From an optimization exercise on the open Yosys and OpenROAD flow, aimed at small area, a short achievable clock period and few clock cycles per item; shortcuts taken in it are not production practice.
In this exercise RTL edits were held to simulation tests only and were not proved equivalent to the original.
Some runs may be left out. An edit can pass the tests and still lose a function that they never use.

--- flow/design.v: outline only ---
// module Cfu: 4480 lines
module Cfu (
    input               cmd_valid,
    output              cmd_ready,
    input      [9:0]    cmd_payload_function_id,
    input      [31:0]   cmd_payload_inputs_0,
    input      [31:0]   cmd_payload_inputs_1,
    output              rsp_valid,
    input               rsp_ready,
    output     [31:0]   rsp_payload_outputs_0,
    input               reset,
    input               clk
);
  // ...
==> flow/flow/run.sh <==
#!/bin/bash
set -euo pipefail
bash standard.sh synth > synth.log 2>&1
bash standard.sh SETUP_SLACK_MARGIN=10 finish > layout.log 2>&1
==> flow/standard.sh <==
#!/bin/bash
# synth_recipe.tcl (not shown) runs the flow's synth.tcl, then flattens the netlist and writes it again
# the make line also repeats each setting of config.mk as NAME=value (left out here)
make -C /OpenROAD-flow-scripts/flow DESIGN_CONFIG=/design/flow/config.mk WORK_HOME=/design/flow/orfs CLKGATE_MAP_FILE= SYNTH_SCRIPT=/design/flow/synth_recipe.tcl "${@:-finish}"
==> flow/config.mk <==
export PLATFORM = sky130hd
export DESIGN_NAME = Cfu
export DESIGN_NICKNAME = Cfu
export VERILOG_FILES = /design/flow/design.v
export SDC_FILE = /design/flow/constraint.sdc
export NUM_CORES = 4
export LEC_CHECK = 0
export CAP_MARGIN = 20
export CORE_MARGIN = 2
export CORE_UTILIZATION = 40
export PLACE_DENSITY = 0.6
export SLEW_MARGIN = 20
==> flow/constraint.sdc <==
create_clock -name core_clock -period 15.0 [get_ports {clk}]
set_input_delay 3.0000 -clock core_clock [delete_from_list [all_inputs] [get_ports {clk}]]
set_output_delay 3.0000 -clock core_clock [all_outputs]
set_load 0.01 [all_outputs]
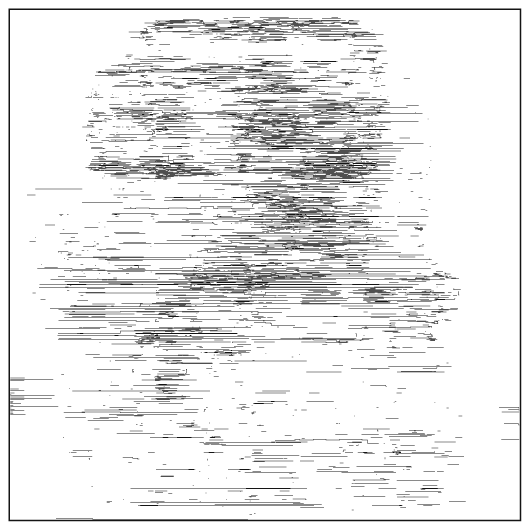
*Signal wires on met3, run 1*
(1 px per um)
main direction: horizontal
wire length on this layer: 47.0 mm
share of all routed wire: 12%
longest straight run: 210 um
nets with wire on the layer: 1015
vias: 84000
routing usage on met3: 9.42%
drt total wl: 390 mm

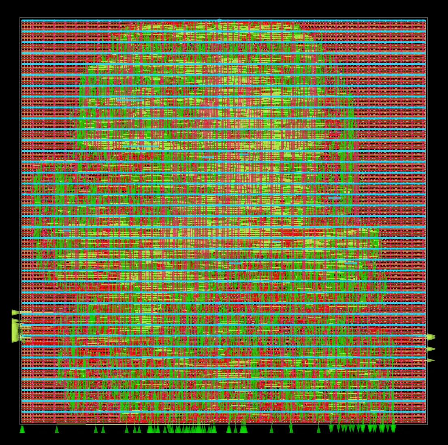
*Full-chip view from the flow's report step, run 1*
final instance area: 113000 sq um
Die W: 510 um
die height: 510 um
IO Count: 112

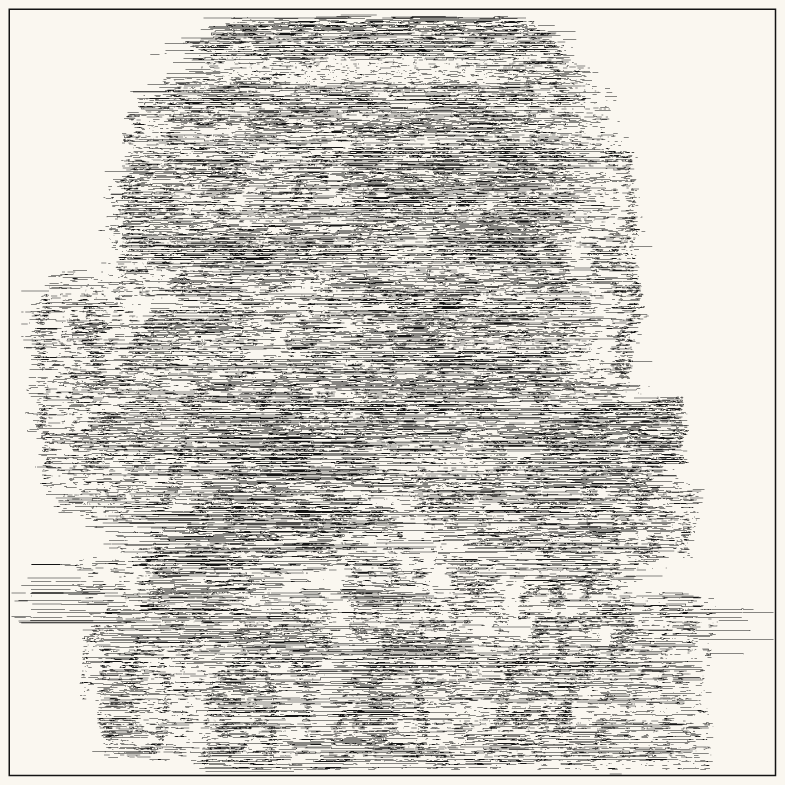
*Met1 routing, run 1*
(1.5 px per um)
share of all routed wire: 40%
longest straight run: 174 um
main direction: horizontal
wire length on this layer: 155 mm
nets with wire on the layer: 11725

==> impl_metrics.env, run 1 <==
export IMPL_routed_via_density=5.98
export IMPL_max_freq_ghz=0.199
export IMPL_grt_busiest_layer="met2"
export IMPL_drc=0
export IMPL_hold_depth=0
export IMPL_gp_congestion=0.992
export IMPL_top_layer="met5"
export IMPL_dp_hpwl_mm=273
export IMPL_placementRows=185
export IMPL_status="timing/DRC/antenna clean"
export IMPL_rsz0062_at_grt="true"
export IMPL_n_all_inverters=1600
export IMPL_place_inst=13700
export IMPL_place_ws_ps=9030
export IMPL_syn_to_final_growth_pct=10.4
export IMPL_worst_slew_pin_slew_ps=1200
export IMPL_clkCellAreaFrac_pct=3.71
export IMPL_cpPeakStageDelay_ps=580
export IMPL_postSynthRegisterBits=1022
export IMPL_largest_class="multi-input combinational cells"
export IMPL_first_pass_iters=7
export IMPL_layout_setup_ws_ps=9980
export IMPL_dieArea_sq_um=260000
export IMPL_seq_area_sq_um=23700
export IMPL_seq_area_frac_synth_pct=22.9
export IMPL_seq_cell_share_pct=21.0
export IMPL_cts_root_buf="clkbuf_16"
export IMPL_cts_hold_buffers_added=0
export IMPL_synth_enable_flop_cells=302
export IMPL_grt_max_degree=65
export IMPL_cts_resized=251
export IMPL_start_util_pct=40.3
export IMPL_stdcell_count=14100
export IMPL_post_synth_top_area_cell="fa_1"
export IMPL_r2r_cells=12
export IMPL_critPathRequiredTime_ps=15600
export IMPL_finalNetCount=12400
export IMPL_syn_area_per_cell_sq_um=9.44
export IMPL_synth_top_area_share_pct=23.4
export IMPL_n_clock_buffer=166
export IMPL_synth_cell_types=109
export IMPL_finClkSkew_ps=116
export IMPL_grt_util_met1_pct=39.1
export IMPL_setup_tns_ps=0
export IMPL_cp_arrival_ps=5630
export IMPL_netlist_area_sq_um=102000
export IMPL_multi_input_area_sq_um=70600
export IMPL_multi_input_area_share_pct=62.5
export IMPL_post_dp_cell_area_sq_um=106000
export IMPL_first_global_vias=85600
export IMPL_regToRegSetupSlack_ps=9980
export IMPL_netlist_top_cells_count="inv_1, fa_1, a22oi_1"
Testbench counts for the RTL of run 1, summed over its fixed seeds: cycles 6,876, items 3,342.
## run 1: cell usage in the layout (no fill, tap or decap), types with 54 or more instances in the layout
cell,Yosys,final
dfxtp_2,0,71
nor2_1,459,451
fa_1,1195,1194
a211oi_1,81,79
a22oi_1,1007,998
nand2_1,540,537
nor2b_1,105,102
clkbuf_16,0,124
xor2_1,607,602
o21bai_1,65,64
and2_1,54,54
buf_4,0,213
nand2b_1,61,57
edfxtp_1,302,302
ha_1,562,543
xnor2_1,653,642
mux2i_1,97,96
clkdlybuf4s50_1,0,75
inv_1,1582,1567
nor3_1,111,110
a21o_1,151,151
o21ai_0,323,313
nand3_1,71,71
dfxtp_1,720,602
a21oi_1,504,502
## run 1: logic make-up (layout without fill, tap and decap cells)
| logic type | after synthesis | count (layout) | synth area share (%) |
|---|---|---|---|
| AOI/OAI and AO/OA | 2606 | 2606 | 17.4 |
| xor gates and xnor gates | 1262 | 1262 | 10.8 |
| adders and majority gates | 1759 | 1759 | 30.3 |
| buffers and inverters | 2401 | 2248 | 8.82 |
| DFF | 1022 | 1022 | 22.9 |
| muxes | 183 | 183 | 2.48 |
| other | 1 | 8 | 0.00366 |
| and+or+nand+nor | 1605 | 1605 | 7.25 |
### Signal wires on met2, run 1

(1 px per um)
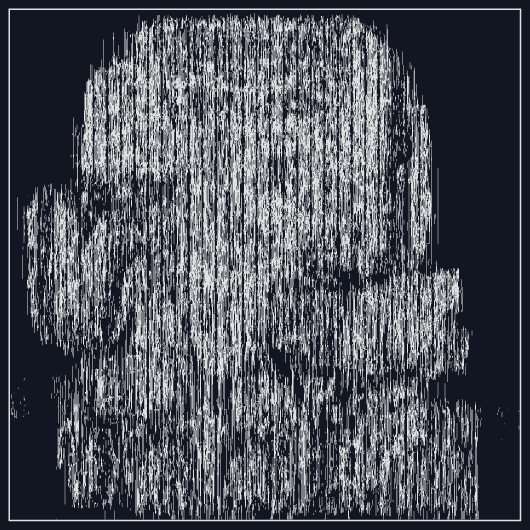

--- run 2 (diff from run 1) ---
==> flow/run.sh (new file) <==
#!/bin/bash
# synth_recipe.tcl (not shown) runs the flow's synth.tcl, then flattens the netlist and writes it again
# the make line also repeats each setting of config.mk as NAME=value (left out here)
make -C /OpenROAD-flow-scripts/flow DESIGN_CONFIG=/design/flow/config.mk WORK_HOME=/design/flow/orfs CLKGATE_MAP_FILE= SYNTH_SCRIPT=/design/flow/synth_recipe.tcl finish
removed: flow/flow/run.sh
removed: flow/standard.sh
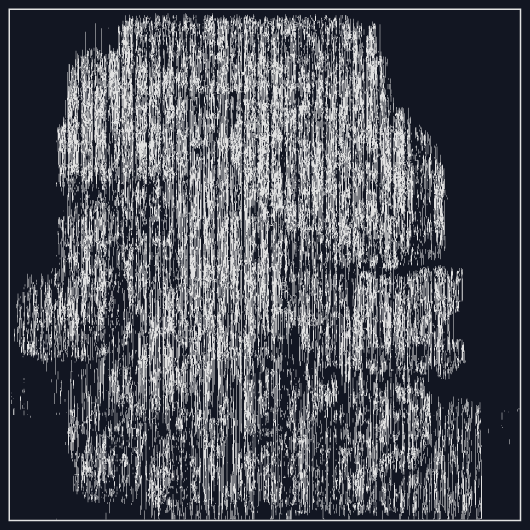
*Signal wires on met2, run 2*
(1 px per um)
share of all routed wire: 43%
wire length on this layer: 167 mm
longest straight run: 114 um
nets with wire on the layer: 10170
main direction: vertical
vias: 83900
met2 GRT Util: 44.2%
drt total wl: 391 mm

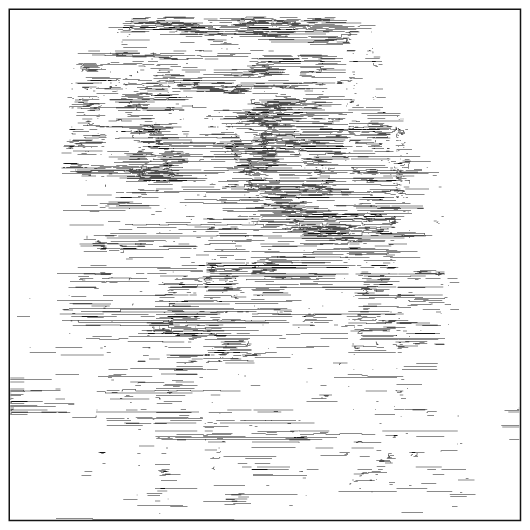
*Signal wires on met3, run 2*
(1 px per um)
share of all routed wire: 12%
longest straight run: 165 um
nets with wire on the layer: 1003
main direction: horizontal
wire length on this layer: 47.1 mm
routing usage on met3: 8.30%

==> run 2 against run 1 <==
  * Still clean
  * Area after synthesis unchanged
  * Maximum frequency down 17%
  * Critical path depth up 6
  * Register-to-register slack worse by 1000 ps
  * Clock skew down 33 ps
  * Die area unchanged
  * Flip-flop and latch count unchanged
  * Hold slack better by 56 ps
  * Synthesized cell count unchanged
==> impl_metrics.env, run 2 <==
export IMPL_synth_fa_ha_area_share_pct=30.3
export IMPL_netlist_area_sq_um=102000
export IMPL_cpPeakStageDelay_ps=810
export IMPL_status="timing/DRC/antenna clean"
export IMPL_max_freq_ghz=0.165
export IMPL_drc=0
export IMPL_dp_hpwl_mm=272
export IMPL_placementRows=185
export IMPL_seq_area_sq_um=23600
export IMPL_clk_path_buf_depth=3
export IMPL_final_common_cell="inv_1"
export IMPL_synth_compound_area_share_pct=17.4
export IMPL_cts_root_buf="clkbuf_16"
export IMPL_cts_hold_buffers_added=0
export IMPL_yosys_area_share_xor_xnor_pct=10.8
export IMPL_synth_top_family_by_area="adder cells"
export IMPL_critPathRequiredTime_ps=15640
export IMPL_setup_tns_ps=0
export IMPL_post_synth_top_area_cell="fa_1"
export IMPL_r2r_cells=18
export IMPL_die_w_um=510
export IMPL_synth_enable_flop_cells=302
export IMPL_synth_top_area_share_pct=23.4
export IMPL_first_global_vias=85200
export IMPL_syn_area_per_cell_sq_um=9.44
export IMPL_num_io_pins=112
export IMPL_finClkSkew_ps=83.1
export IMPL_netlist_top_cells_count="inv_1, fa_1, a22oi_1"
export IMPL_cap_violations=0
export IMPL_synth_cell_types=109
export IMPL_postSynthRegisterBits=1022
export IMPL_grt_busiest_layer="met2"
export IMPL_cts_resized=0
export IMPL_hold_depth=0
export IMPL_timing_final_crit_period_ps=6050
export IMPL_cts_sinks=1022
export IMPL_synthMuxAreaShare_pct=2.48
export IMPL_worst_slew_pin_slew_ps=1320
export IMPL_seq_area_frac_synth_pct=22.9
export IMPL_grt_util_met1_pct=39.9
export IMPL_regToRegSetupSlack_ps=8950
export IMPL_final_cell_mix="inv_1, fa_1, a22oi_1, xnor2_1, dfxtp_1"
export IMPL_rsz0062_at_grt="false"
export IMPL_syn_to_final_growth_pct=8.08
export IMPL_fp_dieH_um=510
export IMPL_gp_congestion=0.989
export IMPL_first_pass_iters=9
export IMPL_criticalPathCategory="register to register"
export IMPL_routed_via_density=6.02
export IMPL_dieArea_sq_um=260000
export IMPL_cp_arrival_ps=6690
export IMPL_grt_max_degree=69
export IMPL_multi_input_area_sq_um=69900
export IMPL_start_util_pct=40.3
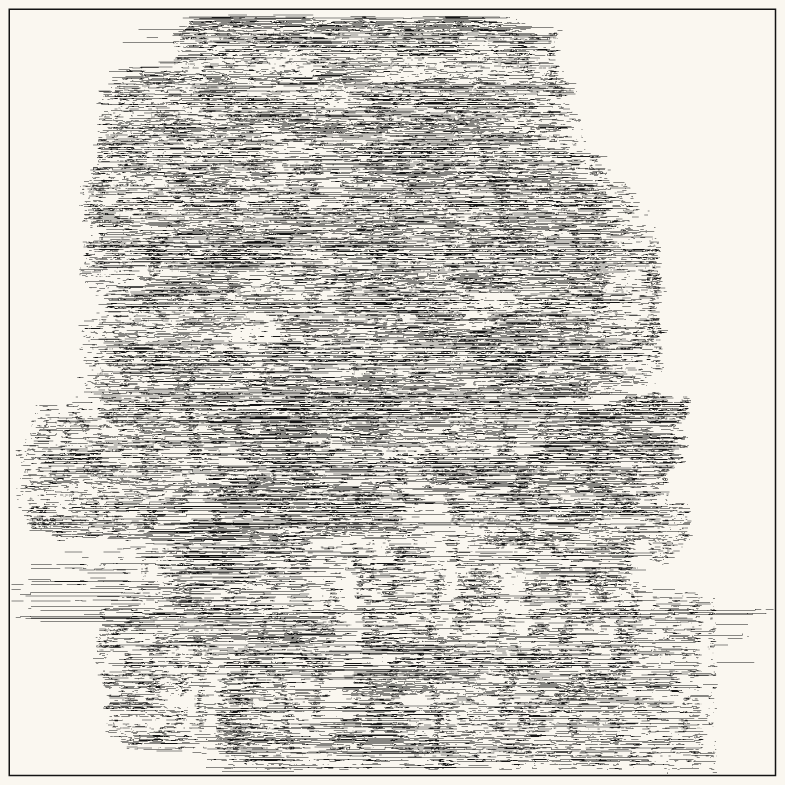
*Met1 routing, run 2*
(1.5 px per um)
longest straight run: 171 um
main direction: horizontal
wire length on this layer: 157 mm
nets with wire on the layer: 11576

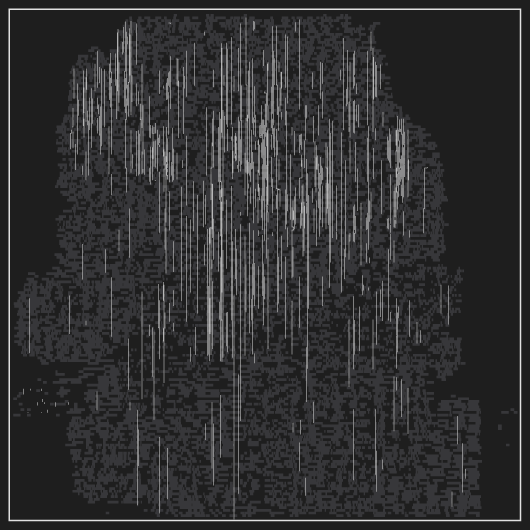
*M4 wires, run 2*
(1 px per um)
main direction: vertical
wire length on this layer: 20.4 mm

run 2: cell counts after synthesis:
Identical to the previous run, type by type.
run 2: cells by family after synthesis:
family          after synthesis
compound gates             2606
xor+xnor                   1262
fa+ha+maj                  1759
buf+inv                    2401
flops                      1022
mux                         183
other cells                   1
simple gates               1605
run 2: through the flow:
step | util (%) | setup WS, ps | cell area (sq um) | std cells
floorplan | - | 9230 | 102000 | 10800
global placement | 41.8 | 9130 | 106000 | 13700
detailed placement | 41.8 | 9100 | 106000 | 13700
CTS | 43.5 | 9100 | 111000 | 13900
global route | 43.5 | 8730 | 111000 | 13900
finish | 43.5 | 8950 | 111000 | 13900
run 2: final cells by class:
class | count | area share [%]
inverters | 1600 | 5.43
clock inverters | 65 | 0.855
diodes | 5 | 0.0113
flip-flops and latches | 1022 | 21.4
repair buffers | 307 | 2.32
multi-input cells | 7416 | 63.2
clock buffers | 156 | 2.98
well taps | 3366 | 3.81
run 2: metal layers:
metal	up-vias	wire (um)	part of all wire [%]
li1	35600	-	-
met1	41700	157000	40
met2	5392	167000	43
met3	1212	47100	12
met4	28	20400	5.2
met5	-	356	0.091
### Full-chip view from the flow's report step, run 2

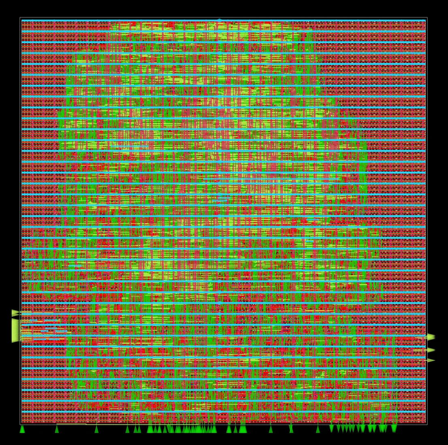

--- run 3 (diff from run 2) ---
--- a/flow/design.v
+++ b/flow/design.v
@@ -4307,8 +4307,13 @@
     reg        lr_v, lr_dec, lr_inc;
     reg [31:0] lr;
     always @(posedge clk) begin
-        if (reset) lr_v <= 1'b0;
-        else lr_v <= pr_v;
+        if (reset) begin
+            lr_v <= 1'b0;
+            cv <= 1'b0;
+        end else begin
+            lr_v <= pr_v;
+            cv <= pr_v | (disp & a_simple);
+        end
         lr_dec <= pr_op == 2'd0 & esum[47];
         lr_inc <= pr_op == 2'd1 & qround;
         lr <= (pr_op == 2'd0) ? esum[47:16] :
@@ -4449,7 +4454,7 @@
     wire [31:0] macc = cS + cC;
     wire [31:0] simple_res = s_f0 ? 32'd0 : macc;
     wire [31:0] long_res = lr + {{31{lr_dec}}, lr_dec | lr_inc};
-    wire        cv = s_v | lr_v;
+    reg         cv;      
     wire [31:0] cval = s_v ? simple_res : long_res;
     reg [2:0]  q;
     reg [3:0]  wp, rp;
==> flow/flow/run.sh (new file) <==
#!/bin/bash
set -euo pipefail
sed 's/yosys synth -nofsm -noshare {\*}\$args/yosys synth -nofsm -noshare -noabc {*}$args/' \
    synth_recipe.tcl > nabc_synth.tcl
grep -q -- '-noabc' nabc_synth.tcl
bash standard.sh SYNTH_SCRIPT="$PWD/nabc_synth.tcl" synth > synth.log 2>&1
bash standard.sh SYNTH_SCRIPT="$PWD/nabc_synth.tcl" SETUP_SLACK_MARGIN=10 finish > layout.log 2>&1
==> flow/standard.sh (new file) <==
#!/bin/bash
# synth_recipe.tcl (not shown) runs the flow's synth.tcl, then flattens the netlist and writes it again
# the make line also repeats each setting of config.mk as NAME=value (left out here)
make -C /OpenROAD-flow-scripts/flow DESIGN_CONFIG=/design/flow/config.mk WORK_HOME=/design/flow/orfs CLKGATE_MAP_FILE= SYNTH_SCRIPT=/design/flow/synth_recipe.tcl "${@:-finish}"
--- a/flow/config.mk
+++ b/flow/config.mk
@@ -8,5 +8,5 @@
 export CAP_MARGIN = 20
 export CORE_MARGIN = 2
 export CORE_UTILIZATION = 40
-export PLACE_DENSITY = 0.6
+export PLACE_DENSITY = 0.5
 export SLEW_MARGIN = 20
removed: flow/run.sh
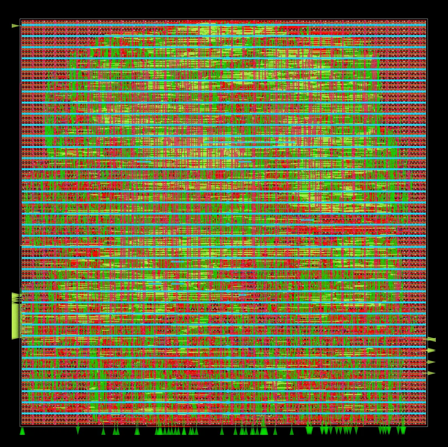
*Full-chip view from the flow's report step, run 3*
Die ar.: 250000 sq um
die height: 500 um
Die W: 500 um
final instance area: 109000 sq um
drt total wl: 413 mm

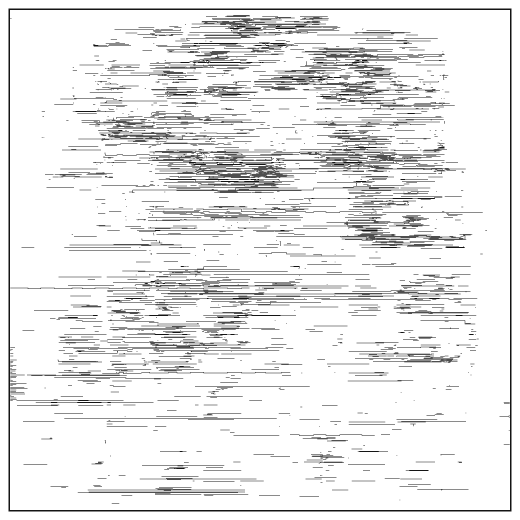
*Signal wires on met3, run 3*
(1 px per um)
main direction: horizontal
longest straight run: 212 um
share of all routed wire: 10%
wire length on this layer: 43.2 mm
routing usage on met3: 9.04%
vias: 80000

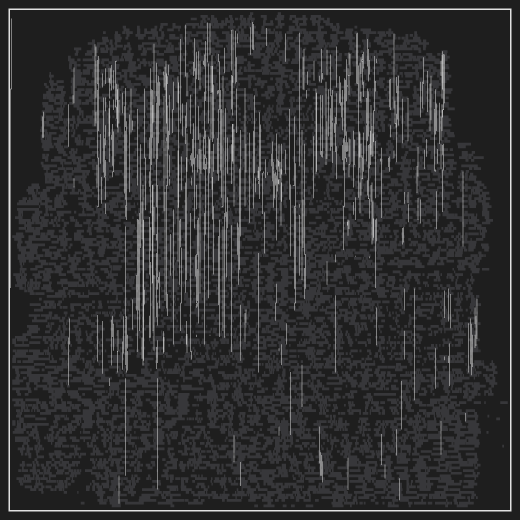
*M4 wires, run 3*
(1 px per um)
nets with wire on the layer: 253
main direction: vertical
longest straight run: 199 um

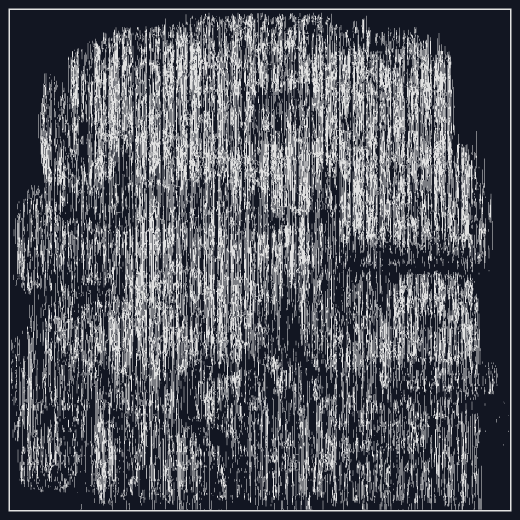
*Signal wires on met2, run 3*
(1 px per um)
share of all routed wire: 42%
main direction: vertical
wire length on this layer: 171 mm
met2 GRT Util: 46.4%

==> run 3 against run 2 <==
  * Area after synthesis down 3.9%
  * Still clean on timing, DRC and antenna
  * Clock skew down 6.4 ps
  * Hold slack better by 18 ps
  * Flip-flop and latch count unchanged
==> impl_metrics.env, run 3 <==
export IMPL_worst_slew_pin_slew_ps=1240
export IMPL_critPathRequiredTime_ps=15670
export IMPL_status="timing/DRC/antenna clean"
export IMPL_synth_cell_types=103
export IMPL_grt_util_met1_pct=45.6
export IMPL_post_synth_top_area_cell="fa_1"
export IMPL_grt_busiest_layer="met2"
export IMPL_rsz0062_at_grt="true"
export IMPL_cts_sinks=1022
export IMPL_cp_arrival_ps=5690
export IMPL_drtIter0Drc=9449
export IMPL_r2r_cells=8
export IMPL_synth_top_area_share_pct=24.6
export IMPL_final_common_cell="fa_1"
export IMPL_stdcell_count=12800
export IMPL_num_io_pins=112
export IMPL_first_pass_iters=9
export IMPL_synthSimpleGateAreaFrac_pct=7.96
export IMPL_routed_via_density=6.28
export IMPL_cts_hold_buffers_added=0
export IMPL_seq_area_frac_synth_pct=23.9
export IMPL_criticalPathCategory="register to register"
export IMPL_place_inst=12400
export IMPL_clk_path_buf_depth=3
export IMPL_synth_compound_area_share_pct=17.9
export IMPL_syn_to_final_growth_pct=10.4
export IMPL_yosys_area_share_xor_xnor_pct=10.8
export IMPL_syn_area_per_cell_sq_um=10.2
export IMPL_gp_congestion=0.965
export IMPL_hp_class="register to register"
export IMPL_cts_root_buf="clkbuf_16"
export IMPL_synth_enable_flop_cells=302
export IMPL_post_dp_cell_area_sq_um=102000
export IMPL_setup_tns_ps=0
export IMPL_first_global_vias=80700
export IMPL_timing_final_crit_period_ps=5020
export IMPL_hold_depth=0
export IMPL_postSynthRegisterBits=1022
export IMPL_cts_resized=161
export IMPL_synth_top_family_by_area="adder cells"
export IMPL_grt_max_degree=76
export IMPL_place_ws_ps=8790
export IMPL_start_util_pct=40.1
export IMPL_synth_fa_ha_area_share_pct=32.0
export IMPL_netlist_top_cells_count="fa_1, xnor2_1, a22oi_1"
export IMPL_layout_setup_ws_ps=9980
export IMPL_final_util_pct=44.3
export IMPL_final_cell_mix="fa_1, xnor2_1, a22oi_1, dfxtp_1, ha_1"
export IMPL_cap_violations=0
export IMPL_max_freq_ghz=0.199
export IMPL_synthMuxAreaShare_pct=2.53
export IMPL_placementRows=182
export IMPL_dp_hpwl_mm=279
export IMPL_grt_usage_pct=32.4
export IMPL_regToRegSetupSlack_ps=9980
export IMPL_drc=0
export IMPL_netlist_area_sq_um=98400
export IMPL_finClkSkew_ps=76.7
Testbench counts for the RTL of run 3, summed over its fixed seeds: cycles 6,876, items 3,342.
run 3: cell type report:
| class | instances | area, sq um |
|---|---|---|
| timing repair inverter | 1 | 5.00 |
| clock inverter | 80 | 870 |
| inverter | 466 | 1780 |
| sequential | 1022 | 23800 |
| fill | 23200 | 137000 |
| tap | 3220 | 4030 |
| clock buffer | 150 | 3410 |
| timing repair buffer | 398 | 3900 |
| multi-input combinational | 7399 | 70800 |
| antenna | 17 | 42.5 |
run 3: worst max-delay path: stages, from the launching register on:
cell	delay, ps
dfxtp_2	850
buf_6	570
xnor2_1	220
fa_1	580
fa_1	460
fa_1	540
fa_1	560
fa_1	590
fa_1	450
run 3: layer usage:
| metal | vias up | routed length [um] |
|---|---|---|
| met3 | 1108 | 43200 |
| met4 | 16 | 20500 |
| met1 | 40700 | 177000 |
| met2 | 4753 | 171000 |
| li1 | 33500 | - |
| met5 | - | 200 |
### Met1 routing, run 3

(1.5 px per um)
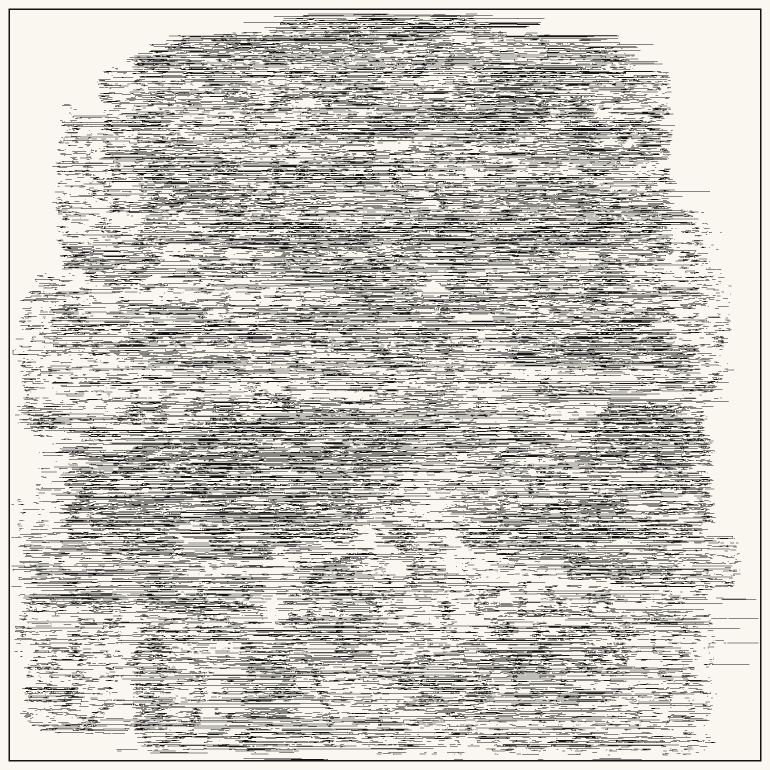

--- run 4 (diff from run 3) ---
--- a/flow/design.v
+++ b/flow/design.v
@@ -606,11 +606,11 @@
     reg [1:0]  r2_op;
     reg [3:0]  r2_pass;
     reg [73:0] r2_S, r2_C;
-    reg [47:0] r2_tS, r2_tC;
+    reg [31:0] r2_tS, r2_tC;
+    reg        r2_tc;        
     reg [37:0] r2_B;
     wire [73:0] V = r2_S + r2_C;
-    wire [47:0] TV = r2_tS + r2_tC;
-    wire [31:0] r2_T = TV[47:16];
+    wire [31:0] r2_T = r2_tS + r2_tC + {31'b0, r2_tc};
     wire [33:0] pv = V[64:31];
     wire        ps = |pv[33:31];
     wire [43:0] pm = {10'b0, pv} - 44'h100000000;
@@ -3386,6 +3386,7 @@
 assign mS = {mt_1715, mt_1713, mt_1711, mt_1709, mt_1707, mt_1705, mt_1703, mt_1701, mt_1699, mt_1697, mt_1695, mt_1693, mt_1691, mt_1689, mt_1687, mt_1685, mt_1683, mt_1681, mt_1679, mt_1677, mt_1675, mt_1673, mt_1671, mt_1669, mt_1667, mt_1665, mt_1663, mt_1661, mt_1659, mt_1657, mt_1655, mt_1653, mt_1651, mt_1649, mt_1647, mt_1645, mt_1643, mt_1641, mt_1639, mt_1637, mt_1635, mt_1633, mt_1631, mt_1629, mt_1627, mt_1625, mt_1623, mt_1621, mt_1619, mt_1617, mt_1615, mt_1613, mt_1611, mt_1609, mt_1607, mt_1605, mt_1603, mt_1601, mt_1599, mt_1597, mt_1595, mt_1593, mt_1591, mt_1589, mt_1587, mt_1585, mt_1583, mt_1581, mt_1579, mt_1577, mt_1575, mt_1573, mt_1571, mt_1569};
 assign mC = {mt_1714, mt_1712, mt_1710, mt_1708, mt_1706, mt_1704, mt_1702, mt_1700, mt_1698, mt_1696, mt_1694, mt_1692, mt_1690, mt_1688, mt_1686, mt_1684, mt_1682, mt_1680, mt_1678, mt_1676, mt_1674, mt_1672, mt_1670, mt_1668, mt_1666, mt_1664, mt_1662, mt_1660, mt_1658, mt_1656, mt_1654, mt_1652, mt_1650, mt_1648, mt_1646, mt_1644, mt_1642, mt_1640, mt_1638, mt_1636, mt_1634, mt_1632, mt_1630, mt_1628, mt_1626, mt_1624, mt_1622, mt_1620, mt_1618, mt_1616, mt_1614, mt_1612, mt_1610, mt_1608, mt_1606, mt_1604, mt_1602, mt_1600, mt_1598, mt_1596, mt_1594, mt_1592, mt_1590, mt_1588, mt_1586, mt_1584, mt_1582, mt_1580, mt_1578, mt_1576, mt_1574, mt_1572, mt_1570, z3_0};
     wire [47:0] tS, tC;
+    wire [16:0] tlow = {1'b0, tS[15:0]} + {1'b0, tC[15:0]};
 wire ts0_11 = (tp4 & r1_A[0]);
 wire ts0_12 = (tp4 & r1_A[1]);
 wire ts0_13 = (tp3 & ~r1_A[0]) | (tp4 & r1_A[2]);
@@ -4280,8 +4281,9 @@
         r2_pass <= r1_pass;
         r2_S <= mS;
         r2_C <= mC;
-        r2_tS <= tS;
-        r2_tC <= tC;
+        r2_tS <= tS[47:16];
+        r2_tC <= tC[47:16];
+        r2_tc <= tlow[16];
         r2_B <= r1_B;
     end
     reg        pr_v;
@@ -4319,7 +4321,10 @@
         lr <= (pr_op == 2'd0) ? esum[47:16] :
               (pr_op == 2'd1) ? qsh : {pr_V[33], pr_V[31:1]};
     end
-    reg [31:0] R;
+    reg [3:0]  wp, rp;
+    reg [31:0] e0, e1, e2, e3;
+    wire [31:0] R = ({32{wp[1]}} & e0) | ({32{wp[2]}} & e1) |
+                    ({32{wp[3]}} & e2) | ({32{wp[0]}} & e3);
     wire [31:0] cS, cC;
 wire ct_1 = R[0] ^ s_p0[0];
 wire ct_2 = R[0] & s_p0[0];
@@ -4457,18 +4462,14 @@
     reg         cv;      
     wire [31:0] cval = s_v ? simple_res : long_res;
     reg [2:0]  q;
-    reg [3:0]  wp, rp;
-    reg [31:0] e0, e1, e2, e3;
     wire [2:0] qc = q + {2'b0, cv};
     always @(posedge clk) begin
         if (reset) begin
-            R <= 32'd0;
             q <= 3'd0;
             rv <= 1'b0;
             wp <= 4'b0001;
             rp <= 4'b0001;
         end else begin
-            if (cv) R <= cval;
             q <= qc - {2'b0, ho};
             rv <= ho ? (qc != 3'd1) : (qc != 3'd0);
             if (cv) wp <= {wp[2:0], wp[3]};
@@ -4477,7 +4478,8 @@
         if (cv & wp[0]) e0 <= cval;
         if (cv & wp[1]) e1 <= cval;
         if (cv & wp[2]) e2 <= cval;
-        if (cv & wp[3]) e3 <= cval;
+        if (reset) e3 <= 32'd0;
+        else if (cv & wp[3]) e3 <= cval;
     end
     assign rsp_valid = rv;
     assign rsp_payload_outputs_0 = ({32{rp[0]}} & e0) | ({32{rp[1]}} & e1) |
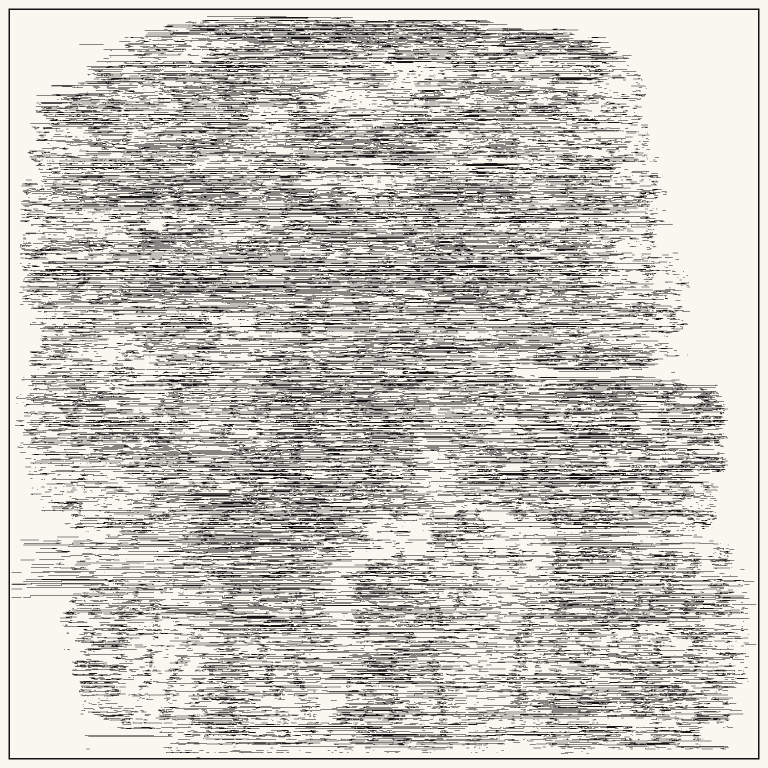
*Met1 routing, run 4*
(1.5 px per um)
share of all routed wire: 43%
longest straight run: 125 um
nets with wire on the layer: 10407
drt total wl: 408 mm
vias: 79800
met1 Track Usage GR: 44.7%

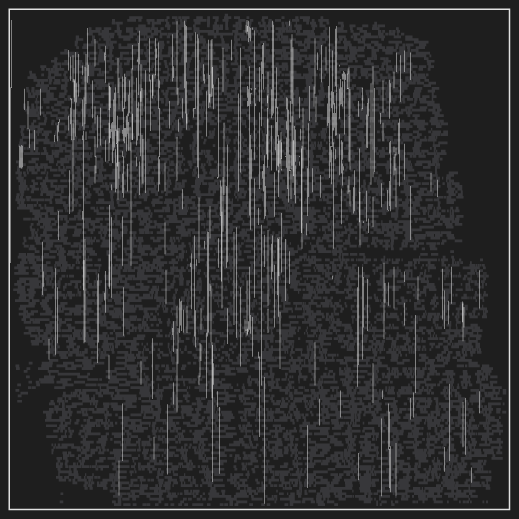
*M4 wires, run 4*
(1 px per um)
main direction: vertical
longest straight run: 175 um

==> run 4 against run 3 <==
  * Wire length decreased by 1.0%
  * Synthesized cell count down 0.24%
  * Largest cell class unchanged
  * Critical endpoint is now e3[30]
  * Worst setup slack lost 58 ps
  * Critical path depth is 11 higher
  * Maximum frequency decreased by 1.1%
  * Utilization increased by 0.073 points
  * Flip-flop and latch count is 61 lower
  * Non-clock buffer count is 15 lower
==> impl_metrics.env, run 4 <==
export IMPL_post_synth_top_area_cell="fa_1"
export IMPL_fp_dieH_um=499
export IMPL_place_ws_ps=8660
export IMPL_seq_area_frac_synth_pct=22.4
export IMPL_gp_congestion=0.950
export IMPL_cap_violations=0
export IMPL_start_util_pct=40.2
export IMPL_place_inst=12400
export IMPL_grt_max_degree=67
export IMPL_setup_tns_ps=0
export IMPL_rsz0062_at_grt="true"
export IMPL_netlist_area_sq_um=97900
export IMPL_drtIter0Drc=9502
export IMPL_critPathRequiredTime_ps=15740
export IMPL_syn_to_final_growth_pct=10.3
export IMPL_final_util_pct=44.4
export IMPL_post_dp_cell_area_sq_um=101000
export IMPL_timing_final_crit_period_ps=5070
export IMPL_worst_path_stages=19
export IMPL_grt_usage_pct=31.8
export IMPL_synth_cell_types=107
export IMPL_dp_hpwl_mm=273
export IMPL_drc=0
export IMPL_cp_arrival_ps=5810
export IMPL_stdcell_count=12700
export IMPL_clk_path_buf_depth=3
export IMPL_status="timing/DRC/antenna clean"
export IMPL_final_cell_mix="fa_1, xnor2_1, a22oi_1, dfxtp_1, ha_1"
export IMPL_dieArea_sq_um=249000
export IMPL_die_w_um=499
export IMPL_synth_enable_flop_cells=270
export IMPL_hp_class="register to register"
export IMPL_grt_busiest_layer="met2"
export IMPL_first_pass_iters=8
export IMPL_cts_hold_buffers_added=0
export IMPL_placementRows=181
export IMPL_hold_depth=0
export IMPL_worst_slew_pin_slew_ps=1270
Testbench counts for the RTL of run 4, summed over its fixed seeds: cycles 6,876, items 3,342.
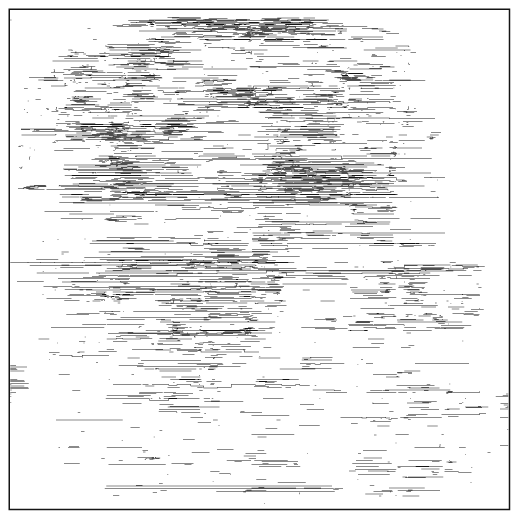
*Signal wires on met3, run 4*
(1 px per um)
main direction: horizontal
share of all routed wire: 11%

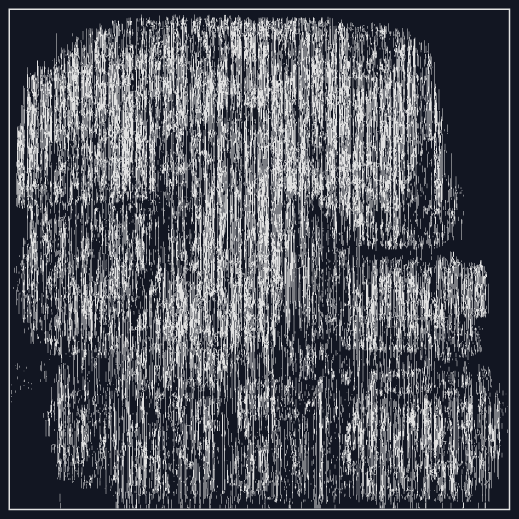
*Signal wires on met2, run 4*
(1 px per um)
share of all routed wire: 42%
main direction: vertical
wire length on this layer: 172 mm
met2 GRT Util: 46.6%

==> run 4: per-layer routing <==
layer	vias up	part of all wire, %
li1	33400	-
met1	40600	43
met2	4689	42
met3	1028	11
met4	6	4.4
met5	-	0.0091
==> run 4: logic make-up after synthesis <==
kind of cell | synth area share (%)
simple gates | 7.80
flops | 22.4
fa+ha+maj | 32.3
compound gates | 18.5
buf+inv | 5.09
mux | 3.01
xor+xnor | 10.9
==> run 4: layout make-up <==
type / instances / area (sq um) / share of cell area, %
multi-input cells: 7422 / 71900 / 66.6
flip-flops and latches: 961 / 22300 / 20.6
well taps: 3202 / 4010 / 3.71
repair buffers: 383 / 3790 / 3.51
clock buffers: 149 / 3250 / 3.01
inverters: 475 / 1810 / 1.68
clock inverters: 72 / 908 / 0.842
diodes: 7 / 17.5 / 0.0162
==> run 4: repair_timing <==
item,in CTS,in global routing
pin swaps,33,38
gates resized for setup,253,191
setup buffers,42,43
cloned,4,3
endpoints found under the setup margin,211,127
### Full-chip view from the flow's report step, run 4

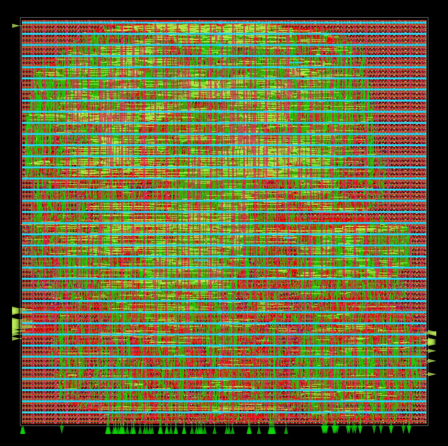

--- run 5 (diff from run 4) ---
--- a/flow/design.v
+++ b/flow/design.v
@@ -10,7 +10,7 @@
     input               reset,
     input               clk
 );
-    localparam [4:0] LQ = 5'd4, LE = 5'd10, LR = 5'd20;
+    localparam [4:0] LQ = 5'd4, LE = 5'd10, LR = 5'd19;
     localparam [37:0] C32 = 38'hF0F0F0F0;
     reg        a_v;
     reg [31:0] a_a, a_b;
@@ -4292,7 +4292,7 @@
     reg [31:0] pr_T;
     always @(posedge clk) begin
         if (reset) pr_v <= 1'b0;
-        else pr_v <= r2_v & r2_last;
+        else pr_v <= r2_v & r2_last & (r2_op != 2'd2);
         pr_op <= r2_op;
         pr_V <= V[73:31];
         pr_T <= r2_T;
@@ -4306,6 +4306,7 @@
     wire [31:0] lowm = (32'h1 << rb) - 32'h1;    
     wire        qround = (rsa != 6'd0) & mh[rb] & (~mh[31] | (|(mh & lowm)));
     wire [31:0] qsh = $signed(mh) >>> rsm;
+    wire       rec_done = r2_v & r2_last & (r2_op == 2'd2);
     reg        lr_v, lr_dec, lr_inc;
     reg [31:0] lr;
     always @(posedge clk) begin
@@ -4313,13 +4314,13 @@
             lr_v <= 1'b0;
             cv <= 1'b0;
         end else begin
-            lr_v <= pr_v;
-            cv <= pr_v | (disp & a_simple);
+            lr_v <= pr_v | rec_done;
+            cv <= pr_v | rec_done | (disp & a_simple);
         end
-        lr_dec <= pr_op == 2'd0 & esum[47];
-        lr_inc <= pr_op == 2'd1 & qround;
-        lr <= (pr_op == 2'd0) ? esum[47:16] :
-              (pr_op == 2'd1) ? qsh : {pr_V[33], pr_V[31:1]};
+        lr_dec <= ~rec_done & pr_op == 2'd0 & esum[47];
+        lr_inc <= ~rec_done & pr_op == 2'd1 & qround;
+        lr <= rec_done ? {V[64], V[62:32]} :
+              (pr_op == 2'd0) ? esum[47:16] : qsh;
     end
     reg [3:0]  wp, rp;
     reg [31:0] e0, e1, e2, e3;
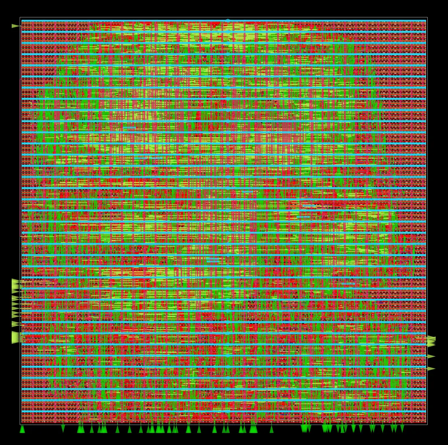
*Full-chip view from the flow's report step, run 5*
Die ar.: 247000 sq um
Die W: 497 um
post-layout util: 44.4%

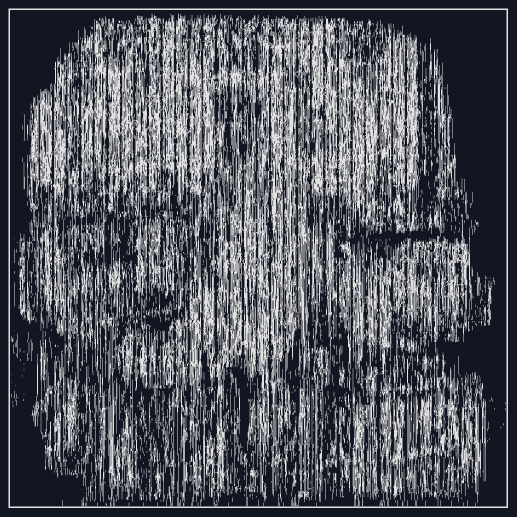
*Signal wires on met2, run 5*
(1 px per um)
nets with wire on the layer: 9294
main direction: vertical
longest straight run: 141 um
wire length on this layer: 170 mm
share of all routed wire: 42%
drt total wl: 404 mm
met2 GRT Util: 46.5%
vias: 79200

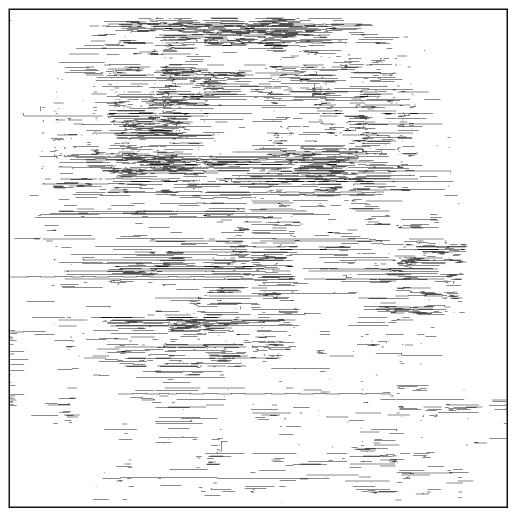
*Signal wires on met3, run 5*
(1 px per um)
wire length on this layer: 44.0 mm
share of all routed wire: 11%
routing usage on met3: 8.71%

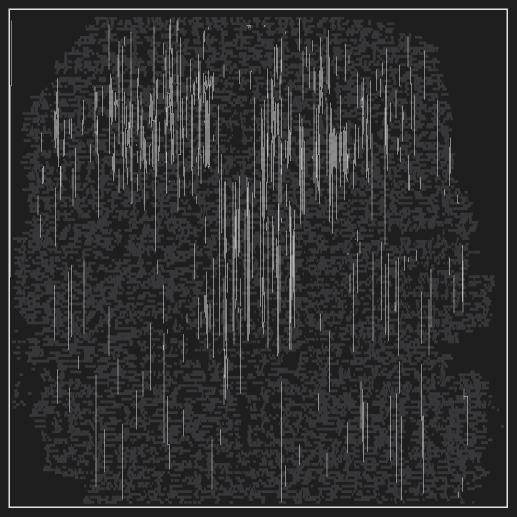
*M4 wires, run 5*
(1 px per um)
wire length on this layer: 18600 um
nets with wire on the layer: 226
main direction: vertical
longest straight run: 191 um

==> run 5 against run 4 <==
  * Worst setup slack got worse by 150 ps
  * Critical path depth unchanged
  * First-iteration DRC count decreased by 0.24%
  * Critical path type unchanged
  * Highest routed layer unchanged
==> impl_metrics.env, run 5 <==
export IMPL_critPathRequiredTime_ps=15490
export IMPL_core_area_sq_um=241000
export IMPL_cpPeakStageDelay_ps=590
export IMPL_cap_violations=0
export IMPL_htree_levels=3
export IMPL_cp_arrival_ps=5710
export IMPL_startpoint_type="register"
export IMPL_drc=0
export IMPL_grt_pass1_wl_mm=576
export IMPL_slew_headroom_pct=10.0
export IMPL_final_common_cell="fa_1"
export IMPL_grt_util_met1_pct=45.4
export IMPL_worstPathMaxFanout=15
export IMPL_cts_sinks=961
export IMPL_place_ws_ps=8980
export IMPL_clk_latency_ps=810
export IMPL_post_dp_cell_area_sq_um=101000
export IMPL_antenna_found_initial=52
export IMPL_grt_busiest_layer="met2"
export IMPL_synth_enable_flop_cells=270
export IMPL_cts_root_buf="clkbuf_16"
export IMPL_post_drt_wl_per_cell_um=32.2
export IMPL_routed_wl_met2_mm=170
export IMPL_synth_cell_types=105
export IMPL_rsz0062_at_grt="true"
export IMPL_first_pass_iters=10
export IMPL_final_cell_mix="fa_1, xnor2_1, a22oi_1, ha_1, dfxtp_1"
export IMPL_worst_slew_pin_slew_ps=1340
export IMPL_dr_wl_met3_mm=44.0
export IMPL_post_synth_top_area_cell="fa_1"
export IMPL_synth_top_area_share_pct=25.0
export IMPL_drt_met1_wl_mm=172
export IMPL_status="timing/DRC/antenna clean"
export IMPL_top_layer="met5"
export IMPL_num_io_pins=112
export IMPL_postSynthRegisterBits=961
export IMPL_ant_nets=0
export IMPL_synth_area_leaders="fa_1, dfxtp_1, xnor2_1, edfxtp_1, a22oi_1"
export IMPL_setup_tns_ps=0
export IMPL_crit_family="compound AO/OA/AOI/OAI gates"
export IMPL_syn_num_nets=11500
export IMPL_gp_congestion=0.963
export IMPL_syn_to_final_growth_pct=10.3
export IMPL_seq_area_frac_synth_pct=22.6
export IMPL_drtIter0Drc=9479
export IMPL_holdWs_ps=322
export IMPL_grt_max_degree=70
export IMPL_hold_viol_final=0
export IMPL_grt_ovfl_total=0
export IMPL_timing_final_crit_period_ps=5220
export IMPL_setup_violations=0
export IMPL_yosysMostFrequentCell="fa_1"
export IMPL_async_flop_share_pct=0
export IMPL_hold_depth=0
export IMPL_placementRows=180
export IMPL_max_freq_ghz=0.192
export IMPL_regToRegSetupSlack_ps=9780
export IMPL_stdcell_count=12600
export IMPL_crit_chain="buf_12 > a22oi_2 > nand2_2 > fa_1 > fa_2 > fa_1 > fa_2 > a21o_1 > a21o_1 > a21oi_4 > o31ai_4 > a21oi_2 > a31o_4 > a2111oi_4 > o21ai_1 > nand2b_1 > a211oi_2 > xor2_1 > o22ai_2"
export IMPL_place_inst=12300
export IMPL_drive_above_1_share_pct=9.85
export IMPL_hp_class="register to register"
export IMPL_start_util_pct=40.3
export IMPL_dp_hpwl_mm=270
export IMPL_clk_path_buf_depth=3
export IMPL_final_max_slew_viol_count=0
export IMPL_grt_usage_pct=32.2
export IMPL_syn_area_per_cell_sq_um=10.1
export IMPL_worst_path_stages=19
export IMPL_netlist_area_sq_um=97000
Testbench counts for the RTL of run 5, summed over its fixed seeds: cycles 6,824, items 3,342.
## run 5: cell count changes after synthesis, moves of 15 or more
| cell | change |
|---|---|
| o21ai_0 | -44 |
| a21oi_1 | +32 |
| a21o_1 | -21 |
| nand3_1 | -20 |
| nand2b_1 | +15 |
| nor2_1 | -15 |
| xnor2_1 | +15 |
## run 5: cell type report
type | count | area (sq um)
clock buffers | 164 | 3420
fillers | 22700 | 134000
inverters | 481 | 1830
well taps | 3185 | 3990
flip-flops and latches | 961 | 22300
repair buffers | 366 | 3560
diodes | 14 | 35.0
multi-input cells | 7349 | 71300
clock inverters | 56 | 587
## run 5: what timing repair did
item / CTS / global route
hold buffers: 0 / 0
endpoints found under the setup margin: 212 / 192
cloned: 4 / 2
gates resized for setup: 198 / 186
hold endpoints to repair: 0 / 0
buffers inserted: 52 / 22
pin swaps: 44 / 48
## run 5: kinds of logic after synthesis
group,synth area share [%]
mux,2.85
compound gates,18.2
flops,22.6
simple gates,7.78
buf+inv,4.98
fa+ha+maj,32.5
xor+xnor,11.1
### Met1 routing, run 5

(1.5 px per um)
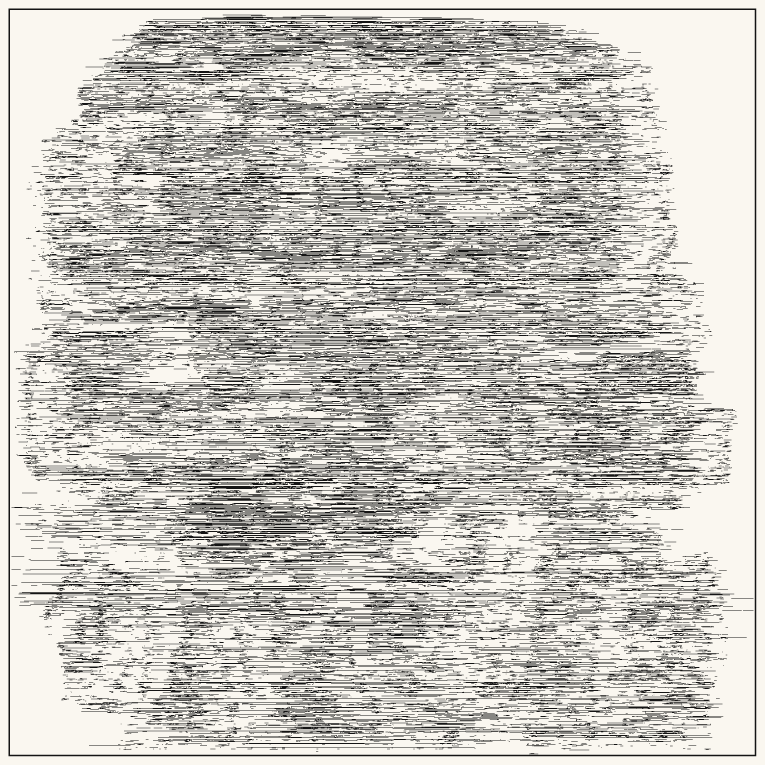

--- run 6 (diff from run 5) ---
--- a/flow/config.mk
+++ b/flow/config.mk
@@ -7,6 +7,6 @@
 export LEC_CHECK = 0
 export CAP_MARGIN = 20
 export CORE_MARGIN = 2
-export CORE_UTILIZATION = 40
-export PLACE_DENSITY = 0.5
+export CORE_UTILIZATION = 45
+export PLACE_DENSITY = 0.65
 export SLEW_MARGIN = 20
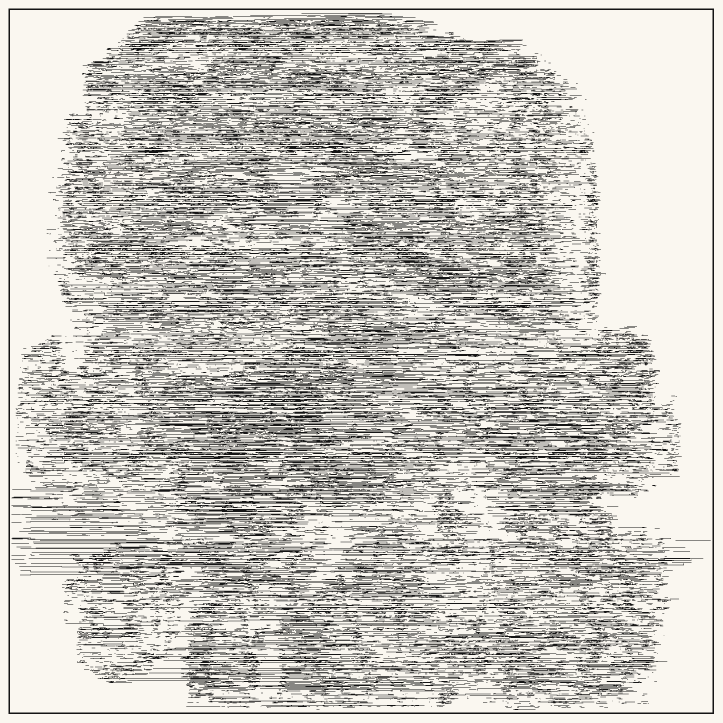
*Met1 routing, run 6*
(1.5 px per um)
main direction: horizontal
wire length on this layer: 149 mm
share of all routed wire: 39%
drt total wl: 385 mm
met1 Track Usage GR: 45.8%
vias: 81400

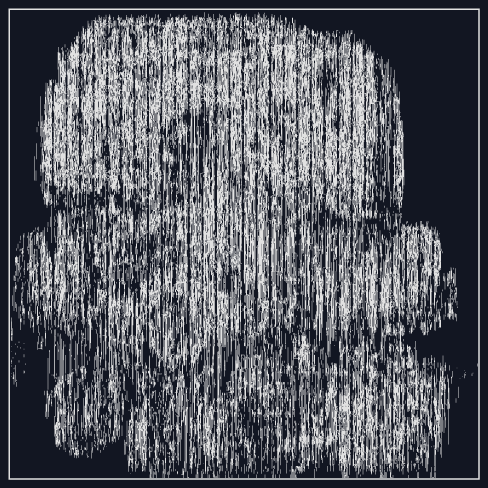
*Signal wires on met2, run 6*
(1 px per um)
main direction: vertical
longest straight run: 118 um
wire length on this layer: 160 mm
nets with wire on the layer: 9456
share of all routed wire: 42%
met2 GRT Util: 49.5%

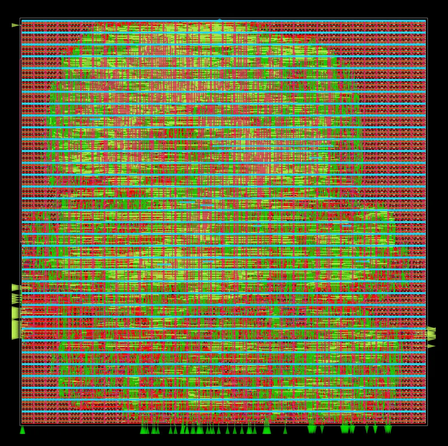
*Full-chip view from the flow's report step, run 6*
Die W: 468 um
Final Non-Filler Cells: 12200
post-layout util: 49.6%
FP Rows: 170
Die ar.: 219000 sq um

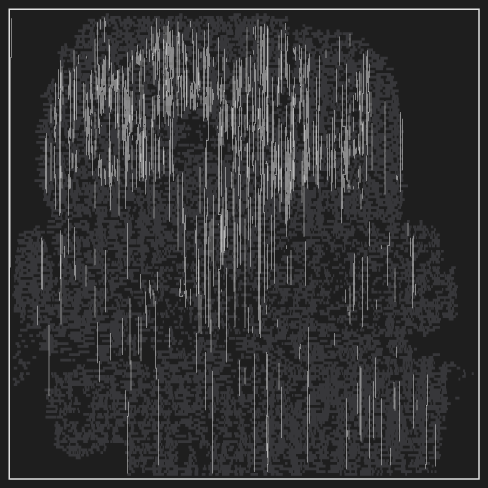
*M4 wires, run 6*
(1 px per um)
main direction: vertical
share of all routed wire: 6.1%

==> run 6 against run 5 <==
  * Still clean
  * Area after synthesis stayed put
  * Sequential share of layout area hardly changed
  * First-iteration DRC count is 23% higher
  * Critical path depth is 1 higher
  * Clock skew is 43 ps higher
  * Utilization is 5.2 points higher
  * Via count is 2.9% higher
  * Wire length is 4.9% lower
  * Register-to-register slack worse by 30 ps
  * Final cell count is 2.7% lower
==> impl_metrics.env, run 6 <==
export IMPL_post_synth_top_area_cell="fa_1"
export IMPL_synth_enable_flop_cells=270
export IMPL_htree_levels=3
export IMPL_cts_hold_buffers_added=0
export IMPL_cap_violations=0
export IMPL_regToRegSetupSlack_ps=9760
export IMPL_postSynthRegisterBits=961
export IMPL_cts_setup_buffers=48
export IMPL_worst_path_stages=20
export IMPL_r2r_cells=20
export IMPL_seq_area_frac_synth_pct=22.6
export IMPL_drtIter0Drc=11700
export IMPL_start_util_pct=45.3
export IMPL_grt_max_degree=68
export IMPL_yosysMostFrequentCell="fa_1"
export IMPL_antenna_found_initial=39
export IMPL_cts_resized=257
export IMPL_hold_viol_final=0
export IMPL_cp_arrival_ps=5960
export IMPL_final_common_cell="fa_1"
export IMPL_multi_input_area_sq_um=71100
export IMPL_dp_hpwl_mm=253
export IMPL_final_max_slew_viol_count=0
export IMPL_holdWs_ps=326
export IMPL_synth_cell_types=105
export IMPL_hp_class="register to register"
export IMPL_num_io_pins=112
export IMPL_setup_violations=0
export IMPL_slew_headroom_pct=17.0
export IMPL_clk_path_buf_depth=3
export IMPL_grt_usage_pct=34.2
export IMPL_drive_above_1_share_pct=9.64
export IMPL_startpoint_type="register"
export IMPL_cts_root_buf="clkbuf_16"
export IMPL_critPathRequiredTime_ps=15720
export IMPL_async_flop_share_pct=0
export IMPL_first_pass_iters=10
export IMPL_fill_cells=19300
export IMPL_synth_top_area_share_pct=25.0
export IMPL_grt_pass1_wl_mm=552
export IMPL_status="timing/DRC/antenna clean"
export IMPL_clk_latency_ps=830
export IMPL_syn_to_final_growth_pct=9.63
export IMPL_cts_sinks=961
export IMPL_cpPeakStageDelay_ps=570
export IMPL_max_freq_ghz=0.191
export IMPL_gp_congestion=0.974
export IMPL_seq_area_sq_um=22200
export IMPL_timing_final_crit_period_ps=5240
export IMPL_worst_slew_pin_slew_ps=1240
export IMPL_crit_chain="buf_12 > a22oi_2 > nand2_2 > fa_1 > fa_1 > fa_1 > ha_4 > or2_2 > a21oi_2 > a21oi_2 > nor3b_1 > o31a_1 > buf_4 > o21a_1 > o21ai_1 > nand2b_1 > a221oi_2 > xnor2_1 > a31o_2 > a22o_1"
export IMPL_drc=0
export IMPL_worstPathMaxFanout=18
export IMPL_netlist_area_sq_um=97000
[run 6: cell families after synthesis]
family	Yosys count	synth area share, %
xor+xnor	1224	11.1
mux	207	2.85
flops	961	22.6
fa+ha+maj	1796	32.5
compound gates	2552	18.2
buf+inv	1277	4.98
simple gates	1570	7.78
[run 6: metal layers]
layer  track usage, %  wire (um)  vias up
met4             16.4      23300       20
met2             49.5     160000     6425
li1                 -          -    33000
met3             11.3      52400     1674
met5            0.736        241        -
met1             45.8     149000    40300
[run 6: area by class of cell]
cell class                      count  area share [%]
Timing Repair Buffer              378            3.49
Clock buffer                      138            2.91
Sequential cell                   961            20.8
Tap cell                         2838            3.34
Clock inverter                     73           0.792
Inverter                          481            1.72
Antenna cell                       15          0.0353
Multi-Input combinational cell   7349            66.9
[run 6: metrics by stage]
step	setup slack, ps	cells	util, %	cell area [sq um]
floorplan	10000	9587	-	97100
global placement	8990	11900	46.8	100000
detailed placement	9000	11900	46.8	100000
CTS	9930	12200	49.2	106000
global route	9640	12200	49.6	106000
finish	9760	12200	49.6	106000
### Signal wires on met3, run 6

(1 px per um)
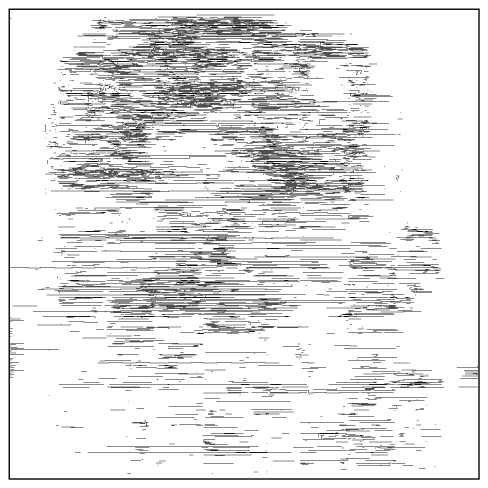

--- run 7 (diff from run 6) ---
--- a/flow/design.v
+++ b/flow/design.v
@@ -4322,10 +4322,7 @@
         lr <= rec_done ? {V[64], V[62:32]} :
               (pr_op == 2'd0) ? esum[47:16] : qsh;
     end
-    reg [3:0]  wp, rp;
-    reg [31:0] e0, e1, e2, e3;
-    wire [31:0] R = ({32{wp[1]}} & e0) | ({32{wp[2]}} & e1) |
-                    ({32{wp[3]}} & e2) | ({32{wp[0]}} & e3);
+    reg [31:0] R;        
     wire [31:0] cS, cC;
 wire ct_1 = R[0] ^ s_p0[0];
 wire ct_2 = R[0] & s_p0[0];
@@ -4463,14 +4460,18 @@
     reg         cv;      
     wire [31:0] cval = s_v ? simple_res : long_res;
     reg [2:0]  q;
+    reg [3:0]  wp, rp;
+    reg [31:0] e0, e1, e2, e3;
     wire [2:0] qc = q + {2'b0, cv};
     always @(posedge clk) begin
         if (reset) begin
             q <= 3'd0;
             rv <= 1'b0;
+            R <= 32'd0;
             wp <= 4'b0001;
             rp <= 4'b0001;
         end else begin
+            if (cv) R <= cval;
             q <= qc - {2'b0, ho};
             rv <= ho ? (qc != 3'd1) : (qc != 3'd0);
             if (cv) wp <= {wp[2:0], wp[3]};
@@ -4479,8 +4480,7 @@
         if (cv & wp[0]) e0 <= cval;
         if (cv & wp[1]) e1 <= cval;
         if (cv & wp[2]) e2 <= cval;
-        if (reset) e3 <= 32'd0;
-        else if (cv & wp[3]) e3 <= cval;
+        if (cv & wp[3]) e3 <= cval;
     end
     assign rsp_valid = rv;
     assign rsp_payload_outputs_0 = ({32{rp[0]}} & e0) | ({32{rp[1]}} & e1) |
--- a/flow/config.mk
+++ b/flow/config.mk
@@ -7,6 +7,6 @@
 export LEC_CHECK = 0
 export CAP_MARGIN = 20
 export CORE_MARGIN = 2
-export CORE_UTILIZATION = 45
-export PLACE_DENSITY = 0.65
+export CORE_UTILIZATION = 40
+export PLACE_DENSITY = 0.5
 export SLEW_MARGIN = 20
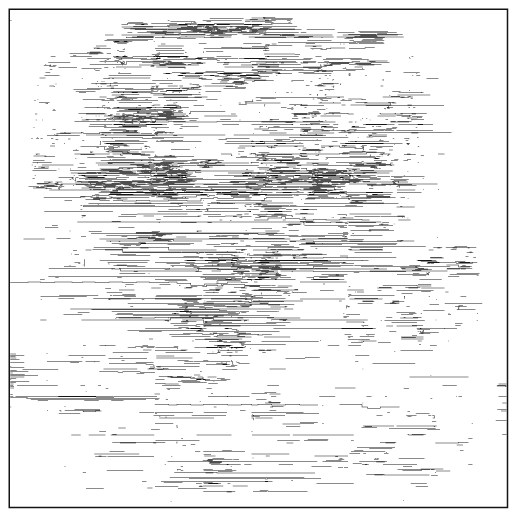
*Signal wires on met3, run 7*
(1 px per um)
share of all routed wire: 11%
nets with wire on the layer: 1001
routing usage on met3: 9.60%
drt total wl: 404 mm

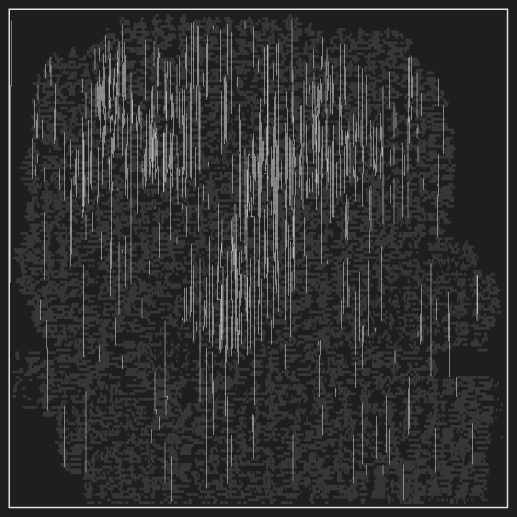
*M4 wires, run 7*
(1 px per um)
main direction: vertical
nets with wire on the layer: 247
wire length on this layer: 21.8 mm
longest straight run: 212 um
vias: 79000

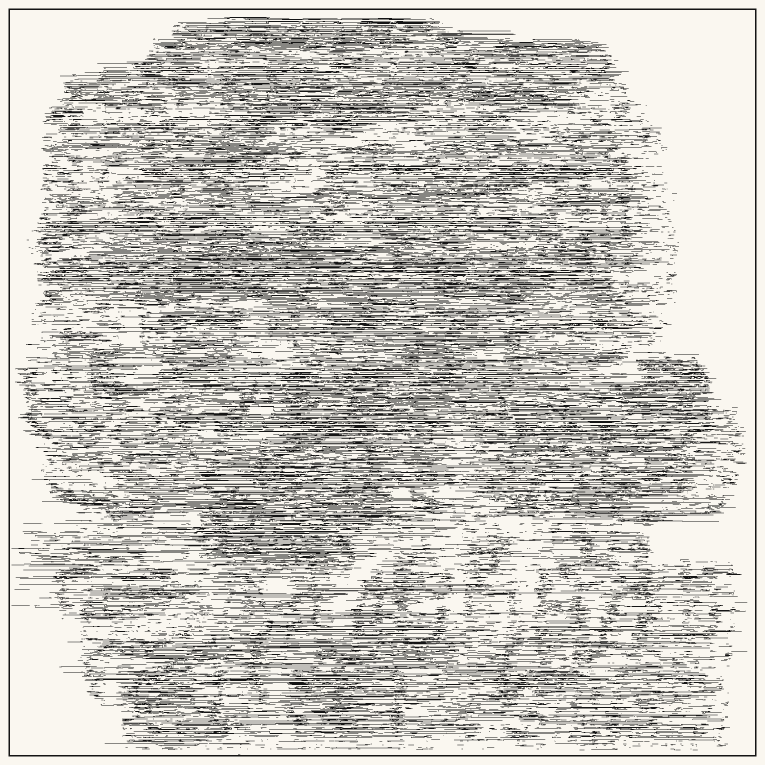
*Met1 routing, run 7*
(1.5 px per um)
share of all routed wire: 42%
nets with wire on the layer: 10343
wire length on this layer: 169 mm

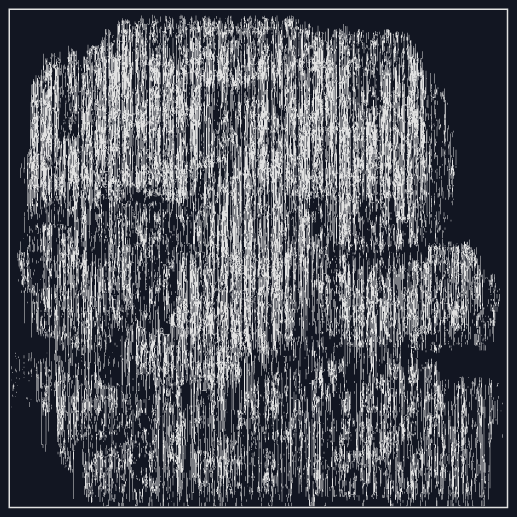
*Signal wires on met2, run 7*
(1 px per um)
longest straight run: 140 um
share of all routed wire: 42%
nets with wire on the layer: 9230

==> run 7 against run 6 <==
  * Highest routed layer unchanged
  * Worst setup slack improved by 220 ps
  * Synthesized cell count fell by 0.35%
  * Die area grew 12%
==> impl_metrics.env, run 7 <==
export IMPL_max_freq_ghz=0.199
export IMPL_synth_top_area_share_pct=25.0
export IMPL_final_cell_area_sq_um=107000
export IMPL_cts_hold_buffers_added=0
export IMPL_cap_violations=0
export IMPL_htree_levels=3
export IMPL_synth_compound_area_share_pct=17.7
export IMPL_cts_root_buf="clkbuf_16"
export IMPL_core_area_sq_um=241000
export IMPL_hp_class="register to register"
export IMPL_worst_slew_pin_slew_ps=1180
export IMPL_synthSimpleGateAreaFrac_pct=7.51
export IMPL_multi_input_area_sq_um=70000
export IMPL_synth_enable_flop_cells=302
export IMPL_r2r_cells=9
export IMPL_startpoint_type="register"
export IMPL_post_synth_top_area_cell="fa_1"
export IMPL_dp_hpwl_mm=267
export IMPL_yosys_area_share_xor_xnor_pct=11.0
export IMPL_cpPeakStageDelay_ps=800
export IMPL_antenna_found_initial=41
export IMPL_grt_pass1_wl_mm=571
export IMPL_final_max_slew_viol_count=0
export IMPL_clk_path_buf_depth=3
export IMPL_seq_area_frac_synth_pct=23.6
export IMPL_final_common_cell="fa_1"
export IMPL_grt_usage_pct=32.0
export IMPL_dr_wl_met3_mm=45.4
export IMPL_setup_violations=0
export IMPL_cp_arrival_ps=5680
export IMPL_drtIter0Drc=9513
export IMPL_crit_chain="buf_4 > a22oi_1 > xnor2_1 > fa_1 > fa_1 > fa_1 > fa_1 > fa_1 > fa_1"
export IMPL_fill_cells=22700
export IMPL_yosysMostFrequentCell="fa_1"
export IMPL_hold_viol_final=0
export IMPL_holdWs_ps=301
export IMPL_timing_final_crit_period_ps=5020
export IMPL_netlist_area_sq_um=97100
export IMPL_place_inst=12200
export IMPL_die_w_um=497
export IMPL_regToRegSetupSlack_ps=9980
export IMPL_dieArea_sq_um=247000
export IMPL_final_util_pct=44.4
export IMPL_status="timing/DRC/antenna clean"
export IMPL_layout_setup_ws_ps=9980
export IMPL_critPathRequiredTime_ps=15660
export IMPL_stdcell_count=12600
export IMPL_worst_path_stages=9
export IMPL_drive_above_1_share_pct=9.34
export IMPL_grt_max_degree=69
export IMPL_gp_congestion=0.983
export IMPL_clk_latency_ps=830
export IMPL_syn_to_final_growth_pct=10.3
export IMPL_placementRows=180
export IMPL_synth_fa_ha_area_share_pct=32.5
export IMPL_routed_wl_met2_mm=168
export IMPL_num_io_pins=112
export IMPL_synth_top_family_by_area="adder cells"
export IMPL_worstPathMaxFanout=22
export IMPL_top_layer="met5"
export IMPL_start_util_pct=40.3
Testbench counts for the RTL of run 7, summed over its fixed seeds: cycles 6,824, items 3,342.
==> run 7: cell count changes after synthesis, sizes merged, moves of 23 or more <==
cell,delta
a22o,-38
and2,-64
nor2,+76
edfxtp,+32
a22oi,-64
a21oi,+23
nand2,+27
==> run 7: area by class of cell <==
type,instances,share of cell area (%)
Timing Repair Buffer,375,3.45
Clock buffer,150,3.05
Inverter,488,1.73
Antenna cell,14,0.0327
Tap cell,3185,3.72
Sequential cell,993,21.7
Multi-Input combinational cell,7280,65.4
Clock inverter,73,0.888
==> run 7: layer usage <==
layer  vias to the layer above  global-route usage, %
li1                      32900                      -
met3                      1194                   9.60
met1                     40000                   44.1
met5                         -                 0.0772
met4                        28                   14.5
met2                      4884                   45.8
==> run 7: what timing repair did <==
| item | in CTS | in global routing |
|---|---|---|
| pin swaps | 16 | 21 |
| buffers inserted | 51 | 25 |
| gates resized for setup | 194 | 188 |
| gates cloned | 2 | 2 |
| endpoints found under the setup margin | 194 | 165 |
### Full-chip view from the flow's report step, run 7

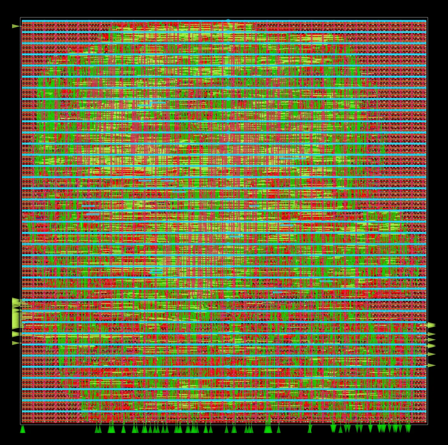

--- run 8 (diff from run 7) ---
==> flow/flow/run.sh (replaced) <==
#!/bin/bash
set -euo pipefail
sed 's/yosys synth -nofsm -noshare {\*}\$args/yosys synth -nofsm -noshare -noabc {*}$args/' \
    synth_recipe.tcl > nabc_synth.tcl
grep -q -- '-noabc' nabc_synth.tcl
bash standard.sh SYNTH_SCRIPT="$PWD/nabc_synth.tcl" synth > synth.log 2>&1
bash standard.sh SYNTH_SCRIPT="$PWD/nabc_synth.tcl" SETUP_SLACK_MARGIN=10.25 finish > layout.log 2>&1
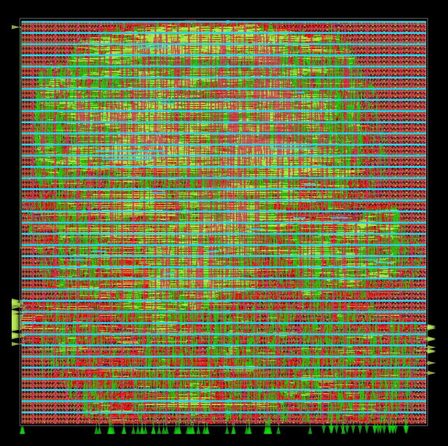
*Full-chip view from the flow's report step, run 8*
Die W: 497 um
drt total wl: 430 mm
Die ar.: 247000 sq um

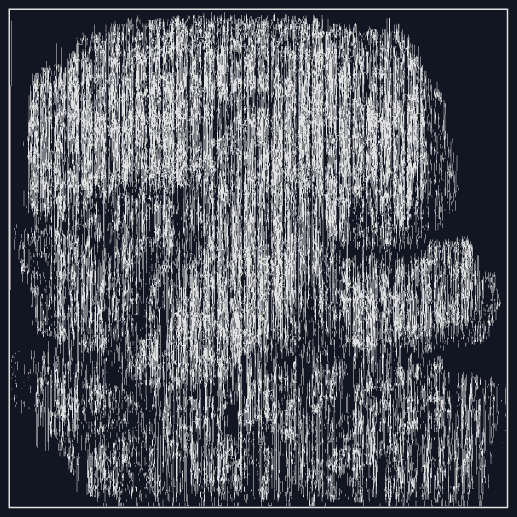
*Signal wires on met2, run 8*
(1 px per um)
longest straight run: 204 um
nets with wire on the layer: 9343
main direction: vertical
wire length on this layer: 175 mm
vias: 81000
met2 GRT Util: 46.3%

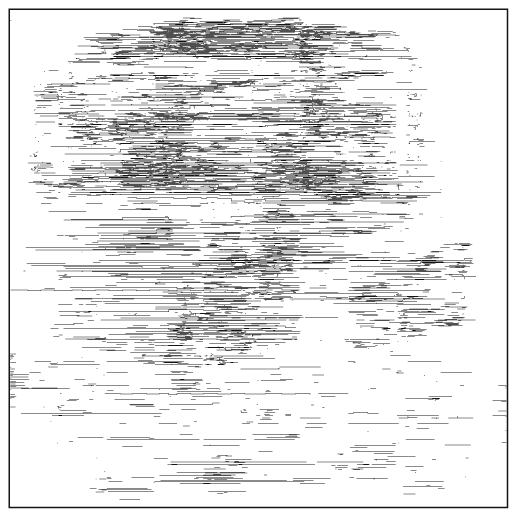
*Signal wires on met3, run 8*
(1 px per um)
longest straight run: 223 um
main direction: horizontal
wire length on this layer: 55.7 mm
routing usage on met3: 11.2%

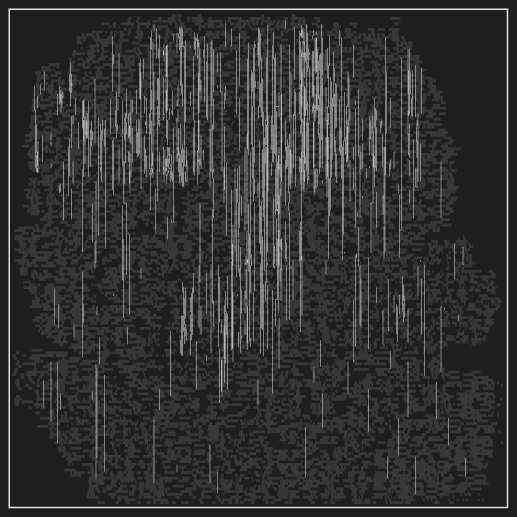
*M4 wires, run 8*
(1 px per um)
main direction: vertical
share of all routed wire: 5.9%
wire length on this layer: 25.2 mm

==> run 8 against run 7 <==
  * Non-clock buffer count is 96 higher
  * Sequential share of layout area fell by 0.49 points
  * Synthesized cell count stayed put
  * Critical path depth is 4 lower
  * Wire length is 6.4% higher
  * Maximum frequency is 1.6% higher
  * Register-to-register slack improved by 270 ps
  * Clock skew is 11 ps higher
  * Final area rose by 2.5%
  * Still clean
==> impl_metrics.env, run 8 <==
export IMPL_status="timing/DRC/antenna clean"
export IMPL_place_inst=12200
export IMPL_stdcell_count=12700
export IMPL_synth_fa_ha_area_share_pct=32.5
export IMPL_drtIter0Drc=10300
export IMPL_start_util_pct=40.3
export IMPL_drive_above_1_share_pct=11.4
export IMPL_multi_input_area_sq_um=70600
export IMPL_n_all_inverters=488
export IMPL_cts_root_buf="clkbuf_16"
export IMPL_n_clock_buffer=152
export IMPL_worst_path_stages=5
export IMPL_grt_pass1_wl_mm=584
export IMPL_synth_top_family_by_area="adder cells"
export IMPL_largest_class="multi-input combinational cells"
export IMPL_grt_max_degree=65
export IMPL_hold_viol_final=0
export IMPL_multi_input_gates=7280
export IMPL_multi_input_area_share_pct=64.4
export IMPL_seq_cell_count=993
export IMPL_synth_enable_flop_cells=302
export IMPL_dp_hpwl_mm=265
export IMPL_num_io_pins=112
export IMPL_yosys_area_share_xor_xnor_pct=11.0
export IMPL_syn_to_final_growth_pct=13.0
export IMPL_clkCellAreaFrac_pct=3.90
export IMPL_final_cell_area_sq_um=110000
export IMPL_regToRegSetupSlack_ps=10250
export IMPL_antenna_found_initial=51
export IMPL_fill_cells=22600
export IMPL_seq_area_frac_synth_pct=23.6
export IMPL_final_util_pct=45.5
export IMPL_netlist_area_sq_um=97100
export IMPL_setup_violations=0
export IMPL_synthSimpleGateAreaFrac_pct=7.51
export IMPL_cap_violations=0
export IMPL_gp_congestion=0.980
export IMPL_hp_class="register to register"
export IMPL_synth_top_area_share_pct=25.0
export IMPL_final_cell_mix="fa_1, xnor2_1, a22oi_1, dfxtp_1, ha_1"
export IMPL_critPathRequiredTime_ps=12000
export IMPL_worstPathMaxFanout=14
export IMPL_grt_usage_pct=32.9
export IMPL_post_synth_top_area_cell="fa_1"
export IMPL_clk_latency_ps=870
export IMPL_placementRows=180
export IMPL_synthFlopType="dfxtp_1"
export IMPL_cp_arrival_ps=1940
export IMPL_worst_slew_pin_slew_ps=1310
export IMPL_yosysMostFrequentCell="fa_1"
export IMPL_cpPeakStageDelay_ps=370
export IMPL_startpoint_type="register"
export IMPL_max_freq_ghz=0.202
export IMPL_n_antenna_cell=31
export IMPL_fin_crit_sh_pct=32.9
export IMPL_htree_levels=3
export IMPL_n_all_buffers=471
export IMPL_timing_final_crit_period_ps=4940
export IMPL_final_common_cell="fa_1"
export IMPL_taps=3185
-- run 8: cell counts after synthesis --
Identical to the previous run, type by type.
-- run 8: per-stage QoR --
step	hold WS, ps	setup WS, ps
finish	310	10060
CTS	327	9970
global route	329	9990
floorplan	310	10250
detailed placement	312	9180
global placement	310	9240
-- run 8: kinds of logic after synthesis --
group / Yosys count
compound gates: 2497
fa+ha+maj: 1797
xor+xnor: 1218
simple gates: 1572
mux: 196
flops: 993
buf+inv: 1280
-- run 8: repair_timing --
action / in CTS / in global routing
pin swaps: 47 / 75
gates resized for setup: 390 / 221
buffers inserted: 78 / 87
endpoints found under the hold margin: 0 / 0
hold buffers: 0 / 0
gates cloned: 7 / 10
setup endpoints to repair: 251 / 207
-- run 8: layer usage --
layer / share of wire [%] / routed length, um / vias to the layer above / track usage, %
li1: - / - / 33100 / -
met1: 40 / 173000 / 40800 / 45.0
met2: 41 / 175000 / 5602 / 46.3
met3: 13 / 55700 / 1452 / 11.2
met4: 5.9 / 25200 / 35 / 15.7
met5: 0.095 / 407 / - / 0
### Met1 routing, run 8

(1.5 px per um)
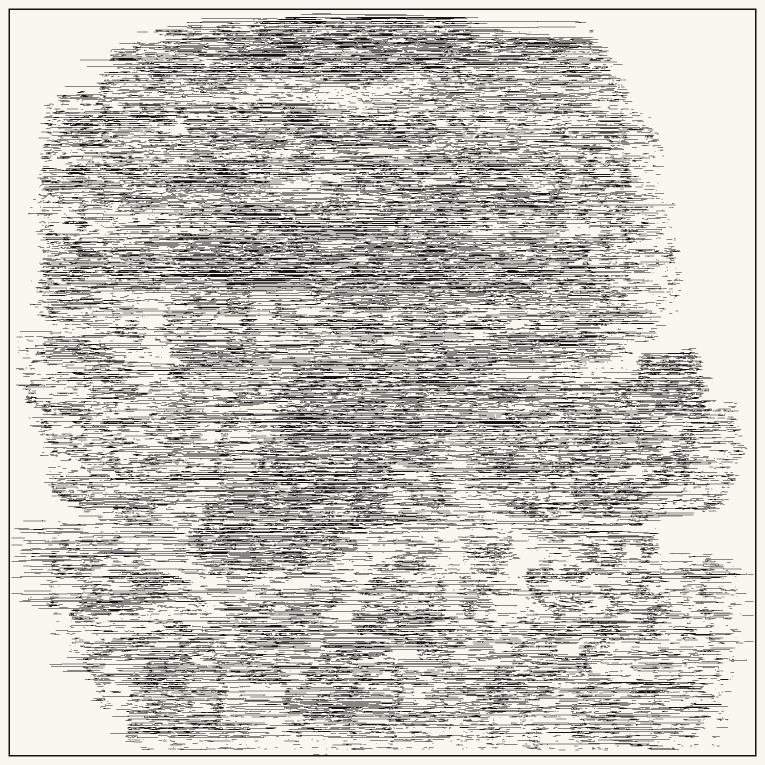

--- run 9 (diff from run 8) ---
==> flow/flow/run.sh (replaced) <==
#!/bin/bash
set -euo pipefail
sed 's/yosys synth -nofsm -noshare {\*}\$args/yosys synth -nofsm -noshare -noabc {*}$args/' \
    synth_recipe.tcl > nabc_synth.tcl
grep -q -- '-noabc' nabc_synth.tcl
bash standard.sh SYNTH_SCRIPT="$PWD/nabc_synth.tcl" synth > synth.log 2>&1
bash standard.sh SYNTH_SCRIPT="$PWD/nabc_synth.tcl" SETUP_SLACK_MARGIN=10.5 finish > layout.log 2>&1
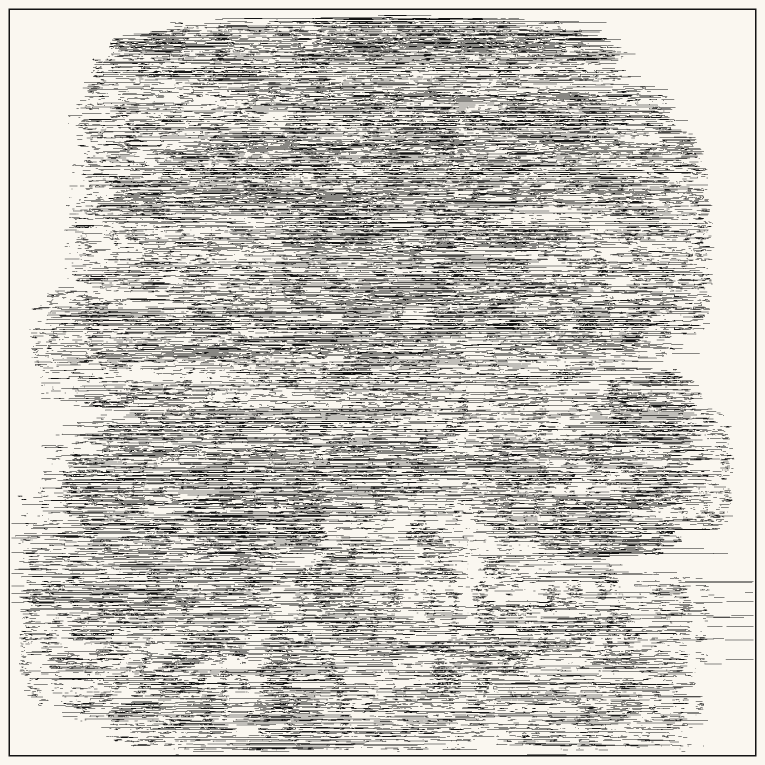
*Met1 routing, run 9*
(1.5 px per um)
longest straight run: 184 um
main direction: horizontal
nets with wire on the layer: 10607

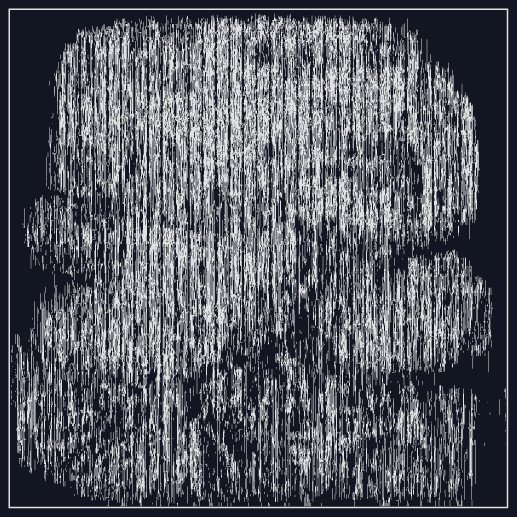
*Signal wires on met2, run 9*
(1 px per um)
nets with wire on the layer: 9668
main direction: vertical

==> run 9 against run 8 <==
  * Critical path depth fell by 1
  * Clock-buffer cell count fell by 6
  * Maximum frequency rose by 1.4%
  * Still clean
  * Critical path type unchanged
  * Register-to-register slack got worse by 110 ps
  * Final area rose by 4.8%
==> impl_metrics.env, run 9 <==
export IMPL_fp_dieH_um=497
export IMPL_buf_share_pct=8.06
export IMPL_yosys_area_share_xor_xnor_pct=11.0
export IMPL_netlist_area_sq_um=97100
export IMPL_timing_final_crit_period_ps=4870
export IMPL_fin_crit_sh_pct=32.5
export IMPL_ys_warn_count=1
export IMPL_top_layer="met5"
export IMPL_antenna_found_initial=42
export IMPL_cap_violations=0
export IMPL_placementRows=180
export IMPL_hold_viol_final=0
export IMPL_taps=3185
export IMPL_drt_met1_wl_mm=175
export IMPL_start_util_pct=40.3
export IMPL_worstPathMaxFanout=6
export IMPL_startpoint_type="register"
export IMPL_multi_input_area_share_pct=62.9
export IMPL_holdWs_ps=308
export IMPL_syn_num_nets=11400
export IMPL_first_pass_iters=9
export IMPL_synth_enable_flop_cells=302
export IMPL_setup_violations=0
export IMPL_post_synth_top_area_cell="fa_1"
export IMPL_multi_input_area_sq_um=72200
export IMPL_clk_latency_ps=860
export IMPL_fill_cells=22200
export IMPL_cts_sinks=993
export IMPL_crit_path_end_kind="output port"
export IMPL_n_clock_buffer=146
export IMPL_max_freq_ghz=0.205
export IMPL_synth_fa_ha_area_share_pct=32.5
export IMPL_drive_above_1_share_pct=16.5
export IMPL_cp_arrival_ps=1870
export IMPL_grt_util_met2_pct=46.8
export IMPL_grt_max_degree=65
export IMPL_hp_class="register to register"
export IMPL_seq_cell_count=993
export IMPL_synth_top_area_share_pct=25.0
export IMPL_htree_levels=3
export IMPL_grt_busiest_layer="met2"
export IMPL_seq_area_sq_um=23300
export IMPL_synthMuxAreaShare_pct=2.63
export IMPL_final_common_cell="fa_1"
export IMPL_final_cell_mix="fa_1, xnor2_1, a22oi_1, dfxtp_1"
export IMPL_cts_made_buffers=117
export IMPL_n_antenna_cell=24
export IMPL_dieArea_sq_um=247000
export IMPL_n_all_inverters=488
export IMPL_grt_usage_pct=33.4
export IMPL_cts_hold_buffers_added=0
export IMPL_status="timing/DRC/antenna clean"
export IMPL_cts_root_buf="clkbuf_16"
export IMPL_cts_setup_buffers=214
export IMPL_seq_cell_share_pct=20.3
export IMPL_finClkSkew_ps=134
export IMPL_synth_compound_area_share_pct=17.7
export IMPL_routed_wl_met2_mm=176
export IMPL_clk_path_buf_depth=3
export IMPL_grt_util_met1_pct=45.3
export IMPL_regToRegSetupSlack_ps=10140
export IMPL_r2r_cells=11
export IMPL_multi_input_gates=7280
export IMPL_port_buffers=108
export IMPL_finalNetCount=11400
export IMPL_first_global_vias=80400
export IMPL_seq_area_frac_synth_pct=23.6
export IMPL_grt_pass1_wl_mm=592
export IMPL_yosysMostFrequentCell="fa_1"
export IMPL_synth_top_family_by_area="adder cells"
export IMPL_criticalPathCategory="register to output port"
export IMPL_grtUsageMet3_pct=11.3
export IMPL_synthFlopType="dfxtp_1"
export IMPL_ant_nets=0
export IMPL_routed_via_density=6.33
export IMPL_drtIter0Drc=10700
export IMPL_syn_area_per_cell_sq_um=10.2
export IMPL_clkCellAreaFrac_pct=3.63
export IMPL_post_drt_wl_per_cell_um=33.7
export IMPL_largest_class="multi-input combinational cells"
export IMPL_syn_to_final_growth_pct=18.4
export IMPL_dr_wl_met3_mm=53.2
export IMPL_grt_ovfl_total=0
export IMPL_critPathRequiredTime_ps=12000
export IMPL_die_w_um=497
export IMPL_final_util_pct=47.7
export IMPL_gp_congestion=0.975
export IMPL_postSynthRegisterBits=993
export IMPL_hold_depth=0
export IMPL_synth_area_leaders="fa_1, dfxtp_1, xnor2_1, edfxtp_1, a22oi_1"
export IMPL_worst_slew_pin_slew_ps=1390
export IMPL_dp_hpwl_mm=269
export IMPL_synthSimpleGateAreaFrac_pct=7.51
export IMPL_cts_resized=780
export IMPL_n_all_buffers=691
export IMPL_num_io_pins=112
export IMPL_async_flop_share_pct=0
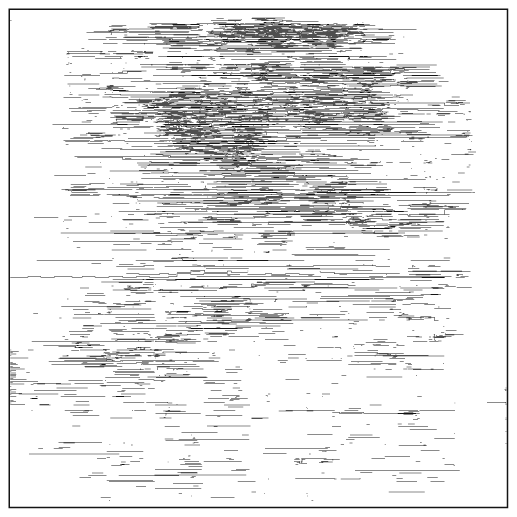
*Signal wires on met3, run 9*
(1 px per um)
wire length on this layer: 53.2 mm
nets with wire on the layer: 1176
longest straight run: 194 um

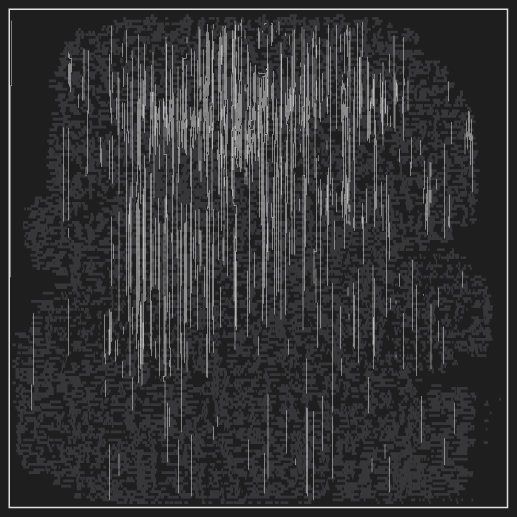
*M4 wires, run 9*
(1 px per um)
share of all routed wire: 6.8%
longest straight run: 195 um
vias: 81500
drt total wl: 434 mm

run 9: cell count changes in the layout (fill, tap and decap cells not counted), moves of 27 or more:
| cell | delta |
|---|---|
| a22oi_2 | +41 |
| buf_12 | +63 |
| fa_2 | +91 |
| a21oi_1 | -27 |
| buf_4 | +87 |
| a22oi_1 | -41 |
| fa_1 | -91 |
run 9: through the flow:
stage / std cells / setup slack, ps / instance area [sq um]
6_report: 12900 / 10130 / 115000
4_1_cts: 12700 / 10040 / 111000
2_1_floorplan: 9553 / 10360 / 97300
3_3_place_gp: 12300 / 9150 / 101000
5_1_grt: 12900 / 10070 / 115000
3_5_place_dp: 12300 / 9140 / 101000
run 9: critical path, stage by stage (launching register included):
cell and delay, ps:
dfxtp_4 410, buf_12 160, a22oi_2 170, nand2_2 100, buf_2 150

## separate check: timing with driven ports
How much do the figures lean on ideal ports? The routed layouts below were timed once more, with nothing changed but the port constraints.
Step 1 (the two cells are an assumption about what drives the block):
set clk [get_ports {clk}]
set_driving_cell -lib_cell sky130_fd_sc_hd__clkbuf_16 $clk
set_driving_cell -lib_cell sky130_fd_sc_hd__buf_2 [delete_from_list [all_inputs] $clk]
Step 2 adds t to the input delays and takes it off the output delays; t is the mean of the earliest and latest rising clock arrival at the registers after step 1. Input paths then give back, and output paths get back, about the clock's delay inside the block.
a / b / c = ideal ports / drivers / drivers and shift; a / b = the first two.
run | t, ns | setup WS [ns] | hold slack, ns | clock arrival spread, ns | worst data-port slew with drivers (ns)
run 1 | 0.854 | 9.977 / 9.977 / 9.312 | 0.236 / 0.236 / 0.236 | 0.116 / 0.116 | 0.06
run 2 | 0.877 | 8.948 / 8.948 / 8.948 | 0.292 / 0.292 / 0.292 | 0.093 / 0.093 | 0.07
run 3 | 0.917 | 9.985 / 9.985 / 9.387 | 0.310 / 0.310 / 0.310 | 0.076 / 0.077 | 0.13
run 4 | 0.899 | 9.927 / 9.927 / 9.315 | 0.327 / 0.327 / 0.327 | 0.088 / 0.089 | 0.04
run 5 | 0.860 | 9.781 / 9.781 / 9.353 | 0.322 / 0.322 / 0.322 | 0.072 / 0.072 | 0.05
run 6 | 0.864 | 9.755 / 9.756 / 9.311 | 0.326 / 0.326 / 0.326 | 0.109 / 0.109 | 0.06
run 7 | 0.891 | 9.978 / 9.889 / 9.345 | 0.301 / 0.301 / 0.301 | 0.080 / 0.080 | 0.07
run 8 | 0.901 | 10.058 / 9.978 / 9.489 | 0.310 / 0.310 / 0.310 | 0.091 / 0.091 | 0.09
run 9 | 0.888 | 10.129 / 10.040 / 9.728 | 0.308 / 0.308 / 0.308 | 0.141 / 0.141 | 0.07
After both steps setup and hold are still met in every run listed. The setup slack of run 1, which loses most, moves by 0.000 ns with the drivers and by -0.665 ns with both steps.
